From an optimization exercise on the open Yosys and OpenROAD flow, aimed at small area; shortcuts taken in it are not production practice.
Where RTL was checked, it was by simulation tests only, not by an equivalence proof against the original.
Not every run is shown, and edits may drop behaviour that the tests do not exercise.
For runs 2 to 4 and 9, only the layout was checked, not whether the RTL still works.

===== flow/run.sh =====
#!/bin/bash
# synth_recipe.tcl (not shown) runs the flow's synth.tcl, then flattens the netlist and writes it again
# the make line also repeats each setting of config.mk as NAME=value (left out here)
make -C /OpenROAD-flow-scripts/flow DESIGN_CONFIG=/design/flow/config.mk WORK_HOME=/design/flow/orfs CLKGATE_MAP_FILE= SYNTH_SCRIPT=/design/flow/synth_recipe.tcl finish

===== flow/config.mk =====
export PLATFORM = sky130hd
export DESIGN_NAME = pattern_comparator
export DESIGN_NICKNAME = pattern_comparator
export VERILOG_FILES = /design/flow/design.v
export SDC_FILE = /design/flow/constraint.sdc
export NUM_CORES = 4
export LEC_CHECK = 0
export CAP_MARGIN = 20
export CORE_MARGIN = 2
export CORE_UTILIZATION = 40
export SLEW_MARGIN = 20

===== flow/constraint.sdc =====
create_clock -name core_clock -period 18.0 [get_ports {i_clk}]
set_input_delay 3.6000 -clock core_clock [delete_from_list [all_inputs] [get_ports {i_clk}]]
set_output_delay 3.6000 -clock core_clock [all_outputs]
set_load 0.01 [all_outputs]

===== flow/design.v =====
module pattern_comparator #(
    parameter WIDTH = 32
)(
    input i_clk,
    input i_rst_n,
    input i_Type_comp,
    input [1:0] i_state,
    input i_enable_buffer,
    input enable_pattern_comparitor,
    input wire [WIDTH-1:0] i_local_gen_0, i_local_gen_1, i_local_gen_2, i_local_gen_3,
    input wire [WIDTH-1:0] i_local_gen_4, i_local_gen_5, i_local_gen_6, i_local_gen_7,
    input wire [WIDTH-1:0] i_local_gen_8, i_local_gen_9, i_local_gen_10, i_local_gen_11,
    input wire [WIDTH-1:0] i_local_gen_12, i_local_gen_13, i_local_gen_14, i_local_gen_15,
    input wire [WIDTH-1:0] i_Data_by_0, i_Data_by_1, i_Data_by_2, i_Data_by_3,
    input wire [WIDTH-1:0] i_Data_by_4, i_Data_by_5, i_Data_by_6, i_Data_by_7,
    input wire [WIDTH-1:0] i_Data_by_8, i_Data_by_9, i_Data_by_10, i_Data_by_11,
    input wire [WIDTH-1:0] i_Data_by_12, i_Data_by_13, i_Data_by_14, i_Data_by_15,
    input [11:0] i_Max_error_Threshold_per_lane,
    input [15:0] i_Max_error_Threshold_aggregate,
    output reg [15:0] o_per_lane_error,
    output wire o_error_done
);
    reg [15:0] DONE_PATTERN;
    reg [15:0] o_error_counter;
    reg [4:0] lane_success_count [15:0];  
    integer i, j;
    reg [11:0] bit_mismatch_temp [15:0];
    reg [11:0] mismatch_count [15:0];
    wire [15:0] lane_mismatch_part_1;
    wire [15:0] lane_mismatch_part_2;
    reg [WIDTH-1:0] bit_mismatch_or;
    reg [5:0] comb_bit_count;
    reg [15:0] o_per_lane_error_reg;
    reg i_enable_buffer_reg;
    localparam IDLE         = 2'b00;
    localparam CLEAR_LFSR   = 2'b01;
    localparam PATTERN_LFSR = 2'b10;
    localparam PER_LANE_IDE = 2'b11;
    assign lane_mismatch_part_1[0]  = enable_pattern_comparitor ? ((i_Data_by_0[15:0]  == i_local_gen_0[15:0])  ? 1 : 0) : 0;
    assign lane_mismatch_part_1[1]  = enable_pattern_comparitor ? ((i_Data_by_1[15:0]  == i_local_gen_1[15:0])  ? 1 : 0) : 0;
    assign lane_mismatch_part_1[2]  = enable_pattern_comparitor ? ((i_Data_by_2[15:0]  == i_local_gen_2[15:0])  ? 1 : 0) : 0;
    assign lane_mismatch_part_1[3]  = enable_pattern_comparitor ? ((i_Data_by_3[15:0]  == i_local_gen_3[15:0])  ? 1 : 0) : 0;
    assign lane_mismatch_part_1[4]  = enable_pattern_comparitor ? ((i_Data_by_4[15:0]  == i_local_gen_4[15:0])  ? 1 : 0) : 0;
    assign lane_mismatch_part_1[5]  = enable_pattern_comparitor ? ((i_Data_by_5[15:0]  == i_local_gen_5[15:0])  ? 1 : 0) : 0;
    assign lane_mismatch_part_1[6]  = enable_pattern_comparitor ? ((i_Data_by_6[15:0]  == i_local_gen_6[15:0])  ? 1 : 0) : 0;
    assign lane_mismatch_part_1[7]  = enable_pattern_comparitor ? ((i_Data_by_7[15:0]  == i_local_gen_7[15:0])  ? 1 : 0) : 0;
    assign lane_mismatch_part_1[8]  = enable_pattern_comparitor ? ((i_Data_by_8[15:0]  == i_local_gen_8[15:0])  ? 1 : 0) : 0;
    assign lane_mismatch_part_1[9]  = enable_pattern_comparitor ? ((i_Data_by_9[15:0]  == i_local_gen_9[15:0])  ? 1 : 0) : 0;
    assign lane_mismatch_part_1[10] = enable_pattern_comparitor ? ((i_Data_by_10[15:0] == i_local_gen_10[15:0]) ? 1 : 0) : 0;
    assign lane_mismatch_part_1[11] = enable_pattern_comparitor ? ((i_Data_by_11[15:0] == i_local_gen_11[15:0]) ? 1 : 0) : 0;
    assign lane_mismatch_part_1[12] = enable_pattern_comparitor ? ((i_Data_by_12[15:0] == i_local_gen_12[15:0]) ? 1 : 0) : 0;
    assign lane_mismatch_part_1[13] = enable_pattern_comparitor ? ((i_Data_by_13[15:0] == i_local_gen_13[15:0]) ? 1 : 0) : 0;
    assign lane_mismatch_part_1[14] = enable_pattern_comparitor ? ((i_Data_by_14[15:0] == i_local_gen_14[15:0]) ? 1 : 0) : 0;
    assign lane_mismatch_part_1[15] = enable_pattern_comparitor ? ((i_Data_by_15[15:0] == i_local_gen_15[15:0]) ? 1 : 0) : 0;
    assign lane_mismatch_part_2[0]  = enable_pattern_comparitor ? ((i_Data_by_0[31:16]  == i_local_gen_0[31:16])  ? 1 : 0) : 0;
    assign lane_mismatch_part_2[1]  = enable_pattern_comparitor ? ((i_Data_by_1[31:16]  == i_local_gen_1[31:16])  ? 1 : 0) : 0;
    assign lane_mismatch_part_2[2]  = enable_pattern_comparitor ? ((i_Data_by_2[31:16]  == i_local_gen_2[31:16])  ? 1 : 0) : 0;
    assign lane_mismatch_part_2[3]  = enable_pattern_comparitor ? ((i_Data_by_3[31:16]  == i_local_gen_3[31:16])  ? 1 : 0) : 0;
    assign lane_mismatch_part_2[4]  = enable_pattern_comparitor ? ((i_Data_by_4[31:16]  == i_local_gen_4[31:16])  ? 1 : 0) : 0;
    assign lane_mismatch_part_2[5]  = enable_pattern_comparitor ? ((i_Data_by_5[31:16]  == i_local_gen_5[31:16])  ? 1 : 0) : 0;
    assign lane_mismatch_part_2[6]  = enable_pattern_comparitor ? ((i_Data_by_6[31:16]  == i_local_gen_6[31:16])  ? 1 : 0) : 0;
    assign lane_mismatch_part_2[7]  = enable_pattern_comparitor ? ((i_Data_by_7[31:16]  == i_local_gen_7[31:16])  ? 1 : 0) : 0;
    assign lane_mismatch_part_2[8]  = enable_pattern_comparitor ? ((i_Data_by_8[31:16]  == i_local_gen_8[31:16])  ? 1 : 0) : 0;
    assign lane_mismatch_part_2[9]  = enable_pattern_comparitor ? ((i_Data_by_9[31:16]  == i_local_gen_9[31:16])  ? 1 : 0) : 0;
    assign lane_mismatch_part_2[10] = enable_pattern_comparitor ? ((i_Data_by_10[31:16] == i_local_gen_10[31:16]) ? 1 : 0) : 0;
    assign lane_mismatch_part_2[11] = enable_pattern_comparitor ? ((i_Data_by_11[31:16] == i_local_gen_11[31:16]) ? 1 : 0) : 0;
    assign lane_mismatch_part_2[12] = enable_pattern_comparitor ? ((i_Data_by_12[31:16] == i_local_gen_12[31:16]) ? 1 : 0) : 0;
    assign lane_mismatch_part_2[13] = enable_pattern_comparitor ? ((i_Data_by_13[31:16] == i_local_gen_13[31:16]) ? 1 : 0) : 0;
    assign lane_mismatch_part_2[14] = enable_pattern_comparitor ? ((i_Data_by_14[31:16] == i_local_gen_14[31:16]) ? 1 : 0) : 0;
    assign lane_mismatch_part_2[15] = enable_pattern_comparitor ? ((i_Data_by_15[31:16] == i_local_gen_15[31:16]) ? 1 : 0) : 0;
    assign o_error_done = enable_pattern_comparitor ? ((o_error_counter > i_Max_error_Threshold_aggregate) ? 0 : 1) : 1;
    always @(*) begin
        if (enable_pattern_comparitor && i_Type_comp) begin
            for (i = 0; i < 16; i = i + 1) begin
                mismatch_count[i] = 0;
                for (j = 0; j < WIDTH; j = j + 1) begin
                    case (i)
                        0:  mismatch_count[i] = mismatch_count[i] + (i_Data_by_0[j]  ^ i_local_gen_0[j]);
                        1:  mismatch_count[i] = mismatch_count[i] + (i_Data_by_1[j]  ^ i_local_gen_1[j]);
                        2:  mismatch_count[i] = mismatch_count[i] + (i_Data_by_2[j]  ^ i_local_gen_2[j]);
                        3:  mismatch_count[i] = mismatch_count[i] + (i_Data_by_3[j]  ^ i_local_gen_3[j]);
                        4:  mismatch_count[i] = mismatch_count[i] + (i_Data_by_4[j]  ^ i_local_gen_4[j]);
                        5:  mismatch_count[i] = mismatch_count[i] + (i_Data_by_5[j]  ^ i_local_gen_5[j]);
                        6:  mismatch_count[i] = mismatch_count[i] + (i_Data_by_6[j]  ^ i_local_gen_6[j]);
                        7:  mismatch_count[i] = mismatch_count[i] + (i_Data_by_7[j]  ^ i_local_gen_7[j]);
                        8:  mismatch_count[i] = mismatch_count[i] + (i_Data_by_8[j]  ^ i_local_gen_8[j]);
                        9:  mismatch_count[i] = mismatch_count[i] + (i_Data_by_9[j]  ^ i_local_gen_9[j]);
                        10: mismatch_count[i] = mismatch_count[i] + (i_Data_by_10[j] ^ i_local_gen_10[j]);
                        11: mismatch_count[i] = mismatch_count[i] + (i_Data_by_11[j] ^ i_local_gen_11[j]);
                        12: mismatch_count[i] = mismatch_count[i] + (i_Data_by_12[j] ^ i_local_gen_12[j]);
                        13: mismatch_count[i] = mismatch_count[i] + (i_Data_by_13[j] ^ i_local_gen_13[j]);
                        14: mismatch_count[i] = mismatch_count[i] + (i_Data_by_14[j] ^ i_local_gen_14[j]);
                        15: mismatch_count[i] = mismatch_count[i] + (i_Data_by_15[j] ^ i_local_gen_15[j]);
                    endcase
                end
            end
        end else begin
            for (i = 0; i < 16; i = i + 1) begin
                mismatch_count[i] = 0;
            end
        end
    end
    always @(*) begin
        if (enable_pattern_comparitor) begin
            comb_bit_count = 0;
            for (j = 0; j < WIDTH; j = j + 1) begin
                bit_mismatch_or[j] = (i_Data_by_0[j]  ^ i_local_gen_0[j])  |
                                     (i_Data_by_1[j]  ^ i_local_gen_1[j])  |
                                     (i_Data_by_2[j]  ^ i_local_gen_2[j])  |
                                     (i_Data_by_3[j]  ^ i_local_gen_3[j])  |
                                     (i_Data_by_4[j]  ^ i_local_gen_4[j])  |
                                     (i_Data_by_5[j]  ^ i_local_gen_5[j])  |
                                     (i_Data_by_6[j]  ^ i_local_gen_6[j])  |
                                     (i_Data_by_7[j]  ^ i_local_gen_7[j])  |
                                     (i_Data_by_8[j]  ^ i_local_gen_8[j])  |
                                     (i_Data_by_9[j]  ^ i_local_gen_9[j])  |
                                     (i_Data_by_10[j] ^ i_local_gen_10[j]) |
                                     (i_Data_by_11[j] ^ i_local_gen_11[j]) |
                                     (i_Data_by_12[j] ^ i_local_gen_12[j]) |
                                     (i_Data_by_13[j] ^ i_local_gen_13[j]) |
                                     (i_Data_by_14[j] ^ i_local_gen_14[j]) |
                                     (i_Data_by_15[j] ^ i_local_gen_15[j]);
                comb_bit_count = comb_bit_count + bit_mismatch_or[j];
            end
        end else begin
            comb_bit_count = 0;
            for (j = 0; j < WIDTH; j = j + 1) begin
                bit_mismatch_or[j] = 0;
            end
        end
    end
    always @(posedge i_clk or negedge i_rst_n) begin
        if (!i_rst_n) begin
            for (i = 0; i < 16; i = i + 1) begin
                bit_mismatch_temp[i] <= 0;
            end
        end else if (i_state == CLEAR_LFSR) begin
            for (i = 0; i < 16; i = i + 1) begin
                bit_mismatch_temp[i] <= 0;
            end
        end else if (enable_pattern_comparitor) begin
            for (i = 0; i < 16; i = i + 1) begin
                bit_mismatch_temp[i] <= bit_mismatch_temp[i] + mismatch_count[i];
            end
        end else begin
            for (i = 0; i < 16; i = i + 1) begin
                bit_mismatch_temp[i] <= bit_mismatch_temp[i];
            end
        end
    end
    always @(posedge i_clk or negedge i_rst_n) begin
        if (!i_rst_n) begin
            o_error_counter    <= 0;
            o_per_lane_error_reg   <= 16'hFFFF;
            DONE_PATTERN       <=0;
            for (i = 0; i < 16; i = i + 1) begin
                lane_success_count[i] <= 0;  
            end
        end else if (enable_pattern_comparitor) begin
            case (i_state)
                IDLE: begin
                    for (i = 0; i < 16; i = i + 1) begin
                        lane_success_count[i] <= 0;  
                    end
                    if (i_Type_comp) begin
                        for (i = 0; i < 16; i = i + 1) begin
                            if (o_per_lane_error_reg[i] == 0) begin
                                o_per_lane_error_reg[i] <= 0;
                            end else if (bit_mismatch_temp[i] > i_Max_error_Threshold_per_lane) begin
                                o_per_lane_error_reg[i] <= 0;
                            end else begin
                                o_per_lane_error_reg[i] <= 1;
                            end
                        end
                    end else begin
                        o_error_counter <= o_error_counter + comb_bit_count;
                    end
                end
                CLEAR_LFSR: begin
                    o_error_counter    <= 0;
                    o_per_lane_error_reg   <= 16'hFFFF;
                    for (i = 0; i < 16; i = i + 1) begin
                        lane_success_count[i] <= 0;  
                    end
                end
                PATTERN_LFSR: begin
                    if (i_Type_comp) begin
                        for (i = 0; i < 16; i = i + 1) begin
                            if (o_per_lane_error_reg[i] == 0) begin
                                o_per_lane_error_reg[i] <= 0;
                            end else if (bit_mismatch_temp[i] > i_Max_error_Threshold_per_lane) begin
                                o_per_lane_error_reg[i] <= 0;
                            end else begin
                                o_per_lane_error_reg[i] <= 1;
                            end
                        end
                    end else begin
                        o_error_counter <= o_error_counter + comb_bit_count;
                    end
                end
                PER_LANE_IDE: begin
                    if (i_enable_buffer) begin
                        for (i = 0; i < 16; i = i + 1) begin
                            if (!lane_mismatch_part_2[i]) begin
                                lane_success_count[i] <= 0;
                            end else if (lane_success_count[i] == 15) begin
                                if (lane_mismatch_part_1[i]) begin
                                    lane_success_count[i] <= 16;
                                end else begin
                                    lane_success_count[i] <= 0;
                                end
                            end else if (!lane_mismatch_part_1[i] && lane_mismatch_part_2[i]) begin
                                lane_success_count[i] <= 1;
                            end else begin
                                lane_success_count[i] <= lane_success_count[i] + 
                                                        (lane_mismatch_part_1[i] & lane_mismatch_part_2[i]);
                            end
                            if (lane_success_count[i] >= 16 ) begin 
                                DONE_PATTERN[i]<=1;
                            end
                            if (DONE_PATTERN[i]) begin
                                o_per_lane_error_reg[i]<=1;
                            end else begin 
                                o_per_lane_error_reg[i]<=0;   
                            end
                        end
                    end
                end
                default: begin
                    o_error_counter   <= o_error_counter;
                    o_per_lane_error_reg  <= o_per_lane_error_reg;
                    for (i = 0; i < 16; i = i + 1) begin
                        lane_success_count[i] <= lane_success_count[i];
                    end
                end
            endcase
        end else begin
            o_error_counter   <= o_error_counter;
            o_per_lane_error_reg  <= o_per_lane_error_reg;
            for (i = 0; i < 16; i = i + 1) begin
                lane_success_count[i] <= lane_success_count[i];  
            end
        end
    end
always @ (posedge i_clk or negedge i_rst_n) begin
    if (!i_rst_n) begin
        i_enable_buffer_reg <= 0;
    end else begin
        i_enable_buffer_reg <= i_enable_buffer;
    end
end
assign negedge_enable_buffer_detected = (!i_enable_buffer && i_enable_buffer_reg);
wire cond_1 = negedge_enable_buffer_detected && (i_state == PATTERN_LFSR || i_state == PER_LANE_IDE);
always @ (posedge i_clk or negedge i_rst_n) begin
    if (!i_rst_n) begin
        o_per_lane_error <= 0;
    end else if (cond_1) begin
        o_per_lane_error <= o_per_lane_error_reg;
    end
end
endmodule

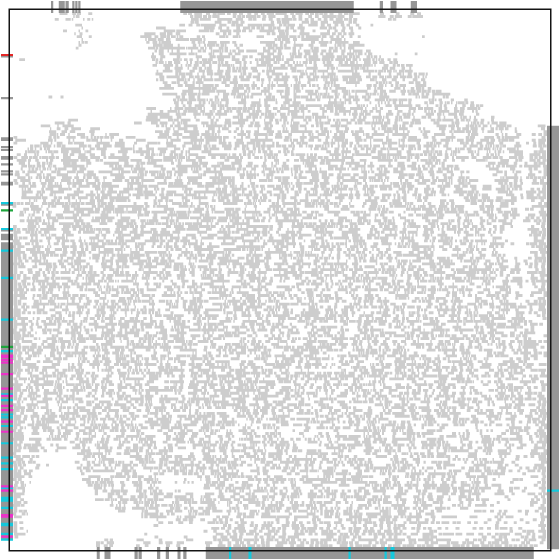
(run_1/pins.png)
Pins as bars across the die edge, other pins in gray.
[green] i_state | pins: 2 | direction: input | edge: left
[red] i_clk | pins: 1 | direction: input | edge: left
[cyan] i_Data_by_11 | pins: 32 | direction: input | edge: 24 left, 7 bottom, 1 right
[magenta] i_Max_error_Threshold_aggregate | pins: 16 | direction: input | edge: left

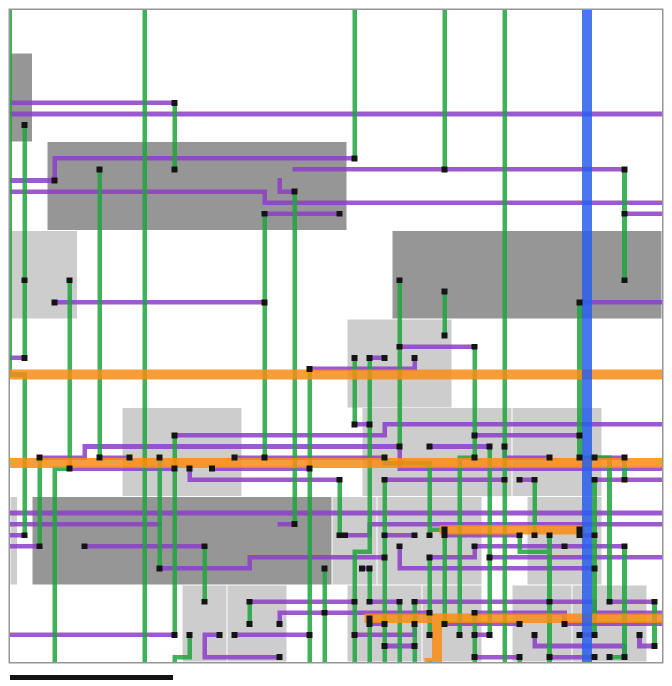
(run_1/zoom.png)
Bar = 5 um. Window x 118 to 138, y 373 to 393 um. Cells in gray, sequential cells in the stronger gray; small squares are vias.
[orange] met3
[purple] met1
[green] met2
[blue] met4
sequential cells in the window: 3
most frequent: dfrtp_1 (3), a21o_1 (2), o21ai_0 (2)
cells with their middle in the window: 17
netlist names of flops here include: lane_success_count (3)

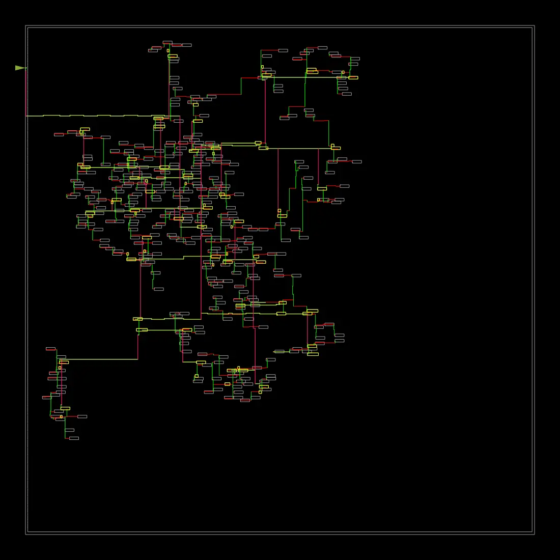
(run_1/final_clocks.png)
CTS sink count: 337
Setup Skew: 0.0314 ns
clock buffers: 57
Clk Latency, worst-skew pair: 0.66 ns

==> qor.csv, run 1 <==
stage,metric,value,unit
status,outcome,finished clean,
hold_path,min_path_type,register to register,
cells_and_area,seq_cell_count,337,
synth,synth_edf_count,0,
hold_path,min_to,DONE_PATTERN[10],
critical_path,r2r_start,bit_mismatch_temp[0][1],
placed_design,gp_congestion,1.04,
synth,avgSynthCellArea,7.89,um2
critical_path,startpoint_type,input pin,
clock_tree,cts_tree,built,
synth,ys.flop_type,dfrtp_1,
cells_and_area,clock_cell_area_share,0.0123,
cells_and_area,syn_to_final_growth,18.6,%
clock_tree,clock_path_buffers,3,
synth,ys_seq_area_frac,0.0823,
synth,ys_types,127,
clock_tree,path_clk_slew,0.06,ns
cells_and_area,final_cell_mix,"ha_1 (1419), nand2_1 (1161), nor2_1 (1126)",
cells_and_area,largest_class,multi-input combinational cells,
drt,initialDrtViolationCount,9166,
grt,grt_max_degree,133,
cells_and_area,final_util,0.476,
timing,setup_viol,0,
drt,viasPerCell,5.80,
synth,yosysWarnings,5,
critical_path,cp-startpoint,i_Data_by_11[2],
cells_and_area,layout_commonest_cell,ha_1,
cells_and_area,regArea,8450,um2
timing,fmax,57.8,MHz
grt,met2_usage,0.511,
die,die_area,261000,um2
placed_design,io_buffers,1075,
synth,synth_commonest_cells,"ha_1 (1419), nand2_1 (1162), xnor2_1 (1140)",
timing,final.setup.worst_slack,0.690,ns
cells_and_area,multi_input_area_share,0.760,
critical_path,worstPathArrival,17.82,ns
grt,grt_use_met1,0.401,
synth,synth_most_common_cell,ha_1,
die,coreArea,256000,um2
cells_and_area,seq_share,0.0694,
cells_and_area,layout.nets,16800,
die,io_pins,1076,
synth,synth_top_cell_area_share,0.173,
drt,wl_met3,30200,um
placed_design,hpwl,373000,um
critical_path,max_stage_delay,0.55,ns
die,die_height,511,um
clock_tree,cts-root-buf,clkbuf_16,
grt,grt_pass1_vias,95000,
clock_tree,post_cts_buffers,0,
die,taps,3384,
synth,ys_top_cells_by_area,"ha_1 (17%), xnor2_1 (9.7%), xor2_1 (9.6%), dfrtp_1 (7.8%), nand2_1 (4.2%)",
critical_path,worstPathRequired,18.51,ns
timing,max_slew_margin,0.0675,
cells_and_area,inverters,410,
drt,dr.max_layer_used,met5,
critical_path,crit_end,bit_mismatch_temp[11][11],
clock_tree,numCtsBuffers,44,
timing,slew_viol_final,0,
job,cap_violations,0,
hold_path,worstHoldPathCells,1,
drt,wl_per_cell,24.6,um
die,die_w,511,um
cells_and_area,n_all_buffers,1429,
grt,grt_overflow_total,0,
timing,worst_slew_pin_slew,1.39,ns
timing,hold_viol_final,0,
hold_path,min_from,DONE_PATTERN[10],
grt,grt_busiest_layer,met2,
timing,timing.final.crit_share,0.962,
cells_and_area,n_antenna_cell,41,
critical_path,reg2regPathDepth,14,
critical_path,critPathKind,input pin to register,
grt,grtUsageTotal,0.321,
synth,yosys.area.top_type,ha_1,
drt,firstDrtPassIters,9,
cells_and_area,nFillCells,25600,
drt,wl,436000,um
timing,hold_slack,0.456,ns
critical_path,end_kind,register,
drt,ant_nets,0,
clock_tree,cts_resized,0,
clock_tree,cts_hold_buf,0,
drt,route.met2.wl,190000,um
clock_tree,htree_levels,2,
cells_and_area,multi_input_area,92500,um2
drt,num_vias,103000,
placed_design,pre_cts_ws,-0.0993,ns
critical_path,cp_max_fo,4,
cells_and_area,largest_reg_flops,192,
cells_and_area,nonClkBufAreaFrac,0.110,
critical_path,reg2reg_to,bit_mismatch_temp[0][11],
grt,grt_pass1_wl,627000,um
critical_path,timing.critical_path.mode_cell,ha_1,
drt,drt-met1-wl,180000,um
grt,met3_usage,0.0455,
drt,drc,0,
die,rows,186,
critical_path,reg2reg_slack,14.96,ns
critical_path,slowest_stage,fa_1,
timing,period_minus_slack,17.31,ns
cells_and_area,drive_gt1_frac,0.0674,
## run 1: metrics by stage
stage | cells | TNS (ns) | cell area, um2
finish | 17700 | 0 | 122000
global route | 17700 | -0.0281 | 122000
CTS | 17700 | 0 | 121000
detailed placement | 17600 | -0.101 | 120000
global placement | 17600 | -0.0188 | 120000
floorplan | 13000 | 0 | 103000
## run 1: critical path, delay by kind of cell
| family | cells | cell delay, ns |
|---|---|---|
| simple gates | 6 | 1.07 |
| fa+ha+maj | 28 | 9.32 |
| buf+inv | 4 | 0.90 |
| xor+xnor | 7 | 1.45 |
| compound gates | 9 | 1.46 |
## run 1: logic make-up after synthesis
family / count (synthesis) / share of synthesized area
flops: 337 / 0.0823
xor+xnor: 2594 / 0.258
buf+inv: 688 / 0.0256
fa+ha+maj: 1546 / 0.191
compound gates: 2616 / 0.164
mux: 493 / 0.0493
simple gates: 4751 / 0.230
other cells: 1 / 0.0000365
## Run 2: files that changed since run 1, shown whole
==> flow/design.v <==
module pc_fa (input a, input b, input c, output s, output co);
    assign s  = a ^ b ^ c;
    assign co = (a & b) | (c & (a ^ b));
endmodule
module pc_ha (input a, input b, output s, output co);
    assign s  = a ^ b;
    assign co = a & b;
endmodule
module pc_pop7 (input [6:0] x, output [2:0] y);
    wire [1:0] a, b;
    wire c1;
    pc_fa f0 (.a(x[0]), .b(x[1]), .c(x[2]), .s(a[0]), .co(a[1]));
    pc_fa f1 (.a(x[3]), .b(x[4]), .c(x[5]), .s(b[0]), .co(b[1]));
    pc_fa f2 (.a(a[0]), .b(b[0]), .c(x[6]), .s(y[0]), .co(c1));
    pc_fa f3 (.a(a[1]), .b(b[1]), .c(c1),   .s(y[1]), .co(y[2]));
endmodule
module pc_pop15 (input [14:0] x, output [3:0] y);
    wire [2:0] a, b;
    wire [1:0] c;
    pc_pop7 p0 (.x(x[6:0]),  .y(a));
    pc_pop7 p1 (.x(x[13:7]), .y(b));
    pc_fa f0 (.a(a[0]), .b(b[0]), .c(x[14]), .s(y[0]), .co(c[0]));
    pc_fa f1 (.a(a[1]), .b(b[1]), .c(c[0]),  .s(y[1]), .co(c[1]));
    pc_fa f2 (.a(a[2]), .b(b[2]), .c(c[1]),  .s(y[2]), .co(y[3]));
endmodule
module pc_pop32 (input [31:0] x, output [4:0] y, output zlo, output zhi);
    wire [3:0] a, b;
    wire [2:0] c;
    pc_pop15 p0 (.x(x[14:0]),  .y(a));
    pc_pop15 p1 (.x(x[30:16]), .y(b));
    pc_fa f0 (.a(a[0]), .b(b[0]), .c(x[15]), .s(y[0]), .co(c[0]));
    pc_fa f1 (.a(a[1]), .b(b[1]), .c(c[0]),  .s(y[1]), .co(c[1]));
    pc_fa f2 (.a(a[2]), .b(b[2]), .c(c[1]),  .s(y[2]), .co(c[2]));
    pc_fa f3 (.a(a[3]), .b(b[3]), .c(c[2]),  .s(y[3]), .co(y[4]));
    assign zlo = ~(|a | x[15]);
    assign zhi = ~(|b | x[31]);
endmodule
module pc_acc #(parameter W = 12) (
    input [W-1:0] acc, input [4:0] p, input ci, input g, input clr, output [W-1:0] s);
    wire          ge = g & ~clr;
    wire [W-1:0]  a  = acc & {W{~clr}};
    wire [4:0]    pg = p & {5{ge}};
    wire [W:0]    c;
    assign c[0] = ci & ge;
    genvar k;
    generate
        for (k = 0; k < 5; k = k + 1) begin : g_fa
            pc_fa f (.a(a[k]), .b(pg[k]), .c(c[k]), .s(s[k]), .co(c[k+1]));
        end
        for (k = 5; k < W - 1; k = k + 1) begin : g_ha
            pc_ha h (.a(a[k]), .b(c[k]), .s(s[k]), .co(c[k+1]));
        end
    endgenerate
    assign s[W-1] = a[W-1] ^ c[W-1];
endmodule
module pc_gt #(parameter W = 12) (input [W-1:0] a, input [W-1:0] bn, output gt);
    wire [W:0] c;
    assign c[1] = a[0] & bn[0];
    genvar k;
    generate
        for (k = 1; k < W; k = k + 1) begin : g_c
            assign c[k+1] = (a[k] & bn[k]) | (c[k] & (a[k] | bn[k]));
        end
    endgenerate
    assign gt = c[W];
endmodule
module pc_lane_next (
    input  [11:0] acc,
    input  [4:0]  p,
    input         pc,
    input         acc_en,    
    input         acc_clr,   
    input  [11:0] thr_n,     
    input         hi,        
    input         lo,        
    input  [4:0]  id,
    input         r,
    input         r_set,     
    input         r_chk,     
    input         id_upd,    
    input         id_clr,    
    output [11:0] acc_d,
    output reg [4:0] id_d,
    output reg    r_d
);
    pc_acc #(.W(12)) u_acc (.acc(acc), .p(p), .ci(pc), .g(acc_en), .clr(acc_clr), .s(acc_d));
    wire over;
    pc_gt #(.W(12)) u_gt (.a(acc), .bn(thr_n), .gt(over));
    wire done = id[4] & id[0];
    always @(*) begin
        if (id_upd) begin
            if (id[4])
                id_d = 5'd17;
            else if (hi & lo)
                id_d = id + 5'd1;
            else if (hi & (id[3:0] != 4'hf))
                id_d = 5'd1;
            else
                id_d = 5'd0;
        end else if (id_clr & ~done)
            id_d = 5'd0;
        else
            id_d = id;
    end
    always @(*) begin
        if (r_set)
            r_d = 1'b1;
        else if (r_chk)
            r_d = r & ~over;
        else if (id_upd)
            r_d = done;
        else
            r_d = r;
    end
endmodule
module pattern_comparator #(
    parameter WIDTH = 32
)(
    input i_clk,
    input i_rst_n,
    input i_Type_comp,
    input [1:0] i_state,
    input i_enable_buffer,
    input enable_pattern_comparitor,
    input wire [WIDTH-1:0] i_local_gen_0, i_local_gen_1, i_local_gen_2, i_local_gen_3,
    input wire [WIDTH-1:0] i_local_gen_4, i_local_gen_5, i_local_gen_6, i_local_gen_7,
    input wire [WIDTH-1:0] i_local_gen_8, i_local_gen_9, i_local_gen_10, i_local_gen_11,
    input wire [WIDTH-1:0] i_local_gen_12, i_local_gen_13, i_local_gen_14, i_local_gen_15,
    input wire [WIDTH-1:0] i_Data_by_0, i_Data_by_1, i_Data_by_2, i_Data_by_3,
    input wire [WIDTH-1:0] i_Data_by_4, i_Data_by_5, i_Data_by_6, i_Data_by_7,
    input wire [WIDTH-1:0] i_Data_by_8, i_Data_by_9, i_Data_by_10, i_Data_by_11,
    input wire [WIDTH-1:0] i_Data_by_12, i_Data_by_13, i_Data_by_14, i_Data_by_15,
    input [11:0] i_Max_error_Threshold_per_lane,
    input [15:0] i_Max_error_Threshold_aggregate,
    output reg [15:0] o_per_lane_error,
    output wire o_error_done
);
    wire en = enable_pattern_comparitor;
    wire [31:0] x [0:15];
    assign x[0] = i_Data_by_0 ^ i_local_gen_0;
    assign x[1] = i_Data_by_1 ^ i_local_gen_1;
    assign x[2] = i_Data_by_2 ^ i_local_gen_2;
    assign x[3] = i_Data_by_3 ^ i_local_gen_3;
    assign x[4] = i_Data_by_4 ^ i_local_gen_4;
    assign x[5] = i_Data_by_5 ^ i_local_gen_5;
    assign x[6] = i_Data_by_6 ^ i_local_gen_6;
    assign x[7] = i_Data_by_7 ^ i_local_gen_7;
    assign x[8] = i_Data_by_8 ^ i_local_gen_8;
    assign x[9] = i_Data_by_9 ^ i_local_gen_9;
    assign x[10] = i_Data_by_10 ^ i_local_gen_10;
    assign x[11] = i_Data_by_11 ^ i_local_gen_11;
    assign x[12] = i_Data_by_12 ^ i_local_gen_12;
    assign x[13] = i_Data_by_13 ^ i_local_gen_13;
    assign x[14] = i_Data_by_14 ^ i_local_gen_14;
    assign x[15] = i_Data_by_15 ^ i_local_gen_15;
    wire [31:0] rest = x[1] | x[2] | x[3] | x[4] | x[5] | x[6] | x[7] | x[8] | x[9] | x[10] | x[11] | x[12] | x[13] | x[14] | x[15];
    wire [31:0] x0m = x[0] | (rest & {32{~i_Type_comp}});
    wire acc_en  = en & i_Type_comp;
    wire acc_clr = (i_state == 2'b01);
    wire r_set   = en & (i_state == 2'b01);
    wire r_chk   = en & ~i_state[0] & i_Type_comp;
    wire id_upd  = en & (i_state == 2'b11) & i_enable_buffer;
    wire id_clr  = en & ~i_state[1];
    wire e_add   = en & ~i_state[0] & ~i_Type_comp;
    wire [11:0] thr_n = ~i_Max_error_Threshold_per_lane;
    reg  [11:0] acc [0:15];
    reg  [4:0]  id  [0:15];
    reg  [15:0] r;
    wire [11:0] acc_d [0:15];
    wire [4:0]  id_d  [0:15];
    wire [15:0] r_d;
    wire [4:0]  pcnt  [0:15];
    wire [15:0] zlo, zhi, hi, lo;
    assign hi[0] = ~|x[0][31:16];
    assign lo[0] = ~|x[0][15:0];
    assign hi[15:1] = zhi[15:1];
    assign lo[15:1] = zlo[15:1];
    genvar n;
    generate
        for (n = 0; n < 16; n = n + 1) begin : g_lane
            wire [31:0] xp = (n == 0) ? x0m : x[n];
            pc_pop32 u_pop (.x(xp), .y(pcnt[n]), .zlo(zlo[n]), .zhi(zhi[n]));
            pc_lane_next u_next (
                .acc(acc[n]), .p(pcnt[n]), .pc(xp[31]),
                .acc_en(acc_en), .acc_clr(acc_clr), .thr_n(thr_n),
                .hi(hi[n]), .lo(lo[n]), .id(id[n]), .r(r[n]),
                .r_set(r_set), .r_chk(r_chk), .id_upd(id_upd), .id_clr(id_clr),
                .acc_d(acc_d[n]), .id_d(id_d[n]), .r_d(r_d[n])
            );
            always @(posedge i_clk or negedge i_rst_n) begin
                if (!i_rst_n) begin
                    acc[n] <= 12'd0;
                    id[n]  <= 5'd0;
                    r[n]   <= 1'b1;
                end else begin
                    acc[n] <= acc_d[n];
                    id[n]  <= id_d[n];
                    r[n]   <= r_d[n];
                end
            end
        end
    endgenerate
    reg  [15:0] err_cnt;
    wire [15:0] err_d;
    pc_acc #(.W(16)) u_eacc (.acc(err_cnt), .p(pcnt[0]), .ci(x0m[31]), .g(e_add), .clr(r_set), .s(err_d));
    always @(posedge i_clk or negedge i_rst_n) begin
        if (!i_rst_n)
            err_cnt <= 16'd0;
        else
            err_cnt <= err_d;
    end
    wire err_over;
    pc_gt #(.W(16)) u_egt (.a(err_cnt), .bn(~i_Max_error_Threshold_aggregate), .gt(err_over));
    assign o_error_done = ~(en & err_over);
    reg enbuf_q;
    always @(posedge i_clk or negedge i_rst_n) begin
        if (!i_rst_n)
            enbuf_q <= 1'b0;
        else
            enbuf_q <= i_enable_buffer;
    end
    always @(posedge i_clk or negedge i_rst_n) begin
        if (!i_rst_n)
            o_per_lane_error <= 16'd0;
        else if (~i_enable_buffer & enbuf_q & i_state[1])
            o_per_lane_error <= r;
    end
endmodule
==> flow/config.mk <==
export PLATFORM = sky130hd
export DESIGN_NAME = pattern_comparator
export DESIGN_NICKNAME = pattern_comparator
export VERILOG_FILES = /design/flow/design.v
export SDC_FILE = /design/flow/constraint.sdc
export NUM_CORES = 4
export LEC_CHECK = 0
export ABC_CLOCK_PERIOD_IN_PS = 18000
export CAP_MARGIN = 20
export CORE_MARGIN = 2
export CORE_UTILIZATION = 40
export SLEW_MARGIN = 20
export SYNTH_HIERARCHICAL = 1
==> run 2 against run 1 <==
The run now fails in 3_2_place_iop. Synthesized cell count is 78% lower. Area after synthesis is 67% lower.
==> qor.csv, run 2 <==
stage,metric,value,unit,change
die,rows,106,,was 186
synth,yosysWarnings,12,,was 5
status,firstError,[ERROR PPL-0024] Number of IO pins (1076) exceeds maximum number of available positions (1062). Increase the die perimeter from 1178.68um to 1463.36um.,,
status,stop_stage,3_2_place_iop,,
die,die_height,295,um,was 511 um
status,outcome,stopped before the end,,was finished clean
synth,synthCells,2911,,was 13.0k
die,die_w,295,um,was 511 um
die,initial_core_util,0.404,,was 0.401
synth,synth_area,33800,um2,was 103000 um2
synth,avgSynthCellArea,11.6,um2,was 7.89 um2
==> run 3, diff against run 2 <==
--- a/flow/config.mk
+++ b/flow/config.mk
@@ -8,6 +8,6 @@
 export ABC_CLOCK_PERIOD_IN_PS = 18000
 export CAP_MARGIN = 20
-export CORE_MARGIN = 2
-export CORE_UTILIZATION = 40
+export CORE_AREA = 3 3 557 137
+export DIE_AREA = 0 0 560 140
 export SLEW_MARGIN = 20
 export SYNTH_HIERARCHICAL = 1
==> run 3 against run 2 <==
The flow stops in 5_1_grt. Synthesized cell count unchanged. Area after synthesis unchanged.
==> qor.csv, run 3 <==
stage,metric,value,unit,change
status,stop_stage,5_1_grt,,was 3_2_place_iop
grt,grt_overflow_total,17,,
grt,grtUsageTotal,0.576,,
synth,yosysWarnings,12,,unchanged
clock_tree,cts_resized,0,,
status,outcome,stopped before the end,,unchanged
clock_tree,htree_levels,1,,
status,firstError,[ERROR GRT-0116] Global routing finished with congestion. Check the congestion regions in the DRC Viewer.,,was [ERROR PPL-0024] Number of IO pins (1076) exceeds maximum number of available positions (1062). Increase the die perimeter from 1178.68um to 1463.36um.
synth,synthCells,2911,,unchanged
grt,grt_pass1_wl,300000,um,
grt,grt_max_degree,94,,
die,die_w,560,um,was 295 um
die,rows,48,,was 106
clock_tree,cts-root-buf,clkbuf_16,,
placed_design,gp_congestion,1.74,,
clock_tree,cts_hold_buf,0,,
clock_tree,clock_sinks,321,,
clock_tree,post_cts_buffers,0,,
grt,grt_pass1_vias,35800,,
clock_tree,numCtsBuffers,26,,
die,die_height,140,um,was 295 um
clock_tree,clock_path_buffers,3,,
die,io_pins,1076,,
synth,avgSynthCellArea,11.6,um2,unchanged
placed_design,hpwl,200000,um,
placed_design,io_buffers,1075,,
synth,synth_area,33800,um2,unchanged
die,initial_core_util,0.468,,was 0.404
[run 3: worst max path at each step]
stage / from / to / slack, ns / cells past startpoint
2_1_floorplan: i_local_gen_7[0] / err_cnt[15] / 7.61 / 25
4_1_cts: i_local_gen_7[0] / err_cnt[15] / 6.04 / 26
3_3_place_gp: i_local_gen_7[3] / err_cnt[15] / 5.50 / 26
3_5_place_dp: i_local_gen_7[0] / err_cnt[15] / 5.45 / 26
[run 3: routing by layer]
layer	overflow	GRT usage
met5	0	0.421
met4	0	0.137
met3	7	0.545
met2	0	0.665
met1	10	0.702
[run 3: per-stage QoR]
| step | setup slack (ns) | cell area [um2] | hold slack, ns | instances |
|---|---|---|---|---|
| detailed placement | 5.45 | 45900 | 0.498 | 4987 |
| global placement | 5.50 | 45900 | 0.489 | 4986 |
| CTS | 6.04 | 46800 | 0.513 | 5034 |
| floorplan | 7.61 | 33800 | 0.497 | 2911 |
==> run 4, diff against run 3 <==
==> flow/flow/run.sh (new file) <==
#!/bin/bash
# Standard ORFS layout with the port buffers made from the smallest buffer cell.
set -uo pipefail
export BUFFER_PORTS_ARGS="-buffer_cell sky130_fd_sc_hd__buf_1"
bash standard.sh synth > make_synth.log 2>&1 || exit 1
bash standard.sh finish > make_finish.log 2>&1 || exit 1
==> flow/standard.sh (new file) <==
#!/bin/bash
# synth_recipe.tcl (not shown) runs the flow's synth.tcl, then flattens the netlist and writes it again
# the make line also repeats each setting of config.mk as NAME=value (left out here)
make -C /OpenROAD-flow-scripts/flow DESIGN_CONFIG=/design/flow/config.mk WORK_HOME=/design/flow/orfs CLKGATE_MAP_FILE= SYNTH_SCRIPT=/design/flow/synth_recipe.tcl "${@:-finish}"
--- a/flow/config.mk
+++ b/flow/config.mk
@@ -8,6 +8,6 @@
 export ABC_CLOCK_PERIOD_IN_PS = 18000
 export CAP_MARGIN = 20
-export CORE_AREA = 3 3 557 137
-export DIE_AREA = 0 0 560 140
+export CORE_AREA = 3 3 477 197
+export DIE_AREA = 0 0 480 200
 export SLEW_MARGIN = 20
 export SYNTH_HIERARCHICAL = 1
removed: flow/run.sh
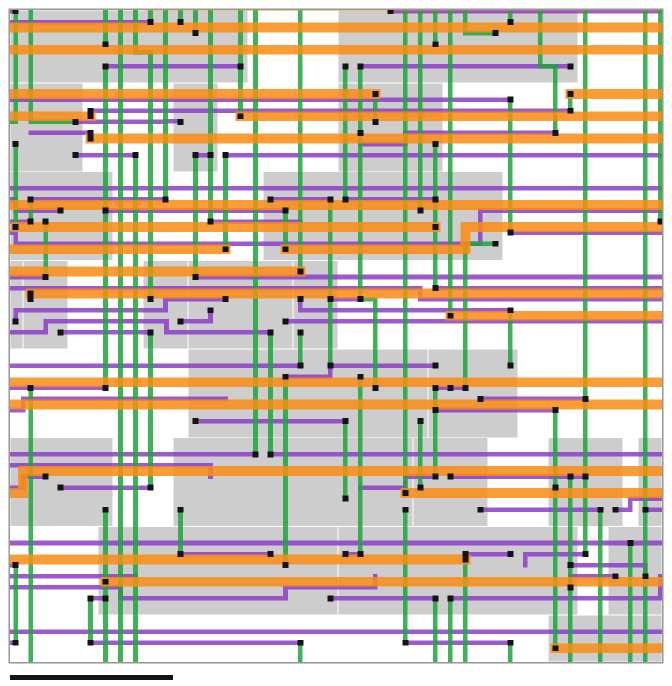
(run_4/zoom.png)
Bar = 5 um. Window x 110 to 130, y 140 to 160 um. Cells in gray, sequential cells in the stronger gray; small squares are vias.

==> run 4 against run 3 <==
Now fails the layout checks on antenna violations. Synthesized cell count unchanged. Area after synthesis unchanged.
==> qor.csv, run 4 <==
stage,metric,value,unit,change
clock_tree,htree_levels,1,,unchanged
die,taps,1224,,
critical_path,r2r_start,err_cnt[0],,
synth,avgSynthCellArea,11.6,um2,unchanged
synth,yosysWarnings,12,,unchanged
drt,dr.max_layer_used,met5,,
cells_and_area,top_register,acc,,
synth,synth_area,33800,um2,unchanged
drt,viasPerCell,5.85,,
die,die_area,96000,um2,
cells_and_area,layout.nets,5705,,
cells_and_area,drive_gt1_frac,0.0509,,
grt,grt_pass1_vias,30000,,
grt,met3_usage,0.258,,
cells_and_area,seq_cell_count,321,,
placed_design,hpwl,192000,um,was 200000 um
die,coreArea,90100,um2,
critical_path,reg2reg_slack,13.23,ns,
cells_and_area,nonClkBufAreaFrac,0.104,,
critical_path,max_stage_delay,0.95,ns,
timing,max_slew_margin,0.0898,,
critical_path,cpLargestDelayFamily,adder cells,,
status,outcome,failed layout checks,,was stopped before the end
critical_path,startpoint_type,input pin,,
critical_path,crit_end,err_cnt[15],,
cells_and_area,largest_reg_flops,192,,
cells_and_area,seq_share,0.197,,
cells_and_area,largest_class,multi-input combinational cells,,
timing,rsz0062_at_grt,no,,
critical_path,cp_max_fo,2,,
cells_and_area,n_antenna_cell,115,,
die,initial_core_util,0.375,,was 0.468
clock_tree,path_clk_slew,0.07,ns,
critical_path,worstPathRequired,18.51,ns,
clock_tree,cts_tree,built,,
timing,final.setup.tns,0,ns,
grt,grt_antenna_before_repair,65,,
drt,wl_met3,33800,um,
cells_and_area,clock_cell_area_share,0.0252,,
critical_path,cp_num_cells,26,,
job,cap_violations,0,,
clock_tree,post_cts_buffers,0,,unchanged
drt,route.met2.wl,82600,um,
critical_path,timing.critical_path.mode_cell,ha_1,,
die,die_height,200,um,was 140 um
drt,wl,214000,um,
grt,grtUsageTotal,0.432,,
cells_and_area,clockBufferCount,47,,
timing,fmax,85.5,MHz,
drt,firstDrtPassIters,7,,
cells_and_area,reg_top3,"acc x192, id x80",,
timing,setup_viol,0,,
timing,timing.final.crit_share,0.650,,
placed_design,io_buffers,1075,,unchanged
die,rows,70,,was 48
drt,ant_nets,1,,
critical_path,end_kind,register,,
drt,num_vias,31500,,
cells_and_area,multi_input_area_share,0.626,,
critical_path,slowest_stage,fa_1,,
clock_tree,cts_resized,0,,unchanged
cells_and_area,final_cell_count_no_fill,5387,,
drt,initialDrtViolationCount,3962,,
timing,finalClockSkew,0.0176,ns,
timing,worst_slew_pin_slew,1.35,ns,
synth,synthCells,2911,,unchanged
clock_tree,clkLatencyLatePin,0.63,ns,
critical_path,reg2reg_to,err_cnt[15],,
hold_path,min_path_type,register to register,,
cells_and_area,final_cell_mix,"buf_1 (1073), fa_1 (501), xor2_1 (481)",,
cells_and_area,multi_input_area,25500,um2,
cells_and_area,multiInputCombCellCount,2540,,
die,die_w,480,um,was 560 um
grt,grt_use_met1,0.592,,
grt,grt_busiest_layer,met1,,
cells_and_area,syn_to_final_growth,20.7,%,
timing,period_minus_slack,11.70,ns,
critical_path,critPathKind,input pin to register,,
drt,drt-met1-wl,89700,um,
cells_and_area,inverters,29,,
clock_tree,clock_sinks,321,,unchanged
grt,met2_usage,0.558,,
cells_and_area,n_all_buffers,1100,,
clock_tree,cts-root-buf,clkbuf_16,,unchanged
drt,drc,0,,
clock_tree,numCtsBuffers,31,,was 26
cells_and_area,nFillCells,8643,,
status,so.violations,antenna violations,,
drt,wl_per_cell,39.7,um,
grt,grt_overflow_total,0,,
cells_and_area,layout_commonest_cell,buf_1,,
critical_path,worstPathArrival,12.21,ns,
timing,slew_viol_final,0,,
grt,grt_pass1_wl,272000,um,
placed_design,place_inst,5214,,was 4987
die,io_pins,1076,,unchanged
critical_path,reg2regPathDepth,17,,
critical_path,cp-startpoint,i_local_gen_8[3],,
placed_design,gp_congestion,1.11,,was 1.74
timing,hold_viol_final,0,,
critical_path,cp_num_buf_inv,1,,
clock_tree,cts_hold_buf,0,,unchanged
clock_tree,clock_path_buffers,3,,unchanged
grt,grt_max_degree,93,,
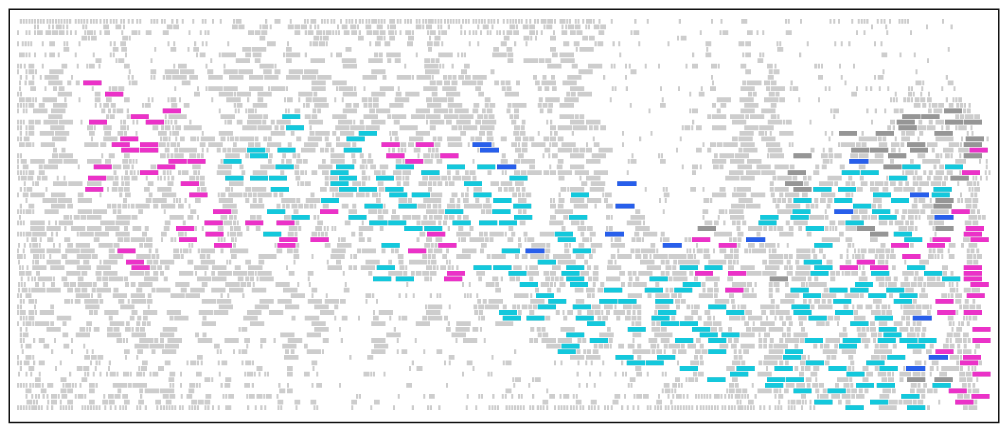
(run_4/registers.png)
Other sequential cells in the stronger gray, the rest of the logic in the fainter gray.
[blue] r | placed flops: 16
[cyan] acc | placed flops: 192
[magenta] id | placed flops: 80
not colored: 33
FF/Latch Area: 8050 um2
utilization after layout: 0.453

-- run 4: per-stage QoR --
stage / cell area [um2] / hold WS [ns] / setup slack, ns
floorplan: 33800 / 0.497 / 7.61
global placement: 39400 / 0.495 / 6.01
detailed placement: 39500 / 0.495 / 5.98
CTS: 40500 / 0.514 / 6.63
global route: 40600 / 0.525 / 6.17
finish: 40800 / 0.513 / 6.30
-- run 4: worst min-delay path by stage --
stage	endpoint	from	cells past startpoint
finish	o_per_lane_error[15]	o_per_lane_error[15]	1
global route	o_per_lane_error[15]	o_per_lane_error[15]	1
detailed placement	o_per_lane_error[10]	o_per_lane_error[10]	1
floorplan	id[0][3]	id[0][3]	1
CTS	o_per_lane_error[15]	o_per_lane_error[15]	1
global placement	o_per_lane_error[15]	o_per_lane_error[15]	1
==> run 5, diff against run 4 <==
--- a/flow/design.v
+++ b/flow/design.v
@@ -74,5 +74,6 @@
     input         hi,        
     input         lo,        
-    input  [4:0]  id,
+    input  [3:0]  q,
+    input         f,
     input         r,
     input         r_set,     
@@ -81,36 +82,21 @@
     input         id_clr,    
     output [11:0] acc_d,
-    output reg [4:0] id_d,
-    output reg    r_d
+    output [3:0]  q_d,
+    output        f_d,
+    output        r_d
 );
     pc_acc #(.W(12)) u_acc (.acc(acc), .p(p), .ci(pc), .g(acc_en), .clr(acc_clr), .s(acc_d));
     wire over;
     pc_gt #(.W(12)) u_gt (.a(acc), .bn(thr_n), .gt(over));
-    wire done = id[4] & id[0];
-    always @(*) begin
-        if (id_upd) begin
-            if (id[4])
-                id_d = 5'd17;
-            else if (hi & lo)
-                id_d = id + 5'd1;
-            else if (hi & (id[3:0] != 4'hf))
-                id_d = 5'd1;
-            else
-                id_d = 5'd0;
-        end else if (id_clr & ~done)
-            id_d = 5'd0;
-        else
-            id_d = id;
-    end
-    always @(*) begin
-        if (r_set)
-            r_d = 1'b1;
-        else if (r_chk)
-            r_d = r & ~over;
-        else if (id_upd)
-            r_d = done;
-        else
-            r_d = r;
-    end
+    wire [15:0] fbt  = 16'h02fd;       
+    wire        fb   = fbt[q];
+    wire        is15 = (q == 4'b1000);
+    wire        done = f & q[0];
+    wire        ok   = hi & lo;
+    wire        hold = ~id_upd & ~(id_clr & ~done);
+    assign q_d[3:1] = ({3{id_upd & ok}} & q[2:0]) | ({3{hold}} & q[3:1]);
+    assign q_d[0]   = (id_upd & (f | (hi & (lo ? fb : ~is15)))) | (hold & q[0]);
+    assign f_d      = (id_upd & (f | (ok & is15))) | (hold & f);
+    assign r_d      = r_set | (r_chk ? (r & ~over) : (id_upd ? done : r));
 endmodule
 module pattern_comparator #(
@@ -165,8 +151,10 @@
     wire [11:0] thr_n = ~i_Max_error_Threshold_per_lane;
     reg  [11:0] acc [0:15];
-    reg  [4:0]  id  [0:15];
+    reg  [3:0]  idq [0:15];
+    reg  [15:0] idf;
     reg  [15:0] r;
     wire [11:0] acc_d [0:15];
-    wire [4:0]  id_d  [0:15];
+    wire [3:0]  idq_d [0:15];
+    wire [15:0] idf_d;
     wire [15:0] r_d;
     wire [4:0]  pcnt  [0:15];
@@ -184,16 +172,18 @@
                 .acc(acc[n]), .p(pcnt[n]), .pc(xp[31]),
                 .acc_en(acc_en), .acc_clr(acc_clr), .thr_n(thr_n),
-                .hi(hi[n]), .lo(lo[n]), .id(id[n]), .r(r[n]),
+                .hi(hi[n]), .lo(lo[n]), .q(idq[n]), .f(idf[n]), .r(r[n]),
                 .r_set(r_set), .r_chk(r_chk), .id_upd(id_upd), .id_clr(id_clr),
-                .acc_d(acc_d[n]), .id_d(id_d[n]), .r_d(r_d[n])
+                .acc_d(acc_d[n]), .q_d(idq_d[n]), .f_d(idf_d[n]), .r_d(r_d[n])
             );
             always @(posedge i_clk or negedge i_rst_n) begin
                 if (!i_rst_n) begin
                     acc[n] <= 12'd0;
-                    id[n]  <= 5'd0;
+                    idq[n] <= 4'd0;
+                    idf[n] <= 1'b0;
                     r[n]   <= 1'b1;
                 end else begin
                     acc[n] <= acc_d[n];
-                    id[n]  <= id_d[n];
+                    idq[n] <= idq_d[n];
+                    idf[n] <= idf_d[n];
                     r[n]   <= r_d[n];
                 end
==> flow/flow/run.sh (replaced) <==
#!/bin/bash
# Own layout flow: the standard ORFS flow (standard.sh) with
#  - a synthesis script derived from synth_recipe.tcl: yosys synth without its
#    internal ABC pass (so extract_fa sees the full adders as written), full
#    adders extracted before half adders, and an area-oriented ABC script
#    (flow/abc_area.script) for the final mapping; registers are untouched;
#  - port buffers made from the smallest buffer cell;
#  - clock tree synthesis without dummy loads, from small clock buffers;
#  - more antenna repair iterations after detailed routing.
set -uo pipefail
W=$(pwd)
F=$W/flow
{
  echo 'proc extract_fa {args} { yosys extract_fa -fa {*}$args; yosys opt_clean; yosys extract_fa -ha {*}$args; yosys opt_clean }'
  echo "proc abc {args} { set i [lsearch -exact \$args -script]; if {\$i >= 0} { lset args [expr {\$i + 1}] $F/abc_area.script }; yosys abc {*}\$args }"
  sed '1s/.*/proc synth {args} { yosys synth -nofsm -noshare -noabc {*}$args }/' synth_recipe.tcl
} > my_synth.tcl
sed "s#SYNTH_SCRIPT=[^ ]*#SYNTH_SCRIPT=$W/my_synth.tcl#" standard.sh > my_standard.sh
export BUFFER_PORTS_ARGS="-buffer_cell sky130_fd_sc_hd__buf_1"
export CTS_ARGS="-sink_clustering_enable -repair_clock_nets -dont_use_dummy_load -buf_list {sky130_fd_sc_hd__clkbuf_4 sky130_fd_sc_hd__clkbuf_8}"
export MAX_REPAIR_ANTENNAS_ITER_DRT=10
bash my_standard.sh finish > make_finish.log 2>&1
==> flow/flow/abc_area.script (new file) <==
strash
&get -n
&st
&syn2
&dch -f
&nf -R 1000 -a
&st
&syn2
&dch -f
&nf -R 1000 -a
&st
&dch -f
&nf -R 1000 -a
&put
topo
dnsize
--- a/flow/config.mk
+++ b/flow/config.mk
@@ -8,6 +8,5 @@
 export ABC_CLOCK_PERIOD_IN_PS = 18000
 export CAP_MARGIN = 20
-export CORE_AREA = 3 3 477 197
-export DIE_AREA = 0 0 480 200
+export CORE_AREA = 3 3 397 167
+export DIE_AREA = 0 0 400 170
 export SLEW_MARGIN = 20
-export SYNTH_HIERARCHICAL = 1
==> run 5 against run 4 <==
The run now fails in 5_1_grt. Synthesized cell count shrank 7.4%. Area after synthesis shrank 6.5%.
==> qor.csv, run 5 <==
stage,metric,value,unit,change
synth,synth-seq-cells,321,,
synth,yosys.area.top_type,fa_1,,
grt,grt_max_degree,173,,
status,stop_stage,5_1_grt,,
synth,synth_area,31600,um2,was 33800 um2
clock_tree,post_cts_buffers,0,,unchanged
clock_tree,htree_levels,2,,was 1
synth,ys_top_cells_by_area,"fa_1 (32%), dfrtp_1 (24%), xor2_1 (13%), and2_0 (5.2%), ha_1 (4.2%)",,
clock_tree,clock_path_buffers,3,,unchanged
placed_design,gp_congestion,1.74,,was 1.11
synth,ys_async_sr_fraction,1.00,,
synth,synth_edf_count,0,,
die,die_height,170,um,was 200 um
grt,grt_overflow_total,6761,,
synth,synth_top_cell_area_share,0.317,,
clock_tree,cts-root-buf,clkbuf_8,,was clkbuf_16
clock_tree,clock_sinks,321,,unchanged
synth,ys_seq_area_frac,0.255,,
die,io_pins,1076,,unchanged
grt,grtUsageTotal,0.929,,
status,outcome,stopped before the end,,was failed layout checks
placed_design,hpwl,230000,um,was 192000 um
synth,ys.flop_type,dfrtp_1,,
clock_tree,cts_hold_buf,0,,unchanged
grt,grt_pass1_vias,39400,,
clock_tree,cts_resized,0,,unchanged
die,die_w,400,um,was 480 um
placed_design,io_buffers,1075,,unchanged
synth,ys_types,46,,
synth,synth_most_common_cell,fa_1,,
status,firstError,[ERROR GRT-0116] Global routing finished with congestion. Check the congestion regions in the DRC Viewer.,,
synth,synth_commonest_cells,"fa_1 (501), xor2_1 (459), dfrtp_1 (305)",,
die,initial_core_util,0.500,,was 0.375
synth,yosysWarnings,5,,was 12
grt,grt_pass1_wl,412000,um,
placed_design,place_inst,4647,,was 5214
synth,synthCells,2697,,was 2911
clock_tree,numCtsBuffers,52,,was 31
die,rows,59,,was 70
synth,avgSynthCellArea,11.7,um2,was 11.6 um2
run 5: how the worst max path moves through the flow:
stage,start,end,cells after the start
after detailed placement,i_local_gen_6[19],err_cnt[15],27
after floorplan,i_Data_by_14[10],err_cnt[15],26
after CTS,i_local_gen_6[19],err_cnt[15],27
after global placement,i_local_gen_6[19],err_cnt[15],27
run 5: routing by layer:
layer / GRT usage / GRT overflow
met3: 0.787 / 1128
met4: 0.795 / 590
met5: 0.691 / 98
met2: 1.11 / 2495
met1: 0.946 / 2450
run 5: logic make-up after synthesis:
group / share of synthesized area
buffers and inverters: 0.00451
xor gates and xnor gates: 0.147
and+or+nand+nor: 0.130
adders and majority gates: 0.365
DFF: 0.255
AOI/OAI and AO/OA: 0.0931
muxes: 0.00570
run 5: metrics by stage:
stage	worst slack, ns	instance area (um2)
detailed placement	5.61	36900
floorplan	7.15	31600
CTS	6.25	37600
global placement	5.73	36900
==> run 6, diff against run 5 <==
--- a/flow/flow/run.sh
+++ b/flow/flow/run.sh
@@ -6,6 +6,5 @@
 #    (flow/abc_area.script) for the final mapping; registers are untouched;
 #  - port buffers made from the smallest buffer cell;
-#  - clock tree synthesis without dummy loads, from small clock buffers;
-#  - more antenna repair iterations after detailed routing.
+#  - clock tree synthesis without dummy loads.
 set -uo pipefail
 W=$(pwd)
@@ -18,5 +17,4 @@
 sed "s#SYNTH_SCRIPT=[^ ]*#SYNTH_SCRIPT=$W/my_synth.tcl#" standard.sh > my_standard.sh
 export BUFFER_PORTS_ARGS="-buffer_cell sky130_fd_sc_hd__buf_1"
-export CTS_ARGS="-sink_clustering_enable -repair_clock_nets -dont_use_dummy_load -buf_list {sky130_fd_sc_hd__clkbuf_4 sky130_fd_sc_hd__clkbuf_8}"
-export MAX_REPAIR_ANTENNAS_ITER_DRT=10
+export CTS_ARGS="-sink_clustering_enable -repair_clock_nets -dont_use_dummy_load"
 bash my_standard.sh finish > make_finish.log 2>&1
--- a/flow/config.mk
+++ b/flow/config.mk
@@ -8,5 +8,5 @@
 export ABC_CLOCK_PERIOD_IN_PS = 18000
 export CAP_MARGIN = 20
-export CORE_AREA = 3 3 397 167
-export DIE_AREA = 0 0 400 170
+export CORE_AREA = 3 3 477 197
+export DIE_AREA = 0 0 480 200
 export SLEW_MARGIN = 20
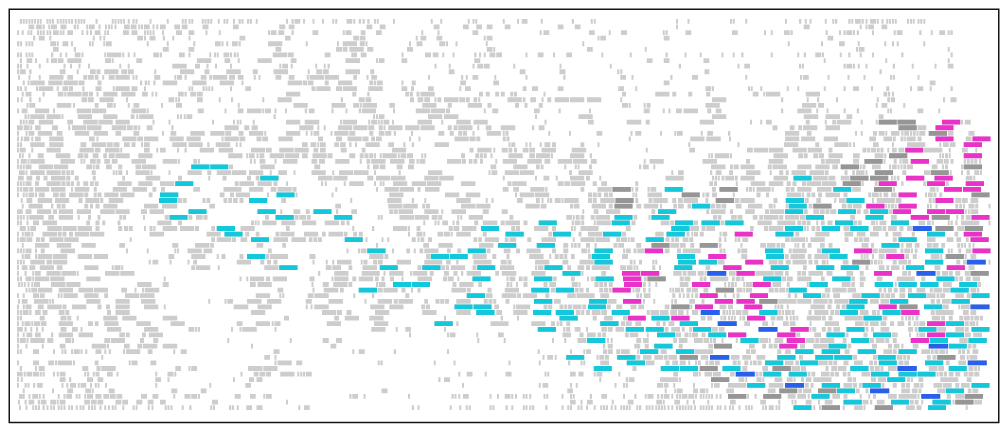
(run_6/registers.png)
Other sequential cells in the stronger gray, the rest of the logic in the fainter gray.
[blue] r | placed flops: 16 | where: lower right
[cyan] acc | placed flops: 192
[magenta] idq | placed flops: 64
not colored: 49

==> run 6 against run 5 <==
Now clean on timing, DRC and antenna. Synthesized cell count stayed put. Area after synthesis stayed put.
==> qor.csv, run 6 <==
stage,metric,value,unit,change
placed_design,pre_cts_ws,5.55,ns,was 5.61 ns
cells_and_area,clockBufferCount,29,,
job,cap_violations,0,,
synth,ys_types,46,,unchanged
die,coreArea,90100,um2,
drt,wl_met3,39700,um,
synth,synth_edf_count,0,,unchanged
placed_design,place_area,37500,um2,was 36900 um2
timing,rsz0062_at_grt,no,,
grt,grt_overflow_total,0,,
synth,synth_commonest_cells,"fa_1 (501), xor2_1 (459), dfrtp_1 (305)",,unchanged
drt,route.met2.wl,87700,um,
synth,synthAdderAreaFrac,0.365,,unchanged
critical_path,end_kind,register,,
cells_and_area,final_util,0.428,,
critical_path,max_stage_delay,0.86,ns,
cells_and_area,inverters,38,,
synth,synth_top_cell_area_share,0.317,,unchanged
critical_path,cpLargestDelayFamily,adder cells,,
synth,synth_xor_area_frac,0.147,,unchanged
cells_and_area,largest_reg_flops,192,,
timing,fmax,83.2,MHz,
cells_and_area,largest_class,multi-input combinational cells,,
cells_and_area,post-route-cell-area,38500,um2,
cells_and_area,final_cell_count_no_fill,5190,,
clock_tree,numCtsBuffers,29,,was 52
synth,ys_async_sr_fraction,1.00,,unchanged
grt,grt_pass1_wl,290000,um,
critical_path,worstPathArrival,12.53,ns,
timing,max_slew_margin,0.0808,,
timing,finalClockSkew,0.0559,ns,
timing,setup_viol,0,,
clock_tree,clock_sinks,321,,unchanged
synth,synth_area,31600,um2,unchanged
clock_tree,clkLatencyLatePin,0.61,ns,
drt,num_vias,30400,,
die,die_w,480,um,was 400 um
cells_and_area,multiInputCombCellCount,2338,,
placed_design,gp_congestion,1.16,,was 1.74
placed_design,io_buffers,1075,,unchanged
cells_and_area,layout.nets,5501,,
synth,ys_top_cells_by_area,"fa_1 (32%), dfrtp_1 (24%), xor2_1 (13%), and2_0 (5.2%), ha_1 (4.2%)",,unchanged
cells_and_area,multi_input_area_share,0.609,,
clock_tree,cts_hold_buf,0,,unchanged
placed_design,place_inst,5027,,was 4647
timing,worst_slew_pin_slew,1.37,ns,
drt,drc,0,,
critical_path,startpoint_type,input pin,,
synth,synth-seq-cells,321,,unchanged
timing,period_minus_slack,12.03,ns,
timing,timing.final.crit_share,0.668,,
die,initial_core_util,0.351,,was 0.500
drt,wl,231000,um,
grt,grt_max_degree,173,,
die,taps,1224,,
cells_and_area,seq_cell_count,321,,
clock_tree,clock_path_buffers,3,,unchanged
cells_and_area,clock_cell_area_share,0.0188,,
cells_and_area,regArea,8050,um2,
timing,final.setup.worst_slack,5.97,ns,
drt,ant_nets,0,,
cells_and_area,n_all_buffers,1107,,
cells_and_area,reg_top3,"acc x192, idq x64",,
critical_path,slowest_stage,fa_1,,
cells_and_area,nonClkBufAreaFrac,0.111,,
synth,ys.flop_type,dfrtp_1,,unchanged
placed_design,hpwl,209000,um,was 230000 um
drt,firstDrtPassIters,5,,
synth,synth_top_family_by_area,adder cells,,unchanged
timing,final.setup.tns,0,ns,
die,rows,70,,was 59
die,die_area,96000,um2,
clock_tree,post_cts_buffers,0,,unchanged
status,outcome,finished clean,,was stopped before the end
cells_and_area,top_register,acc,,
critical_path,timing.critical_path.mode_cell,ha_1,,
cells_and_area,n_antenna_cell,133,,
synth,synth_most_common_cell,fa_1,,unchanged
drt,initialDrtViolationCount,4402,,
grt,grt_antenna_before_repair,148,,
synth,muxShareOfSynthArea,0.00570,,unchanged
synth,yosysWarnings,5,,unchanged
grt,grtUsageTotal,0.470,,
drt,drt-met1-wl,96400,um,
cells_and_area,multi_input_area,23500,um2,
drt,dr.max_layer_used,met5,,
die,io_pins,1076,,unchanged
synth,synth_compound_area_frac,0.0931,,unchanged
hold_path,min_path_type,register to register,,
clock_tree,cts_resized,0,,unchanged
critical_path,worstPathRequired,18.50,ns,
cells_and_area,final_cell_mix,"buf_1 (1073), fa_1 (501), xor2_1 (459)",,
die,die_height,200,um,was 170 um
synth,yosys.area.top_type,fa_1,,unchanged
drt,viasPerCell,5.86,,
synth,avgSynthCellArea,11.7,um2,unchanged
synth,ys_seq_area_frac,0.255,,unchanged
clock_tree,cts_tree,built,,
cells_and_area,nFillCells,8769,,
drt,wl_per_cell,44.5,um,
cells_and_area,drive_gt1_frac,0.0232,,
clock_tree,path_clk_slew,0.07,ns,
timing,hold_slack,0.493,ns,
synth,synthCells,2697,,unchanged
cells_and_area,syn_to_final_growth,22.0,%,
timing,hold_viol_final,0,,
clock_tree,cts-root-buf,clkbuf_16,,was clkbuf_8
cells_and_area,layout_commonest_cell,buf_1,,
clock_tree,htree_levels,1,,was 2
grt,grt_pass1_vias,29200,,
critical_path,cp_max_fo,2,,
critical_path,cp_num_buf_inv,1,,
synth,synthSimpleGateAreaFrac,0.130,,unchanged
timing,slew_viol_final,0,,
critical_path,critPathKind,input pin to register,,
cells_and_area,seq_share,0.209,,
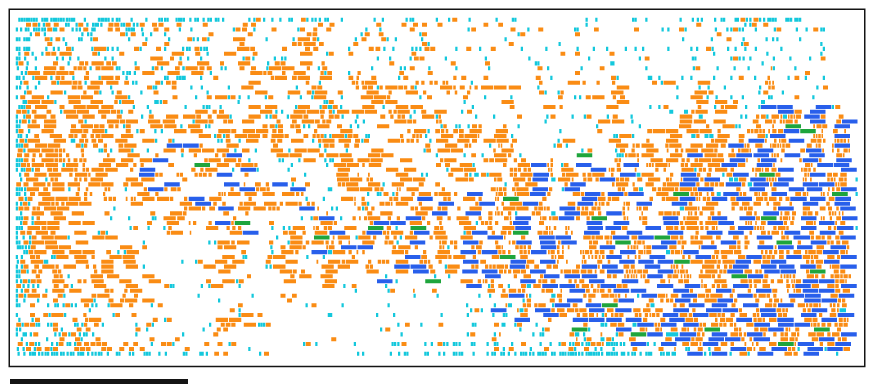
(run_6/cell_classes.png)
Bar = 100 um.
[orange] all other logic | cells: 2376 | share of their area: 64%
[blue] flip-flops | cells: 321 | share of their area: 22%
[green] cells driving clock nets | cells: 29 | share of their area: 2.0%
[cyan] other buffers and delay cells | cells: 1107 | share of their area: 12%

[run 6: path summary, 6_finish.rpt]
path,startpoint,endpoint,slack (ns),cells after the start
max reg2reg,err_cnt[0],err_cnt[15],13.19,18
max in group asynchronous,i_rst_n,acc[2][4],12.89,3
min,o_per_lane_error[10],o_per_lane_error[10],0.49,1
max,i_local_gen_6[1],err_cnt[15],5.97,27
min reg2reg,o_per_lane_error[10],o_per_lane_error[10],0.49,1
min in group asynchronous,i_rst_n,o_per_lane_error[5],3.03,1
[run 6: kinds of logic (layout without fill, tap and decap cells)]
| kind of cell | Yosys count | in the layout |
|---|---|---|
| fa+ha+maj | 624 | 624 |
| flops | 321 | 321 |
| compound gates | 434 | 434 |
| buf+inv | 38 | 1174 |
| mux | 16 | 16 |
| other cells | 0 | 133 |
| simple gates | 735 | 735 |
| xor+xnor | 529 | 529 |
[run 6: per-layer routing]
layer,vias up,GRT usage
li1,11800,-
met1,15900,0.625
met2,2258,0.604
met3,390,0.316
met4,44,0.121
met5,-,0.107
==> run 7, diff against run 6 <==
--- a/flow/design.v
+++ b/flow/design.v
@@ -37,10 +37,8 @@
 endmodule
 module pc_acc #(parameter W = 12) (
-    input [W-1:0] acc, input [4:0] p, input ci, input g, input clr, output [W-1:0] s);
-    wire          ge = g & ~clr;
-    wire [W-1:0]  a  = acc & {W{~clr}};
-    wire [4:0]    pg = p & {5{ge}};
+    input [W-1:0] a, input [4:0] p, input ci, input g, output [W-1:0] s);
+    wire [4:0]    pg = p & {5{g}};
     wire [W:0]    c;
-    assign c[0] = ci & ge;
+    assign c[0] = ci & g;
     genvar k;
     generate
@@ -66,9 +64,9 @@
 endmodule
 module pc_lane_next (
-    input  [11:0] acc,
+    input  [11:0] acc,       
+    input         z,         
     input  [4:0]  p,
     input         pc,
     input         acc_en,    
-    input         acc_clr,   
     input  [11:0] thr_n,     
     input         hi,        
@@ -77,5 +75,4 @@
     input         f,
     input         r,
-    input         r_set,     
     input         r_chk,     
     input         id_upd,    
@@ -86,7 +83,8 @@
     output        r_d
 );
-    pc_acc #(.W(12)) u_acc (.acc(acc), .p(p), .ci(pc), .g(acc_en), .clr(acc_clr), .s(acc_d));
+    wire [11:0] a = acc & {12{~z}};
+    pc_acc #(.W(12)) u_acc (.a(a), .p(p), .ci(pc), .g(acc_en), .s(acc_d));
     wire over;
-    pc_gt #(.W(12)) u_gt (.a(acc), .bn(thr_n), .gt(over));
+    pc_gt #(.W(12)) u_gt (.a(a), .bn(thr_n), .gt(over));
     wire [15:0] fbt  = 16'h02fd;       
     wire        fb   = fbt[q];
@@ -98,5 +96,5 @@
     assign q_d[0]   = (id_upd & (f | (hi & (lo ? fb : ~is15)))) | (hold & q[0]);
     assign f_d      = (id_upd & (f | (ok & is15))) | (hold & f);
-    assign r_d      = r_set | (r_chk ? (r & ~over) : (id_upd ? done : r));
+    assign r_d      = r_chk ? (r & ~over) : (id_upd ? done : r);
 endmodule
 module pattern_comparator #(
@@ -150,8 +148,19 @@
     wire e_add   = en & ~i_state[0] & ~i_Type_comp;
     wire [11:0] thr_n = ~i_Max_error_Threshold_per_lane;
+    reg acc_z, cnt_z;
+    always @(posedge i_clk or negedge i_rst_n) begin
+        if (!i_rst_n) begin
+            acc_z <= 1'b1;
+            cnt_z <= 1'b1;
+        end else begin
+            acc_z <= acc_clr;
+            cnt_z <= r_set;
+        end
+    end
     reg  [11:0] acc [0:15];
     reg  [3:0]  idq [0:15];
     reg  [15:0] idf;
-    reg  [15:0] r;
+    reg  [15:0] r_q;
+    wire [15:0] r = r_q | {16{cnt_z}};
     wire [11:0] acc_d [0:15];
     wire [3:0]  idq_d [0:15];
@@ -170,34 +179,31 @@
             pc_pop32 u_pop (.x(xp), .y(pcnt[n]), .zlo(zlo[n]), .zhi(zhi[n]));
             pc_lane_next u_next (
-                .acc(acc[n]), .p(pcnt[n]), .pc(xp[31]),
-                .acc_en(acc_en), .acc_clr(acc_clr), .thr_n(thr_n),
+                .acc(acc[n]), .z(acc_z), .p(pcnt[n]), .pc(xp[31]),
+                .acc_en(acc_en), .thr_n(thr_n),
                 .hi(hi[n]), .lo(lo[n]), .q(idq[n]), .f(idf[n]), .r(r[n]),
-                .r_set(r_set), .r_chk(r_chk), .id_upd(id_upd), .id_clr(id_clr),
+                .r_chk(r_chk), .id_upd(id_upd), .id_clr(id_clr),
                 .acc_d(acc_d[n]), .q_d(idq_d[n]), .f_d(idf_d[n]), .r_d(r_d[n])
             );
+            always @(posedge i_clk) begin
+                acc[n] <= acc_d[n];
+                r_q[n] <= r_d[n];
+            end
             always @(posedge i_clk or negedge i_rst_n) begin
                 if (!i_rst_n) begin
-                    acc[n] <= 12'd0;
                     idq[n] <= 4'd0;
                     idf[n] <= 1'b0;
-                    r[n]   <= 1'b1;
                 end else begin
-                    acc[n] <= acc_d[n];
                     idq[n] <= idq_d[n];
                     idf[n] <= idf_d[n];
-                    r[n]   <= r_d[n];
                 end
             end
         end
     endgenerate
-    reg  [15:0] err_cnt;
+    reg  [15:0] err_q;
+    wire [15:0] err_cnt = err_q & {16{~cnt_z}};
     wire [15:0] err_d;
-    pc_acc #(.W(16)) u_eacc (.acc(err_cnt), .p(pcnt[0]), .ci(x0m[31]), .g(e_add), .clr(r_set), .s(err_d));
-    always @(posedge i_clk or negedge i_rst_n) begin
-        if (!i_rst_n)
-            err_cnt <= 16'd0;
-        else
-            err_cnt <= err_d;
-    end
+    pc_acc #(.W(16)) u_eacc (.a(err_cnt), .p(pcnt[0]), .ci(x0m[31]), .g(e_add), .s(err_d));
+    always @(posedge i_clk)
+        err_q <= err_d;
     wire err_over;
     pc_gt #(.W(16)) u_egt (.a(err_cnt), .bn(~i_Max_error_Threshold_aggregate), .gt(err_over));
--- a/flow/flow/run.sh
+++ b/flow/flow/run.sh
@@ -6,5 +6,6 @@
 #    (flow/abc_area.script) for the final mapping; registers are untouched;
 #  - port buffers made from the smallest buffer cell;
-#  - clock tree synthesis without dummy loads.
+#  - clock tree synthesis without dummy loads, from small clock buffers;
+#  - more antenna repair iterations after detailed routing.
 set -uo pipefail
 W=$(pwd)
@@ -17,4 +18,5 @@
 sed "s#SYNTH_SCRIPT=[^ ]*#SYNTH_SCRIPT=$W/my_synth.tcl#" standard.sh > my_standard.sh
 export BUFFER_PORTS_ARGS="-buffer_cell sky130_fd_sc_hd__buf_1"
-export CTS_ARGS="-sink_clustering_enable -repair_clock_nets -dont_use_dummy_load"
+export CTS_ARGS="-sink_clustering_enable -repair_clock_nets -dont_use_dummy_load -sink_clustering_size 24 -sink_clustering_max_diameter 70 -buf_list {sky130_fd_sc_hd__clkbuf_16}"
+export MAX_REPAIR_ANTENNAS_ITER_DRT=10
 bash my_standard.sh finish > make_finish.log 2>&1
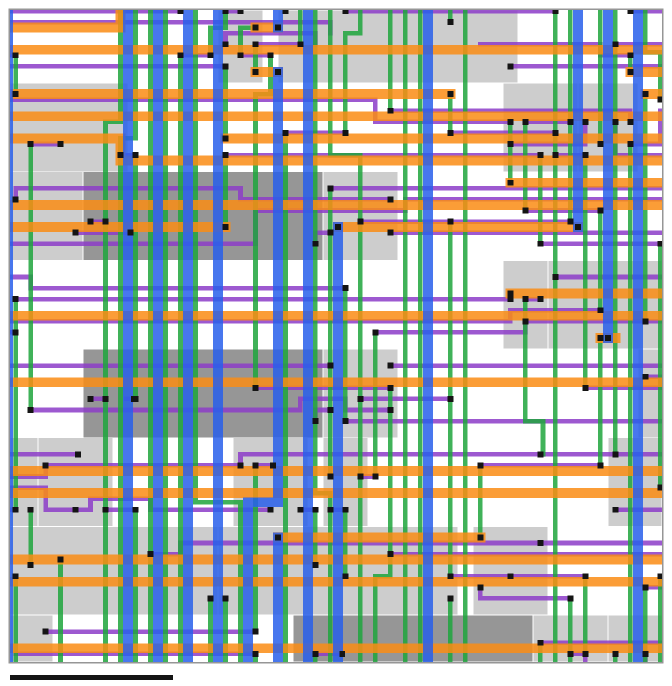
(run_7/zoom.png)
Bar = 5 um. Window x 110 to 130, y 140 to 160 um. Cells in gray, sequential cells in the stronger gray; small squares are vias.
[orange] met3
[blue] met4
[green] met2
[purple] met1
most frequent: nor2b_1 (5), fa_1 (3), dfxtp_1 (3)
sequential cells in the window: 3
cells with their middle in the window: 18
netlist names of flops here include: acc (3)

==> run 7 against run 6 <==
Cell area is 3.8% lower. Largest cell class unchanged. Non-clock buffer count is 1 lower. Highest routed layer unchanged. Synthesized cell count increased by 5.7%. Critical path type unchanged. First-iteration DRC count fell by 12%.
==> qor.csv, run 7 <==
stage,metric,value,unit,change
cells_and_area,final_cell_count_no_fill,5243,,was 5190
placed_design,pre_cts_ws,5.42,ns,was 5.55 ns
cells_and_area,layout_commonest_cell,buf_1,,unchanged
drt,dr.max_layer_used,met5,,unchanged
hold_path,min_to,o_per_lane_error[1],,was o_per_lane_error[10]
placed_design,gp_congestion,1.21,,was 1.16
clock_tree,post_cts_buffers,0,,unchanged
drt,drc,0,,unchanged
critical_path,worstPathRequired,18.42,ns,was 18.50 ns
critical_path,r2r_start,cnt_z,,was err_cnt[0]
synth,avgSynthCellArea,10.8,um2,was 11.7 um2
synth,ys.flop_type,dfxtp_1,,was dfrtp_1
placed_design,place_area,36500,um2,was 37500 um2
timing,max_slew_margin,0.0867,,was 0.0808
clock_tree,cts_tree,built,,unchanged
drt,ant_nets,0,,unchanged
cells_and_area,top_register,acc,,unchanged
hold_path,min_from,o_per_lane_error[1],,was o_per_lane_error[10]
drt,drt-met1-wl,90400,um,was 96400 um
cells_and_area,layout.nets,5642,,was 5501
job,cap_violations,0,,unchanged
die,die_area,96000,um2,unchanged
critical_path,reg2regPathDepth,18,,unchanged
grt,grt_overflow_total,0,,unchanged
placed_design,hpwl,199000,um,was 209000 um
die,coreArea,90100,um2,unchanged
critical_path,cp_num_cells,27,,unchanged
synth,synth_xor_area_frac,0.151,,was 0.147
grt,met3_usage,0.222,,was 0.316
synth,ys_seq_area_frac,0.227,,was 0.255
status,outcome,finished clean,,unchanged
drt,wl,219000,um,was 231000 um
grt,grt_pass1_wl,277000,um,was 290000 um
critical_path,slowest_stage,fa_1,,unchanged
critical_path,worstPathArrival,12.57,ns,was 12.53 ns
grt,grt_max_degree,83,,was 173
synth,synthCells,2851,,was 2697
synth,synthAdderAreaFrac,0.371,,was 0.365
timing,period_minus_slack,12.15,ns,was 12.03 ns
die,rows,70,,unchanged
cells_and_area,final_cell_mix,"buf_1 (1072), fa_1 (501), xor2_1 (461)",,"was buf_1 (1073), fa_1 (501), xor2_1 (459)"
timing,finalClockSkew,0.0533,ns,was 0.0559 ns
clock_tree,cts_hold_buf,0,,unchanged
drt,num_vias,30400,,about the same
cells_and_area,reg_top3,"acc x192, idq x64",,unchanged
synth,synth-seq-cells,323,,was 321
synth,synthSimpleGateAreaFrac,0.137,,was 0.130
synth,yosysWarnings,5,,unchanged
cells_and_area,post-route-cell-area,37100,um2,was 38500 um2
synth,synth_most_common_cell,fa_1,,unchanged
drt,firstDrtPassIters,7,,was 5
die,io_pins,1076,,unchanged
clock_tree,htree_levels,1,,unchanged
timing,rsz0062_at_grt,no,,unchanged
grt,met2_usage,0.605,,was 0.604
synth,yosys.area.top_type,fa_1,,unchanged
critical_path,reg2reg_to,err_q[15],,was err_cnt[15]
placed_design,io_buffers,1075,,unchanged
grt,grt_busiest_layer,met2,,was met1
hold_path,min_path_type,register to register,,unchanged
timing,final.setup.worst_slack,5.85,ns,was 5.97 ns
critical_path,crit_end,err_q[15],,was err_cnt[15]
synth,synth_edf_count,0,,unchanged
grt,grt_antenna_before_repair,85,,was 148
synth,synth_compound_area_frac,0.0983,,was 0.0931
synth,synth_area,30700,um2,was 31600 um2
die,die_w,480,um,unchanged
critical_path,end_kind,register,,unchanged
cells_and_area,drive_gt1_frac,0.0153,,was 0.0232
drt,wl_per_cell,41.8,um,was 44.5 um
critical_path,cpLargestDelayFamily,adder cells,,unchanged
synth,ys_async_sr_fraction,0.307,,was 1.00
critical_path,startpoint_type,input pin,,unchanged
clock_tree,cts-root-buf,clkbuf_16,,unchanged
critical_path,critPathKind,input pin to register,,unchanged
clock_tree,cts_resized,0,,unchanged
timing,setup_viol,0,,unchanged
timing,slew_viol_final,0,,unchanged
synth,ys_types,46,,unchanged
hold_path,worstHoldPathCells,2,,was 1
drt,wl_met3,30200,um,was 39700 um
critical_path,cp_max_fo,2,,unchanged
critical_path,cp-startpoint,i_local_gen_4[28],,was i_local_gen_6[1]
synth,muxShareOfSynthArea,0,,was 0.00570
timing,timing.final.crit_share,0.675,,was 0.668
cells_and_area,syn_to_final_growth,20.7,%,was 22.0%
synth,ys_top_cells_by_area,"fa_1 (33%), dfxtp_1 (15%), xor2_1 (13%), dfrtp_1 (7.9%), ha_1 (4.3%)",,"was fa_1 (32%), dfrtp_1 (24%), xor2_1 (13%), and2_0 (5.2%), ha_1 (4.2%)"
clock_tree,clock_path_buffers,3,,unchanged
grt,grtUsageTotal,0.445,,was 0.470
grt,grt_pass1_vias,29200,,about the same
timing,hold_viol_final,0,,unchanged
timing,fmax,82.3,MHz,was 83.2 MHz
drt,viasPerCell,5.79,,was 5.86
critical_path,timing.critical_path.mode_cell,ha_1,,unchanged
cells_and_area,largest_reg_flops,192,,unchanged
synth,synth_top_family_by_area,adder cells,,unchanged
drt,initialDrtViolationCount,3887,,was 4402
timing,worst_slew_pin_slew,1.37,ns,about the same
clock_tree,path_clk_slew,0.10,ns,was 0.07 ns
synth,synth_top_cell_area_share,0.327,,was 0.317
clock_tree,clkLatencyLatePin,0.57,ns,was 0.61 ns
clock_tree,numCtsBuffers,17,,was 29
critical_path,reg2reg_slack,12.15,ns,was 13.19 ns
placed_design,place_inst,5181,,was 5027
clock_tree,clock_sinks,323,,was 321
die,die_height,200,um,unchanged
drt,route.met2.wl,85900,um,was 87700 um
critical_path,max_stage_delay,0.80,ns,was 0.86 ns
timing,final.setup.tns,0,ns,unchanged
synth,synth_commonest_cells,"fa_1 (501), xor2_1 (461), dfxtp_1 (224)",,"was fa_1 (501), xor2_1 (459), dfrtp_1 (305)"
die,initial_core_util,0.341,,was 0.351
critical_path,cp_num_buf_inv,1,,unchanged
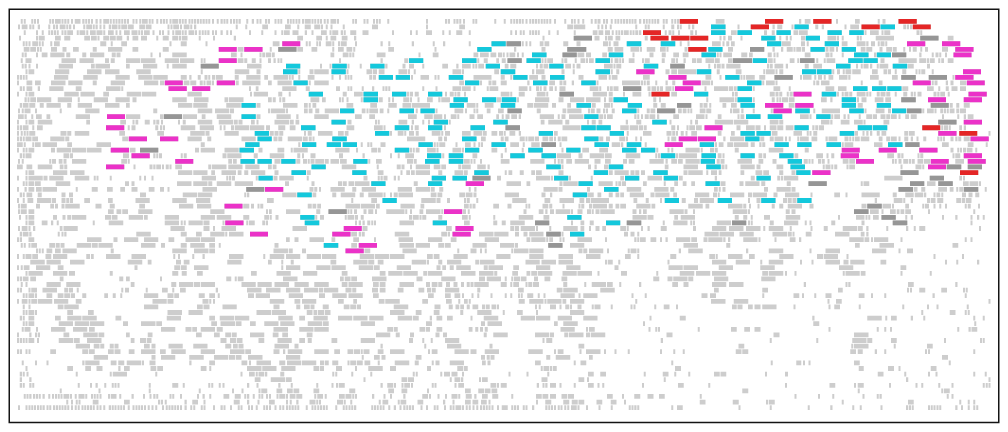
(run_7/registers.png)
Other sequential cells in the stronger gray, the rest of the logic in the fainter gray.
utilization after layout: 0.411
sequential share of cell area: 0.188
FF/Latch Area: 6960 um2

-- run 7: cell types whose count changed after synthesis, moves of 66 or more --
cell / previous run / this run
clkinv_1: 38 / 131
nor2b_1: 9 / 82
and3_1: 31 / 108
nand2_1: 83 / 187
dfxtp_1: 0 / 224
dfrtp_1: 305 / 97
and2_0: 264 / 22
nor2_1: 112 / 178
-- run 7: layout make-up --
class                      instances  area (um2)
fill                            9138       53000
multi-input combinational       2397       23300
sequential                       323        6960
timing repair buffer            1106        4270
tap                             1224        1530
inverter                         131         492
clock buffer                      17         425
antenna                           45         113
-- run 7: kinds of logic after synthesis --
kind of cell	count (synthesis)
AO/OA/AOI/OAI	439
XOR/XNOR	529
adder cells (fa/ha/maj)	611
buffers and inverters	131
flip-flops	323
AND/OR/NAND/NOR	818
-- run 7: metrics by stage --
step,hold WS (ns)
4_1_cts,0.495
2_1_floorplan,0.472
3_3_place_gp,0.466
6_report,0.486
3_5_place_dp,0.472
5_1_grt,0.516
==> run 8, diff against run 7 <==
--- a/flow/flow/run.sh
+++ b/flow/flow/run.sh
@@ -6,5 +6,5 @@
 #    (flow/abc_area.script) for the final mapping; registers are untouched;
 #  - port buffers made from the smallest buffer cell;
-#  - clock tree synthesis without dummy loads, from small clock buffers;
+#  - clock tree synthesis without dummy loads;
 #  - more antenna repair iterations after detailed routing.
 set -uo pipefail
@@ -18,5 +18,5 @@
 sed "s#SYNTH_SCRIPT=[^ ]*#SYNTH_SCRIPT=$W/my_synth.tcl#" standard.sh > my_standard.sh
 export BUFFER_PORTS_ARGS="-buffer_cell sky130_fd_sc_hd__buf_1"
-export CTS_ARGS="-sink_clustering_enable -repair_clock_nets -dont_use_dummy_load -sink_clustering_size 24 -sink_clustering_max_diameter 70 -buf_list {sky130_fd_sc_hd__clkbuf_16}"
+export CTS_ARGS="-sink_clustering_enable -repair_clock_nets -dont_use_dummy_load"
 export MAX_REPAIR_ANTENNAS_ITER_DRT=10
 bash my_standard.sh finish > make_finish.log 2>&1
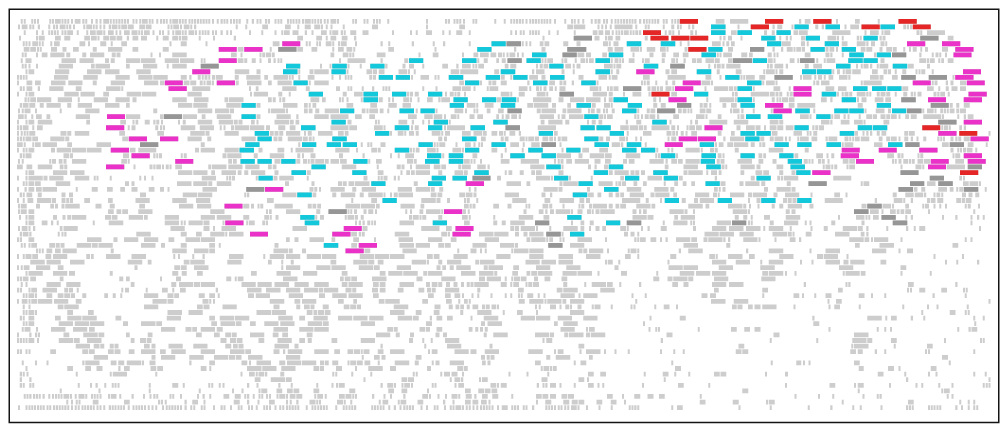
(run_8/registers.png)
Other sequential cells in the stronger gray, the rest of the logic in the fainter gray.
[cyan] acc | placed flops: 192
[red] o_per_lane_error | placed flops: 16
[magenta] idq | placed flops: 64
utilization after layout: 0.414
sequential share of cell area: 0.187

==> run 8 against run 7 <==
Utilization up 0.27 points. Cell area increased by 0.65%. Still clean on timing, DRC and antenna. Wire length up 0.30%. First-iteration DRC count down 4.8%. Critical path type unchanged. Global-route usage grew 0.15 points. Clock skew is 0.027 ns higher. Clock-buffer cell count increased by 11. Critical endpoint unchanged. Hold slack got worse by 0.0068 ns. Via count shrank 0.97%.
==> qor.csv, run 8 <==
stage,metric,value,unit,change
status,outcome,finished clean,,unchanged
drt,drc,0,,unchanged
cells_and_area,regArea,6960,um2,unchanged
critical_path,max_stage_delay,0.77,ns,was 0.80 ns
placed_design,pre_cts_ws,5.42,ns,unchanged
clock_tree,cts_tree,built,,unchanged
placed_design,place_area,36500,um2,unchanged
cells_and_area,layout_commonest_cell,buf_1,,unchanged
grt,grt_pass1_wl,278000,um,was 277000 um
clock_tree,clock_path_buffers,3,,unchanged
clock_tree,cts_resized,0,,unchanged
cells_and_area,inverters,131,,unchanged
clock_tree,path_clk_slew,0.06,ns,was 0.10 ns
critical_path,timing.critical_path.mode_cell,ha_1,,unchanged
synth,yosysWarnings,5,,unchanged
cells_and_area,final_cell_count_no_fill,5240,,was 5243
clock_tree,post_cts_buffers,0,,unchanged
clock_tree,cts_hold_buf,0,,unchanged
grt,grt_antenna_before_repair,79,,was 85
cells_and_area,nonClkBufAreaFrac,0.115,,about the same
timing,slew_viol_final,0,,unchanged
placed_design,hpwl,199000,um,unchanged
synth,synth_top_family_by_area,adder cells,,unchanged
die,die_w,480,um,unchanged
cells_and_area,multi_input_area,23300,um2,unchanged
die,coreArea,90100,um2,unchanged
drt,firstDrtPassIters,6,,was 7
synth,synthCells,2851,,unchanged
die,io_pins,1076,,unchanged
job,cap_violations,0,,unchanged
cells_and_area,largest_class,multi-input combinational cells,,unchanged
timing,max_slew_margin,0.106,,was 0.0867
cells_and_area,post-route-cell-area,37300,um2,was 37100 um2
timing,finalClockSkew,0.0806,ns,was 0.0533 ns
synth,ys_seq_area_frac,0.227,,unchanged
cells_and_area,syn_to_final_growth,21.5,%,was 20.7%
synth,synth_xor_area_frac,0.151,,unchanged
critical_path,startpoint_type,input pin,,unchanged
critical_path,reg2reg_slack,12.19,ns,was 12.15 ns
hold_path,min_path_type,register to register,,unchanged
synth,ys_async_sr_fraction,0.307,,unchanged
synth,synth_commonest_cells,"fa_1 (501), xor2_1 (461), dfxtp_1 (224)",,unchanged
cells_and_area,largest_reg_flops,192,,unchanged
drt,viasPerCell,5.74,,was 5.79
synth,synth_most_common_cell,fa_1,,unchanged
drt,wl,220000,um,was 219000 um
clock_tree,numCtsBuffers,28,,was 17
cells_and_area,n_antenna_cell,31,,was 45
drt,ant_nets,0,,unchanged
timing,period_minus_slack,12.03,ns,was 12.15 ns
cells_and_area,nFillCells,9127,,was 9138
cells_and_area,top_register,acc,,unchanged
timing,final.setup.worst_slack,5.97,ns,was 5.85 ns
synth,synth_area,30700,um2,unchanged
critical_path,cp_max_fo,2,,unchanged
critical_path,worstPathArrival,12.55,ns,was 12.57 ns
die,die_area,96000,um2,unchanged
cells_and_area,layout.nets,5653,,was 5642
synth,synthSimpleGateAreaFrac,0.137,,unchanged
grt,grtUsageTotal,0.447,,was 0.445
cells_and_area,clock_cell_area_share,0.0188,,was 0.0115
synth,synth_edf_count,0,,unchanged
drt,wl_per_cell,41.9,um,was 41.8 um
synth,muxShareOfSynthArea,0,,unchanged
grt,grt_pass1_vias,29400,,was 29.2k
cells_and_area,final_cell_mix,"buf_1 (1072), fa_1 (501), xor2_1 (461)",,unchanged
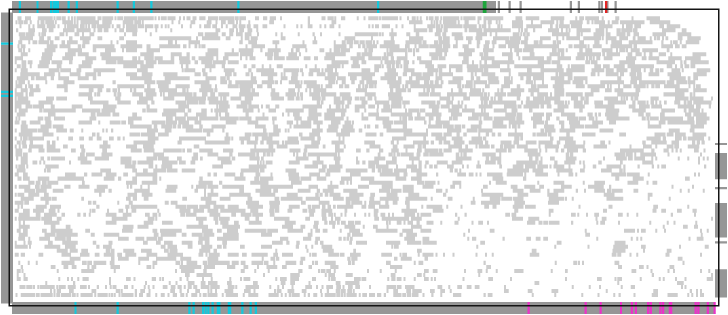
(run_8/pins.png)
Pins as bars across the die edge, other pins in gray.
[magenta] i_Max_error_Threshold_aggregate | pins: 16 | direction: input | edge: bottom
[red] i_clk | pins: 1 | direction: input | edge: top
[cyan] i_Data_by_11 | pins: 32 | direction: input | edge: 15 bottom, 14 top, 3 left
[green] i_state | pins: 2 | direction: input | edge: top

## run 8: cell counts after synthesis
Identical to the previous run, type by type.
## run 8: worst max-delay path, delay by kind of cell
family	cells	cell delay, ns
fa+ha+maj	19	6.50
buf+inv	1	0.30
simple gates	4	1.65
compound gates	1	0.14
xor+xnor	2	0.34
## run 8: per-layer routing
layer / vias to the layer above / wire length [um] / track usage
met5: - / 452 / 0.0176
met4: 56 / 12500 / 0.201
met3: 433 / 31700 / 0.229
met2: 1913 / 85600 / 0.608
met1: 15400 / 89500 / 0.586
li1: 12200 / - / -
## run 8: final timing paths
kind / start / end / depth (start not counted)
max: i_local_gen_4[28] / err_q[15] / 27
min: o_per_lane_error[2] / o_per_lane_error[2] / 2
max reg2reg: cnt_z / err_q[15] / 18
min reg2reg: o_per_lane_error[2] / o_per_lane_error[2] / 2
max in group asynchronous: i_rst_n / idq[14][1] / 2
min in group asynchronous: i_rst_n / o_per_lane_error[1] / 1
==> run 9, diff against run 8 <==
--- a/flow/design.v
+++ b/flow/design.v
@@ -139,5 +139,5 @@
     assign x[15] = i_Data_by_15 ^ i_local_gen_15;
     wire [31:0] rest = x[1] | x[2] | x[3] | x[4] | x[5] | x[6] | x[7] | x[8] | x[9] | x[10] | x[11] | x[12] | x[13] | x[14] | x[15];
-    wire [31:0] x0m = x[0] | (rest & {32{~i_Type_comp}});
+    wire [31:0] x0m = x[0] | (rest & {32{~i_Type_comp & ~i_state[0]}});
     wire acc_en  = en & i_Type_comp;
     wire acc_clr = (i_state == 2'b01);
@@ -169,8 +169,6 @@
     wire [4:0]  pcnt  [0:15];
     wire [15:0] zlo, zhi, hi, lo;
-    assign hi[0] = ~|x[0][31:16];
-    assign lo[0] = ~|x[0][15:0];
-    assign hi[15:1] = zhi[15:1];
-    assign lo[15:1] = zlo[15:1];
+    assign hi = zhi;
+    assign lo = zlo;
     genvar n;
     generate
==> flow/flow/run.sh (replaced) <==
#!/bin/bash
# Own layout flow: the standard ORFS flow (standard.sh) with
#  - a synthesis script derived from synth_recipe.tcl: yosys synth without its
#    internal ABC pass (so extract_fa sees the full adders as written), full
#    adders extracted before half adders, and the final ABC mapping run with
#    each of flow/abc_*.script, keeping the smallest (flow/synth_procs.tcl);
#    registers are untouched;
#  - port buffers made from the smallest buffer cell;
#  - clock tree synthesis without dummy loads, with larger sink clusters;
#  - more antenna repair iterations after detailed routing.
set -uo pipefail
W=$(pwd)
export FLOW_FLOW_DIR=$W/flow
{
  echo "source $W/flow/synth_procs.tcl"
  sed '1s/.*/proc synth {args} { yosys synth -nofsm -noshare -noabc {*}$args }/' synth_recipe.tcl
} > my_synth.tcl
sed "s#SYNTH_SCRIPT=[^ ]*#SYNTH_SCRIPT=$W/my_synth.tcl#" standard.sh > my_standard.sh
export BUFFER_PORTS_ARGS="-buffer_cell sky130_fd_sc_hd__buf_1"
export CTS_ARGS="-sink_clustering_enable -repair_clock_nets -dont_use_dummy_load -sink_clustering_size 20 -sink_clustering_max_diameter 60 -buf_list {sky130_fd_sc_hd__clkbuf_16}"
export MAX_REPAIR_ANTENNAS_ITER_DRT=10
bash my_standard.sh finish > make_finish.log 2>&1
==> flow/flow/abc_1.script (new file) <==
strash
&get -n
&st
&syn2
&dch -f
&nf -R 1000 -a
&st
&syn2
&dch -f
&nf -R 1000 -a
&st
&dch -f
&nf -R 1000 -a
&put
topo
dnsize
==> flow/flow/abc_2.script (new file) <==
strash
&get -n
&st
&syn2
&dc2
&syn3
&dch -f
&nf -R 1000 -a
&st
&syn2
&dch -f
&nf -R 1000 -a
&st
&dch -f
&nf -R 1000 -a
&put
topo
dnsize
==> flow/flow/abc_3.script (new file) <==
strash
&get -n
&st
&syn2
&dch
&nf -R 1000 -a
&put
topo
dnsize
==> flow/flow/abc_4.script (new file) <==
strash
&get -n
&st
&dch
&nf -R 1000
&put
strash
&get -n
&st
&dch
&nf -R 1000
&put
topo
dnsize
==> flow/flow/synth_procs.tcl (new file) <==
# Overrides used by the flow's synthesis (sourced before synth_recipe.tcl's body).
# extract_fa: full adders first, then half adders from what is left.
proc extract_fa {args} {
  yosys extract_fa -fa {*}$args
  yosys opt_clean
  yosys extract_fa -ha {*}$args
  yosys opt_clean
}
# abc: map with each of the flow's area scripts and keep the smallest result.
proc abc {args} {
  set i [lsearch -exact $args -script]
  set libargs {}
  foreach lib $::env(LIB_FILES) { lappend libargs -liberty $lib }
  yosys design -save my_pre_abc
  set best -1
  foreach sc [lsort [glob $::env(FLOW_FLOW_DIR)/abc_*.script]] {
    yosys design -load my_pre_abc
    set a $args
    if {$i >= 0} { lset a [expr {$i + 1}] $sc }
    yosys abc {*}$a
    set txt [tee -q -s result.string stat {*}$libargs]
    if {![regexp {Chip area for module '[^']*': ([0-9.]+)} $txt -> area]} { set area 1e18 }
    puts "abc script [file tail $sc]: area $area"
    if {$best < 0 || $area < $best} {
      set best $area
      yosys design -save my_best_abc
    }
  }
  yosys design -load my_best_abc
  puts "abc: kept area $best"
}
removed: flow/flow/abc_area.script
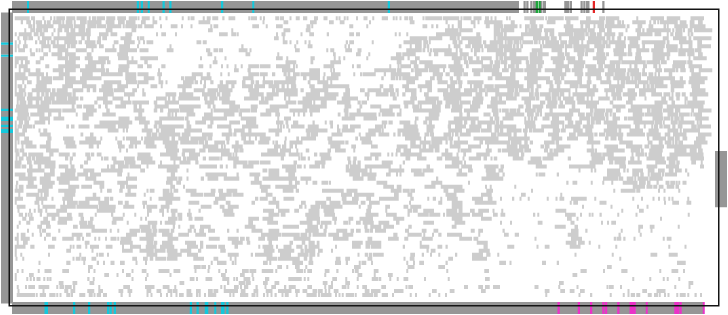
(run_9/pins.png)
Pins as bars across the die edge, other pins in gray.
Die X: 480 um
port bufs: 1075
Die Span Y: 200 um

==> run 9 against run 8 <==
Via count up 0.93%. Die area unchanged. Hold slack gained 0.011 ns. Critical endpoint unchanged.
==> qor.csv, run 9 <==
stage,metric,value,unit,change
status,outcome,finished clean,,unchanged
cells_and_area,final_cell_mix,"buf_1 (1072), fa_1 (501), xor2_1 (463)",,"was buf_1 (1072), fa_1 (501), xor2_1 (461)"
critical_path,r2r_start,acc_z,,was cnt_z
timing,final.setup.worst_slack,5.99,ns,was 5.97 ns
drt,drt-met1-wl,93700,um,was 89500 um
cells_and_area,syn_to_final_growth,21.3,%,was 21.5%
synth,muxShareOfSynthArea,0,,unchanged
synth,avgSynthCellArea,10.9,um2,was 10.8 um2
drt,wl_met3,41300,um,was 31700 um
timing,final.setup.tns,0,ns,unchanged
drt,dr.max_layer_used,met5,,unchanged
synth,synth_most_common_cell,fa_1,,unchanged
synth,synth_edf_count,0,,unchanged
drt,firstDrtPassIters,6,,unchanged
clock_tree,htree_levels,1,,unchanged
drt,wl_per_cell,42.5,um,was 41.9 um
clock_tree,path_clk_slew,0.08,ns,was 0.06 ns
hold_path,min_from,o_per_lane_error[6],,was o_per_lane_error[2]
job,cap_violations,0,,unchanged
clock_tree,cts-root-buf,clkbuf_16,,unchanged
grt,grt_pass1_vias,28600,,was 29.4k
synth,synth-seq-cells,323,,unchanged
drt,viasPerCell,5.78,,was 5.74
synth,synth_area,30800,um2,was 30700 um2
synth,synth_top_cell_area_share,0.326,,was 0.327
synth,synthCells,2811,,was 2851
placed_design,pre_cts_ws,5.43,ns,was 5.42 ns
cells_and_area,reg_top3,"acc x192, idq x64",,unchanged
timing,slew_viol_final,0,,unchanged
synth,yosysWarnings,5,,unchanged
timing,period_minus_slack,12.01,ns,was 12.03 ns
timing,hold_slack,0.490,ns,was 0.479 ns
placed_design,hpwl,204000,um,was 199000 um
critical_path,critPathKind,input pin to register,,unchanged
die,die_area,96000,um2,unchanged
synth,ys_seq_area_frac,0.226,,was 0.227
timing,finalClockSkew,0.0359,ns,was 0.0806 ns
timing,fmax,83.3,MHz,was 83.1 MHz
die,io_pins,1076,,unchanged
hold_path,min_to,o_per_lane_error[6],,was o_per_lane_error[2]
clock_tree,post_cts_buffers,0,,unchanged
timing,max_slew_margin,0.138,,was 0.106
timing,rsz0062_at_grt,no,,unchanged
timing,worst_slew_pin_slew,1.29,ns,was 1.34 ns
clock_tree,clock_sinks,323,,unchanged
synth,synth_commonest_cells,"fa_1 (501), xor2_1 (464), dfxtp_1 (224)",,"was fa_1 (501), xor2_1 (461), dfxtp_1 (224)"
critical_path,reg2reg_to,acc[13][11],,was err_q[15]
critical_path,reg2reg_slack,11.75,ns,was 12.19 ns
critical_path,worstPathArrival,12.45,ns,was 12.55 ns
clock_tree,cts_hold_buf,0,,unchanged
synth,synth_compound_area_frac,0.0991,,was 0.0983
cells_and_area,top_register,acc,,unchanged
die,rows,70,,unchanged
die,coreArea,90100,um2,unchanged
synth,ys_types,46,,unchanged
placed_design,place_inst,5137,,was 5181
critical_path,reg2regPathDepth,15,,was 18
die,initial_core_util,0.342,,was 0.341
cells_and_area,post-route-cell-area,37300,um2,about the same
cells_and_area,final_util,0.414,,about the same
placed_design,place_area,36600,um2,was 36500 um2
synth,synth_top_family_by_area,adder cells,,unchanged
critical_path,end_kind,register,,unchanged
drt,num_vias,30400,,was 30.1k
drt,initialDrtViolationCount,4088,,was 3701
grt,met2_usage,0.560,,was 0.608
cells_and_area,drive_gt1_frac,0.0150,,was 0.0181
drt,route.met2.wl,81200,um,was 85600 um
grt,grt_antenna_before_repair,115,,was 79
placed_design,gp_congestion,1.18,,was 1.21
critical_path,cp_max_fo,2,,unchanged
drt,ant_nets,0,,unchanged
hold_path,worstHoldPathCells,2,,unchanged
timing,hold_viol_final,0,,unchanged
grt,grt_max_degree,84,,was 83
grt,met3_usage,0.344,,was 0.229
synth,ys.flop_type,dfxtp_1,,unchanged
synth,synth_xor_area_frac,0.151,,about the same
grt,grt_pass1_wl,280000,um,was 278000 um
synth,synthSimpleGateAreaFrac,0.142,,was 0.137
clock_tree,clkLatencyLatePin,0.56,ns,was 0.63 ns
timing,setup_viol,0,,unchanged
drt,wl,223000,um,was 220000 um
drt,drc,0,,unchanged
clock_tree,numCtsBuffers,20,,was 28
clock_tree,cts_resized,0,,unchanged
grt,grt_overflow_total,0,,unchanged
critical_path,crit_end,err_q[15],,unchanged
grt,grtUsageTotal,0.452,,was 0.447
grt,grt_use_met1,0.597,,was 0.586
grt,grt_busiest_layer,met1,,was met2
clock_tree,clock_path_buffers,3,,unchanged
cells_and_area,layout.nets,5601,,was 5653
critical_path,cp-startpoint,i_local_gen_2[7],,was i_local_gen_4[28]
synth,ys_async_sr_fraction,0.307,,unchanged
cells_and_area,layout_commonest_cell,buf_1,,unchanged
hold_path,min_path_type,register to register,,unchanged
timing,timing.final.crit_share,0.667,,was 0.669
cells_and_area,largest_reg_flops,192,,unchanged
clock_tree,cts_tree,built,,unchanged
synth,ys_top_cells_by_area,"fa_1 (33%), dfxtp_1 (15%), xor2_1 (13%), dfrtp_1 (7.9%), ha_1 (4.3%)",,unchanged
critical_path,startpoint_type,input pin,,unchanged
synth,yosys.area.top_type,fa_1,,unchanged
cells_and_area,final_cell_count_no_fill,5256,,was 5240
critical_path,worstPathRequired,18.45,ns,was 18.52 ns
synth,synthAdderAreaFrac,0.370,,was 0.371
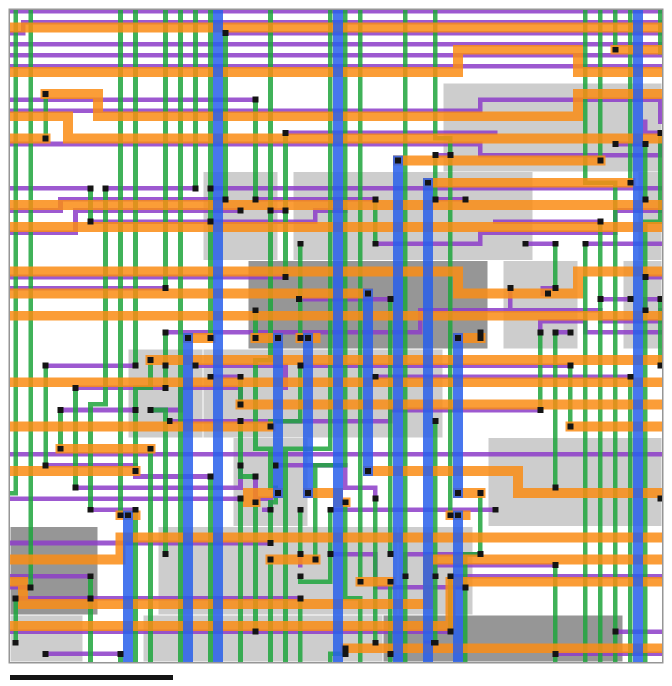
(run_9/zoom.png)
Bar = 5 um. Window x 110 to 130, y 140 to 160 um. Cells in gray, sequential cells in the stronger gray; small squares are vias.

[run 9: changes by cell type after synthesis, sizes merged, moves of 9 or more]
cell | before | now
nand2 | 187 | 88
o21ai | 72 | 90
nor2b | 82 | 111
nand2b | 11 | 60
o22ai | 71 | 33
clkinv | 131 | 97
nand4 | 13 | 4
nor2 | 178 | 216
[run 9: cell type report]
type / count / area (um2)
fill: 9078 / 52800
multi-input combinational: 2391 / 23500
sequential: 323 / 6970
timing repair buffer: 1102 / 4240
tap: 1224 / 1530
clock buffer: 20 / 500
inverter: 97 / 364
antenna: 99 / 248
[run 9: critical path, stage by stage]
cell and delay [ns]:
buf_1 0.42, xor2_1 0.24, or4_1 0.51, nor4_1 0.57, and3_1 0.25, o21ai_0 0.12, fa_1 0.61, fa_1 0.46
fa_1 0.45, fa_1 0.47, fa_1 0.56, fa_1 0.54, and3_1 0.21, fa_1 0.41, fa_1 0.55, fa_1 0.48
ha_1 0.21, ha_1 0.18, ha_1 0.18, ha_1 0.18, ha_1 0.18, ha_1 0.18, ha_1 0.18, ha_1 0.18
ha_1 0.18, ha_1 0.19, xnor2_1 0.13
==> run 10, diff against run 9 <==
--- a/flow/design.v
+++ b/flow/design.v
@@ -77,4 +77,7 @@
     input         r_chk,     
     input         id_upd,    
+    input         upd_v,     
+    input         upd_z,     
+    input         keep_v,    
     input         id_clr,    
     output [11:0] acc_d,
@@ -92,9 +95,9 @@
     wire        done = f & q[0];
     wire        ok   = hi & lo;
-    wire        hold = ~id_upd & ~(id_clr & ~done);
-    assign q_d[3:1] = ({3{id_upd & ok}} & q[2:0]) | ({3{hold}} & q[3:1]);
-    assign q_d[0]   = (id_upd & (f | (hi & (lo ? fb : ~is15)))) | (hold & q[0]);
-    assign f_d      = (id_upd & (f | (ok & is15))) | (hold & f);
-    assign r_d      = r_chk ? (r & ~over) : (id_upd ? done : r);
+    wire        hold = keep_v & ~(id_clr & ~done);
+    assign q_d[3:1] = ({3{upd_v & ok}} & q[2:0]) | ({3{hold}} & q[3:1]);
+    assign q_d[0]   = (upd_v & (f | (hi & (lo ? fb : ~is15)))) | (upd_z & hi) | (hold & q[0]);
+    assign f_d      = (upd_v & (f | (ok & is15))) | (hold & f);
+    assign r_d      = r_chk ? (r & ~over) : ((upd_v & done) | (~id_upd & r));
 endmodule
 module pattern_comparator #(
@@ -148,14 +151,19 @@
     wire e_add   = en & ~i_state[0] & ~i_Type_comp;
     wire [11:0] thr_n = ~i_Max_error_Threshold_per_lane;
-    reg acc_z, cnt_z;
+    reg acc_z, cnt_z, rst_z;
     always @(posedge i_clk or negedge i_rst_n) begin
         if (!i_rst_n) begin
             acc_z <= 1'b1;
             cnt_z <= 1'b1;
+            rst_z <= 1'b1;
         end else begin
             acc_z <= acc_clr;
             cnt_z <= r_set;
+            rst_z <= 1'b0;
         end
     end
+    wire upd_v  = id_upd & ~rst_z;
+    wire upd_z  = id_upd & rst_z;
+    wire keep_v = ~id_upd & ~rst_z;
     reg  [11:0] acc [0:15];
     reg  [3:0]  idq [0:15];
@@ -180,5 +188,6 @@
                 .acc_en(acc_en), .thr_n(thr_n),
                 .hi(hi[n]), .lo(lo[n]), .q(idq[n]), .f(idf[n]), .r(r[n]),
-                .r_chk(r_chk), .id_upd(id_upd), .id_clr(id_clr),
+                .r_chk(r_chk), .id_upd(id_upd), .upd_v(upd_v), .upd_z(upd_z), .keep_v(keep_v),
+                .id_clr(id_clr),
                 .acc_d(acc_d[n]), .q_d(idq_d[n]), .f_d(idf_d[n]), .r_d(r_d[n])
             );
@@ -186,13 +195,6 @@
                 acc[n] <= acc_d[n];
                 r_q[n] <= r_d[n];
-            end
-            always @(posedge i_clk or negedge i_rst_n) begin
-                if (!i_rst_n) begin
-                    idq[n] <= 4'd0;
-                    idf[n] <= 1'b0;
-                end else begin
-                    idq[n] <= idq_d[n];
-                    idf[n] <= idf_d[n];
-                end
+                idq[n] <= idq_d[n];
+                idf[n] <= idf_d[n];
             end
         end
@@ -208,14 +210,10 @@
     assign o_error_done = ~(en & err_over);
     reg enbuf_q;
-    always @(posedge i_clk or negedge i_rst_n) begin
-        if (!i_rst_n)
-            enbuf_q <= 1'b0;
-        else
-            enbuf_q <= i_enable_buffer;
-    end
+    always @(posedge i_clk)
+        enbuf_q <= i_enable_buffer;
     always @(posedge i_clk or negedge i_rst_n) begin
         if (!i_rst_n)
             o_per_lane_error <= 16'd0;
-        else if (~i_enable_buffer & enbuf_q & i_state[1])
+        else if (~i_enable_buffer & enbuf_q & ~rst_z & i_state[1])
             o_per_lane_error <= r;
     end
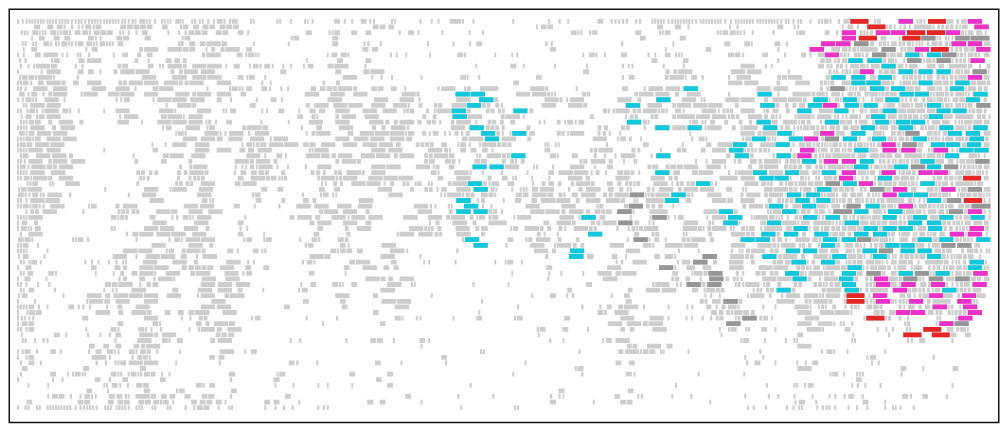
(run_10/registers.png)
Other sequential cells in the stronger gray, the rest of the logic in the fainter gray.
[red] o_per_lane_error | placed flops: 16
[magenta] idq | placed flops: 64 | where: a vertical strip on the right
[cyan] acc | placed flops: 192
not colored: 52
FF/Latch Area: 6590 um2
sequential share of cell area: 0.178
utilization after layout: 0.410

==> run 10 against run 9 <==
Still clean. Global-route usage rose by 5.8 points. Worst setup slack got worse by 0.44 ns. Hold slack improved by 0.020 ns. Critical path type unchanged. Critical endpoint unchanged. Largest cell class unchanged.
==> qor.csv, run 10 <==
stage,metric,value,unit,change
status,outcome,finished clean,,unchanged
critical_path,startpoint_type,input pin,,unchanged
die,rows,70,,unchanged
cells_and_area,nonClkBufAreaFrac,0.116,,was 0.114
cells_and_area,syn_to_final_growth,21.9,%,was 21.3%
timing,slew_viol_final,0,,unchanged
timing,hold_viol_final,0,,unchanged
drt,ant_nets,0,,unchanged
drt,drc,0,,unchanged
placed_design,hpwl,228000,um,was 204000 um
critical_path,worstPathRequired,18.42,ns,was 18.45 ns
critical_path,crit_end,err_q[15],,unchanged
placed_design,place_inst,5157,,was 5137
job,cap_violations,0,,unchanged
clock_tree,clock_sinks,324,,was 323
synth,synth_area,30300,um2,was 30800 um2
critical_path,cp_max_fo,2,,unchanged
drt,num_vias,33100,,was 30.4k
synth,synth_commonest_cells,"fa_1 (501), xor2_1 (462), dfxtp_1 (305)",,"was fa_1 (501), xor2_1 (464), dfxtp_1 (224)"
cells_and_area,largest_reg_flops,192,,unchanged
grt,grt_use_met1,0.683,,was 0.597
die,die_height,200,um,unchanged
synth,ys_types,42,,was 46
cells_and_area,clockBufferCount,23,,was 20
grt,grt_pass1_vias,30200,,was 28.6k
synth,ys_async_sr_fraction,0.0586,,was 0.307
synth,yosys.area.top_type,fa_1,,unchanged
clock_tree,post_cts_buffers,0,,unchanged
drt,initialDrtViolationCount,5643,,was 4088
synth,synth_edf_count,0,,unchanged
synth,synth_most_common_cell,fa_1,,unchanged
drt,route.met2.wl,89400,um,was 81200 um
die,die_area,96000,um2,unchanged
clock_tree,clkLatencyLatePin,0.58,ns,was 0.56 ns
hold_path,min_from,idf[5],,was o_per_lane_error[6]
timing,worst_slew_pin_slew,1.32,ns,was 1.29 ns
timing,rsz0062_at_grt,no,,unchanged
cells_and_area,inverters,108,,was 97
grt,grtUsageTotal,0.511,,was 0.452
synth,synthCells,2827,,was 2811
timing,setup_viol,0,,unchanged
synth,yosysWarnings,5,,unchanged
drt,drt-met1-wl,106000,um,was 93700 um
cells_and_area,post-route-cell-area,36900,um2,was 37300 um2
cells_and_area,final_cell_count_no_fill,5261,,was 5256
cells_and_area,nFillCells,8764,,was 9078
clock_tree,cts_tree,built,,unchanged
cells_and_area,drive_gt1_frac,0.0174,,was 0.0150
timing,period_minus_slack,12.45,ns,was 12.01 ns
grt,met2_usage,0.617,,was 0.560
clock_tree,cts-root-buf,clkbuf_16,,unchanged
critical_path,worstPathArrival,12.87,ns,was 12.45 ns
critical_path,end_kind,register,,unchanged
placed_design,io_buffers,1075,,unchanged
synth,synth-seq-cells,324,,was 323
cells_and_area,layout_commonest_cell,buf_1,,unchanged
cells_and_area,multiInputCombCellCount,2395,,was 2391
placed_design,place_area,36200,um2,was 36600 um2
clock_tree,cts_hold_buf,0,,unchanged
synth,synth_compound_area_frac,0.102,,was 0.0991
synth,synth_top_family_by_area,adder cells,,unchanged
timing,finalClockSkew,0.0567,ns,was 0.0359 ns
hold_path,min_path_type,register to register,,unchanged
cells_and_area,top_register,acc,,unchanged
grt,grt_busiest_layer,met1,,unchanged
clock_tree,path_clk_slew,0.08,ns,about the same
drt,wl_met3,50800,um,was 41300 um
hold_path,worstHoldPathCells,2,,unchanged
die,initial_core_util,0.336,,was 0.342
cells_and_area,final_cell_mix,"buf_1 (1073), fa_1 (501), xor2_1 (459)",,"was buf_1 (1072), fa_1 (501), xor2_1 (463)"
grt,met3_usage,0.396,,was 0.344
critical_path,r2r_start,acc_z,,unchanged
synth,avgSynthCellArea,10.7,um2,was 10.9 um2
cells_and_area,seq_cell_count,324,,was 323
clock_tree,cts_resized,0,,unchanged
critical_path,reg2reg_to,acc[14][11],,was acc[13][11]
die,coreArea,90100,um2,unchanged
timing,max_slew_margin,0.115,,was 0.138
clock_tree,numCtsBuffers,23,,was 20
hold_path,min_to,idf[5],,was o_per_lane_error[6]
drt,firstDrtPassIters,7,,was 6
drt,wl,255000,um,was 223000 um
grt,grt_pass1_wl,312000,um,was 280000 um
cells_and_area,layout.nets,5624,,was 5601
synth,ys_top_cells_by_area,"fa_1 (33%), dfxtp_1 (20%), xor2_1 (13%), ha_1 (4.4%), and3_1 (2.4%)",,"was fa_1 (33%), dfxtp_1 (15%), xor2_1 (13%), dfrtp_1 (7.9%), ha_1 (4.3%)"
critical_path,reg2regPathDepth,15,,unchanged
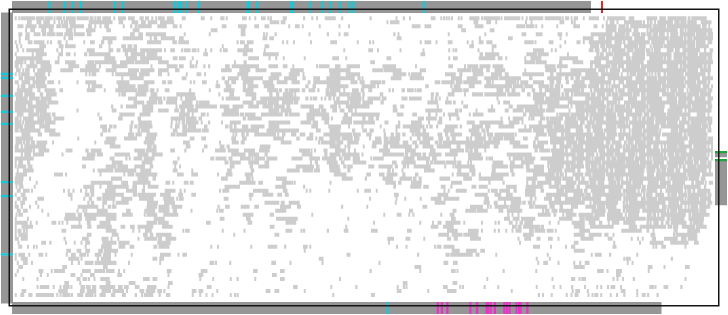
(run_10/pins.png)
Pins as bars across the die edge, other pins in gray.

## run 10: changes by cell type after synthesis, sizes merged, moves of 16 or more
cell / previous run / this run
dfrtp: 97 / 16
dfxtp: 224 / 305
nand2: 88 / 151
nand2b: 60 / 12
nor2: 216 / 176
nor3: 28 / 71
o21ai: 90 / 56
o22a: 2 / 18
o22ai: 33 / 81
## run 10: critical path, stage by stage
cell     delay [ns]
buf_1          0.54
xor2_1         0.23
or4_1          0.57
nor4_1         0.74
and3_1         0.31
o21ai_0        0.12
fa_1           0.57
fa_1           0.44
fa_1           0.43
fa_1           0.46
fa_1           0.86
fa_1           0.54
and3_1         0.20
fa_1           0.42
fa_1           0.43
fa_1           0.40
ha_1           0.21
ha_1           0.19
ha_1           0.18
ha_1           0.18
ha_1           0.18
ha_1           0.19
ha_1           0.19
ha_1           0.19
ha_1           0.18
ha_1           0.18
xnor2_1        0.12
## run 10: metrics by stage
stage               hold WS [ns]  setup WS [ns]
detailed placement         0.486           5.32
finish                     0.510           5.55
CTS                        0.507           5.89
floorplan                  0.459           7.08
global route               0.528           5.63
global placement           0.471           5.36
==> run 11, diff against run 10 <==
--- a/flow/flow/run.sh
+++ b/flow/flow/run.sh
@@ -7,5 +7,5 @@
 #    registers are untouched;
 #  - port buffers made from the smallest buffer cell;
-#  - clock tree synthesis without dummy loads, with larger sink clusters;
+#  - clock tree synthesis without dummy loads, from clkbuf_8 sink clusters;
 #  - more antenna repair iterations after detailed routing.
 set -uo pipefail
@@ -18,5 +18,5 @@
 sed "s#SYNTH_SCRIPT=[^ ]*#SYNTH_SCRIPT=$W/my_synth.tcl#" standard.sh > my_standard.sh
 export BUFFER_PORTS_ARGS="-buffer_cell sky130_fd_sc_hd__buf_1"
-export CTS_ARGS="-sink_clustering_enable -repair_clock_nets -dont_use_dummy_load -sink_clustering_size 20 -sink_clustering_max_diameter 60 -buf_list {sky130_fd_sc_hd__clkbuf_16}"
+export CTS_ARGS="-sink_clustering_enable -repair_clock_nets -dont_use_dummy_load -sink_clustering_size 16 -sink_clustering_max_diameter 40 -buf_list {sky130_fd_sc_hd__clkbuf_8}"
 export MAX_REPAIR_ANTENNAS_ITER_DRT=10
 bash my_standard.sh finish > make_finish.log 2>&1
==> flow/flow/abc_5.script (new file) <==
strash
&get -n
&st
&syn2
&dch -f
&nf -R 1000 -a -p
&st
&syn2
&dch -f
&nf -R 1000 -a -p
&put
topo
dnsize
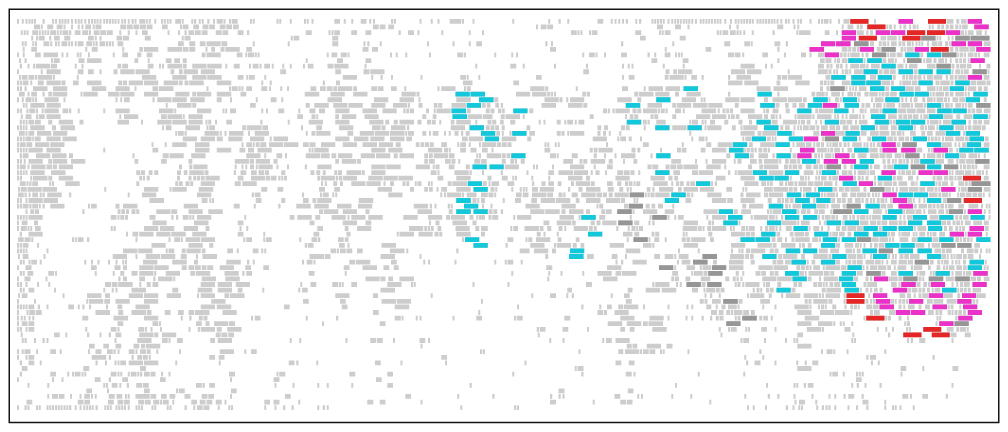
(run_11/registers.png)
Other sequential cells in the stronger gray, the rest of the logic in the fainter gray.
[red] o_per_lane_error | placed flops: 16
[cyan] acc | placed flops: 192
[magenta] idq | placed flops: 64 | where: a vertical strip on the right
not colored: 52
sequential share of cell area: 0.179
utilization after layout: 0.409

==> run 11 against run 10 <==
Register-to-register slack improved by 0.07 ns. First-iteration DRC count shrank 1.6%. Critical path depth did not move. Wire length is 0.23% lower. Clock skew is 0.035 ns higher. Die area is the same.
==> qor.csv, run 11 <==
stage,metric,value,unit,change
timing,max_slew_margin,0.0933,,was 0.115
grt,grt_max_degree,84,,unchanged
synth,yosysWarnings,5,,unchanged
timing,worst_slew_pin_slew,1.36,ns,was 1.32 ns
hold_path,min_to,idq[10][3],,was idf[5]
grt,met3_usage,0.403,,was 0.396
die,io_pins,1076,,unchanged
die,die_w,480,um,unchanged
die,die_height,200,um,unchanged
job,cap_violations,0,,unchanged
critical_path,r2r_start,acc_z,,unchanged
placed_design,io_buffers,1075,,unchanged
timing,period_minus_slack,12.53,ns,was 12.45 ns
synth,yosys.area.top_type,fa_1,,unchanged
clock_tree,numCtsBuffers,35,,was 23
critical_path,worstPathRequired,18.48,ns,was 18.42 ns
drt,drt-met1-wl,106000,um,about the same
cells_and_area,largest_class,multi-input combinational cells,,unchanged
cells_and_area,largest_reg_flops,192,,unchanged
synth,synth_area,30300,um2,unchanged
clock_tree,cts_tree,built,,unchanged
clock_tree,cts-root-buf,clkbuf_8,,was clkbuf_16
cells_and_area,multiInputCombCellCount,2395,,unchanged
cells_and_area,seq_cell_count,324,,unchanged
drt,ant_nets,0,,unchanged
timing,timing.final.crit_share,0.696,,was 0.691
drt,num_vias,32800,,was 33.1k
cells_and_area,inverters,108,,unchanged
die,die_area,96000,um2,unchanged
hold_path,min_path_type,register to register,,unchanged
drt,dr.max_layer_used,met5,,unchanged
hold_path,min_from,idq[10][2],,was idf[5]
synth,ys_seq_area_frac,0.217,,unchanged
grt,grtUsageTotal,0.511,,about the same
die,initial_core_util,0.336,,unchanged
clock_tree,clock_path_buffers,3,,unchanged
drt,viasPerCell,6.24,,was 6.30
grt,grt_antenna_before_repair,103,,was 101
clock_tree,path_clk_slew,0.10,ns,was 0.08 ns
synth,synth_commonest_cells,"fa_1 (501), xor2_1 (462), dfxtp_1 (305)",,unchanged
cells_and_area,reg_top3,"acc x192, idq x64",,unchanged
synth,muxShareOfSynthArea,0,,unchanged
timing,finalClockSkew,0.0916,ns,was 0.0567 ns
die,coreArea,90100,um2,unchanged
clock_tree,htree_levels,2,,was 1
synth,synth_edf_count,0,,unchanged
status,outcome,finished clean,,unchanged
critical_path,reg2regPathDepth,15,,unchanged
clock_tree,clock_sinks,324,,unchanged
cells_and_area,top_register,acc,,unchanged
clock_tree,cts_resized,0,,unchanged
timing,fmax,79.8,MHz,was 80.3 MHz
cells_and_area,layout.nets,5636,,was 5624
cells_and_area,nFillCells,8790,,was 8764
grt,grt_use_met1,0.679,,was 0.683
die,taps,1224,,unchanged
placed_design,hpwl,228000,um,unchanged
synth,synth_most_common_cell,fa_1,,unchanged
synth,synth_xor_area_frac,0.153,,unchanged
cells_and_area,multi_input_area,23400,um2,about the same
grt,grt_overflow_total,0,,unchanged
clock_tree,cts_hold_buf,0,,unchanged
grt,met2_usage,0.610,,was 0.617
critical_path,end_kind,register,,unchanged
timing,final.setup.tns,0,ns,unchanged
synth,synth-seq-cells,324,,unchanged
drt,drc,0,,unchanged
cells_and_area,syn_to_final_growth,21.5,%,was 21.9%
drt,route.met2.wl,88900,um,was 89400 um
cells_and_area,final_cell_mix,"buf_1 (1073), fa_1 (501), xor2_1 (458)",,"was buf_1 (1073), fa_1 (501), xor2_1 (459)"
timing,hold_viol_final,0,,unchanged
critical_path,startpoint_type,input pin,,unchanged
cells_and_area,drive_gt1_frac,0.0209,,was 0.0174
synth,synthAdderAreaFrac,0.376,,unchanged
synth,synth_top_family_by_area,adder cells,,unchanged
timing,slew_viol_final,0,,unchanged
critical_path,critPathKind,input pin to register,,unchanged
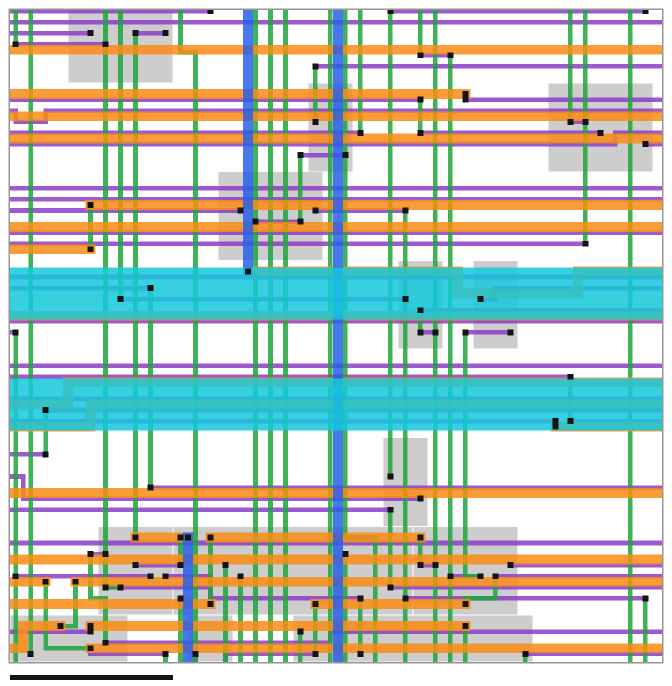
(run_11/zoom.png)
Bar = 5 um. Window x 110 to 130, y 140 to 160 um. Cells in gray, sequential cells in the stronger gray; small squares are vias.
[purple] met1
[blue] met4
[cyan] met5
[green] met2
[orange] met3
sequential cells in the window: 0
cells with their middle in the window: 12
most frequent: buf_1 (5), xor2_1 (4), fa_1 (2)

==> run 11: cell counts after synthesis <==
Identical to the previous run, type by type.
==> run 11: through the flow <==
stage                     utilization  hold WS, ns  instance area, um2  worst slack [ns]  instances
after floorplan                     -        0.459               30300              7.08       2827
after global placement          0.401        0.471               36100              5.36       5157
after detailed placement        0.401        0.486               36200              5.32       5157
after CTS                       0.406        0.502               36600              5.94       5192
after global routing            0.408        0.515               36800              5.68       5234
final                           0.409        0.510               36800              5.47       5262
==> run 11: critical path: stages <==
cell and delay (ns):
buf_1 0.66, xor2_1 0.22, or4_1 0.55, nor4_1 0.78, and3_1 0.27, o21ai_0 0.12, fa_1 0.60, fa_1 0.48
fa_1 0.42, fa_1 0.46, fa_1 0.85, fa_1 0.53, and3_1 0.21, fa_1 0.42, fa_1 0.43, fa_1 0.40
ha_1 0.20, ha_1 0.19, ha_1 0.18, ha_1 0.18, ha_1 0.18, ha_1 0.19, ha_1 0.19, ha_1 0.18
ha_1 0.18, ha_1 0.18, xnor2_1 0.12

==> what the ideal ports hide <==
How much do the figures lean on ideal ports? The routed layouts below were timed once more, with nothing changed but the port constraints.
Step 1 (the two cells are an assumption about what drives the block):
set clk [get_ports {i_clk}]
set_driving_cell -lib_cell sky130_fd_sc_hd__clkbuf_16 $clk
set_driving_cell -lib_cell sky130_fd_sc_hd__buf_2 [delete_from_list [all_inputs] $clk]
Step 2, shift: input delay + t, output delay - t, t = (earliest + latest rising clock arrival at the registers) / 2. This alone moves slack from input paths to output paths.
a / b / c = ideal / step 1 / step 2; a / b = the first two.
run | t, ns | setup WS [ns] | worst setup path after step 2 | clock arrival spread, ns | slew at the worst register clock pin (ns)
run 1 | 0.714 | 0.690 / 0.729 / 0.016 | input to register | 0.047 / 0.047 | 0.07 / 0.07
run 4 | 0.696 | 6.300 / 6.346 / 5.650 | input to register | 0.018 / 0.018 | 0.08 / 0.08
run 6 | 0.638 | 5.975 / 5.967 / 5.329 | input to register | 0.056 / 0.056 | 0.08 / 0.08
run 7 | 0.603 | 5.848 / 5.882 / 5.278 | input to register | 0.054 / 0.055 | 0.12 / 0.12
run 8 | 0.655 | 5.965 / 6.000 / 5.344 | input to register | 0.086 / 0.085 | 0.08 / 0.08
run 9 | 0.599 | 5.993 / 6.004 / 5.405 | input to register | 0.036 / 0.037 | 0.10 / 0.10
run 10 | 0.598 | 5.554 / 5.546 / 4.948 | input to register | 0.058 / 0.058 | 0.09 / 0.09
run 11 | 0.603 | 5.465 / 5.466 / 4.863 | input to register | 0.100 / 0.100 | 0.11 / 0.11
For run 1, which loses most, drivers alone change the setup slack by +0.039 ns; drivers and shift together by -0.674 ns.
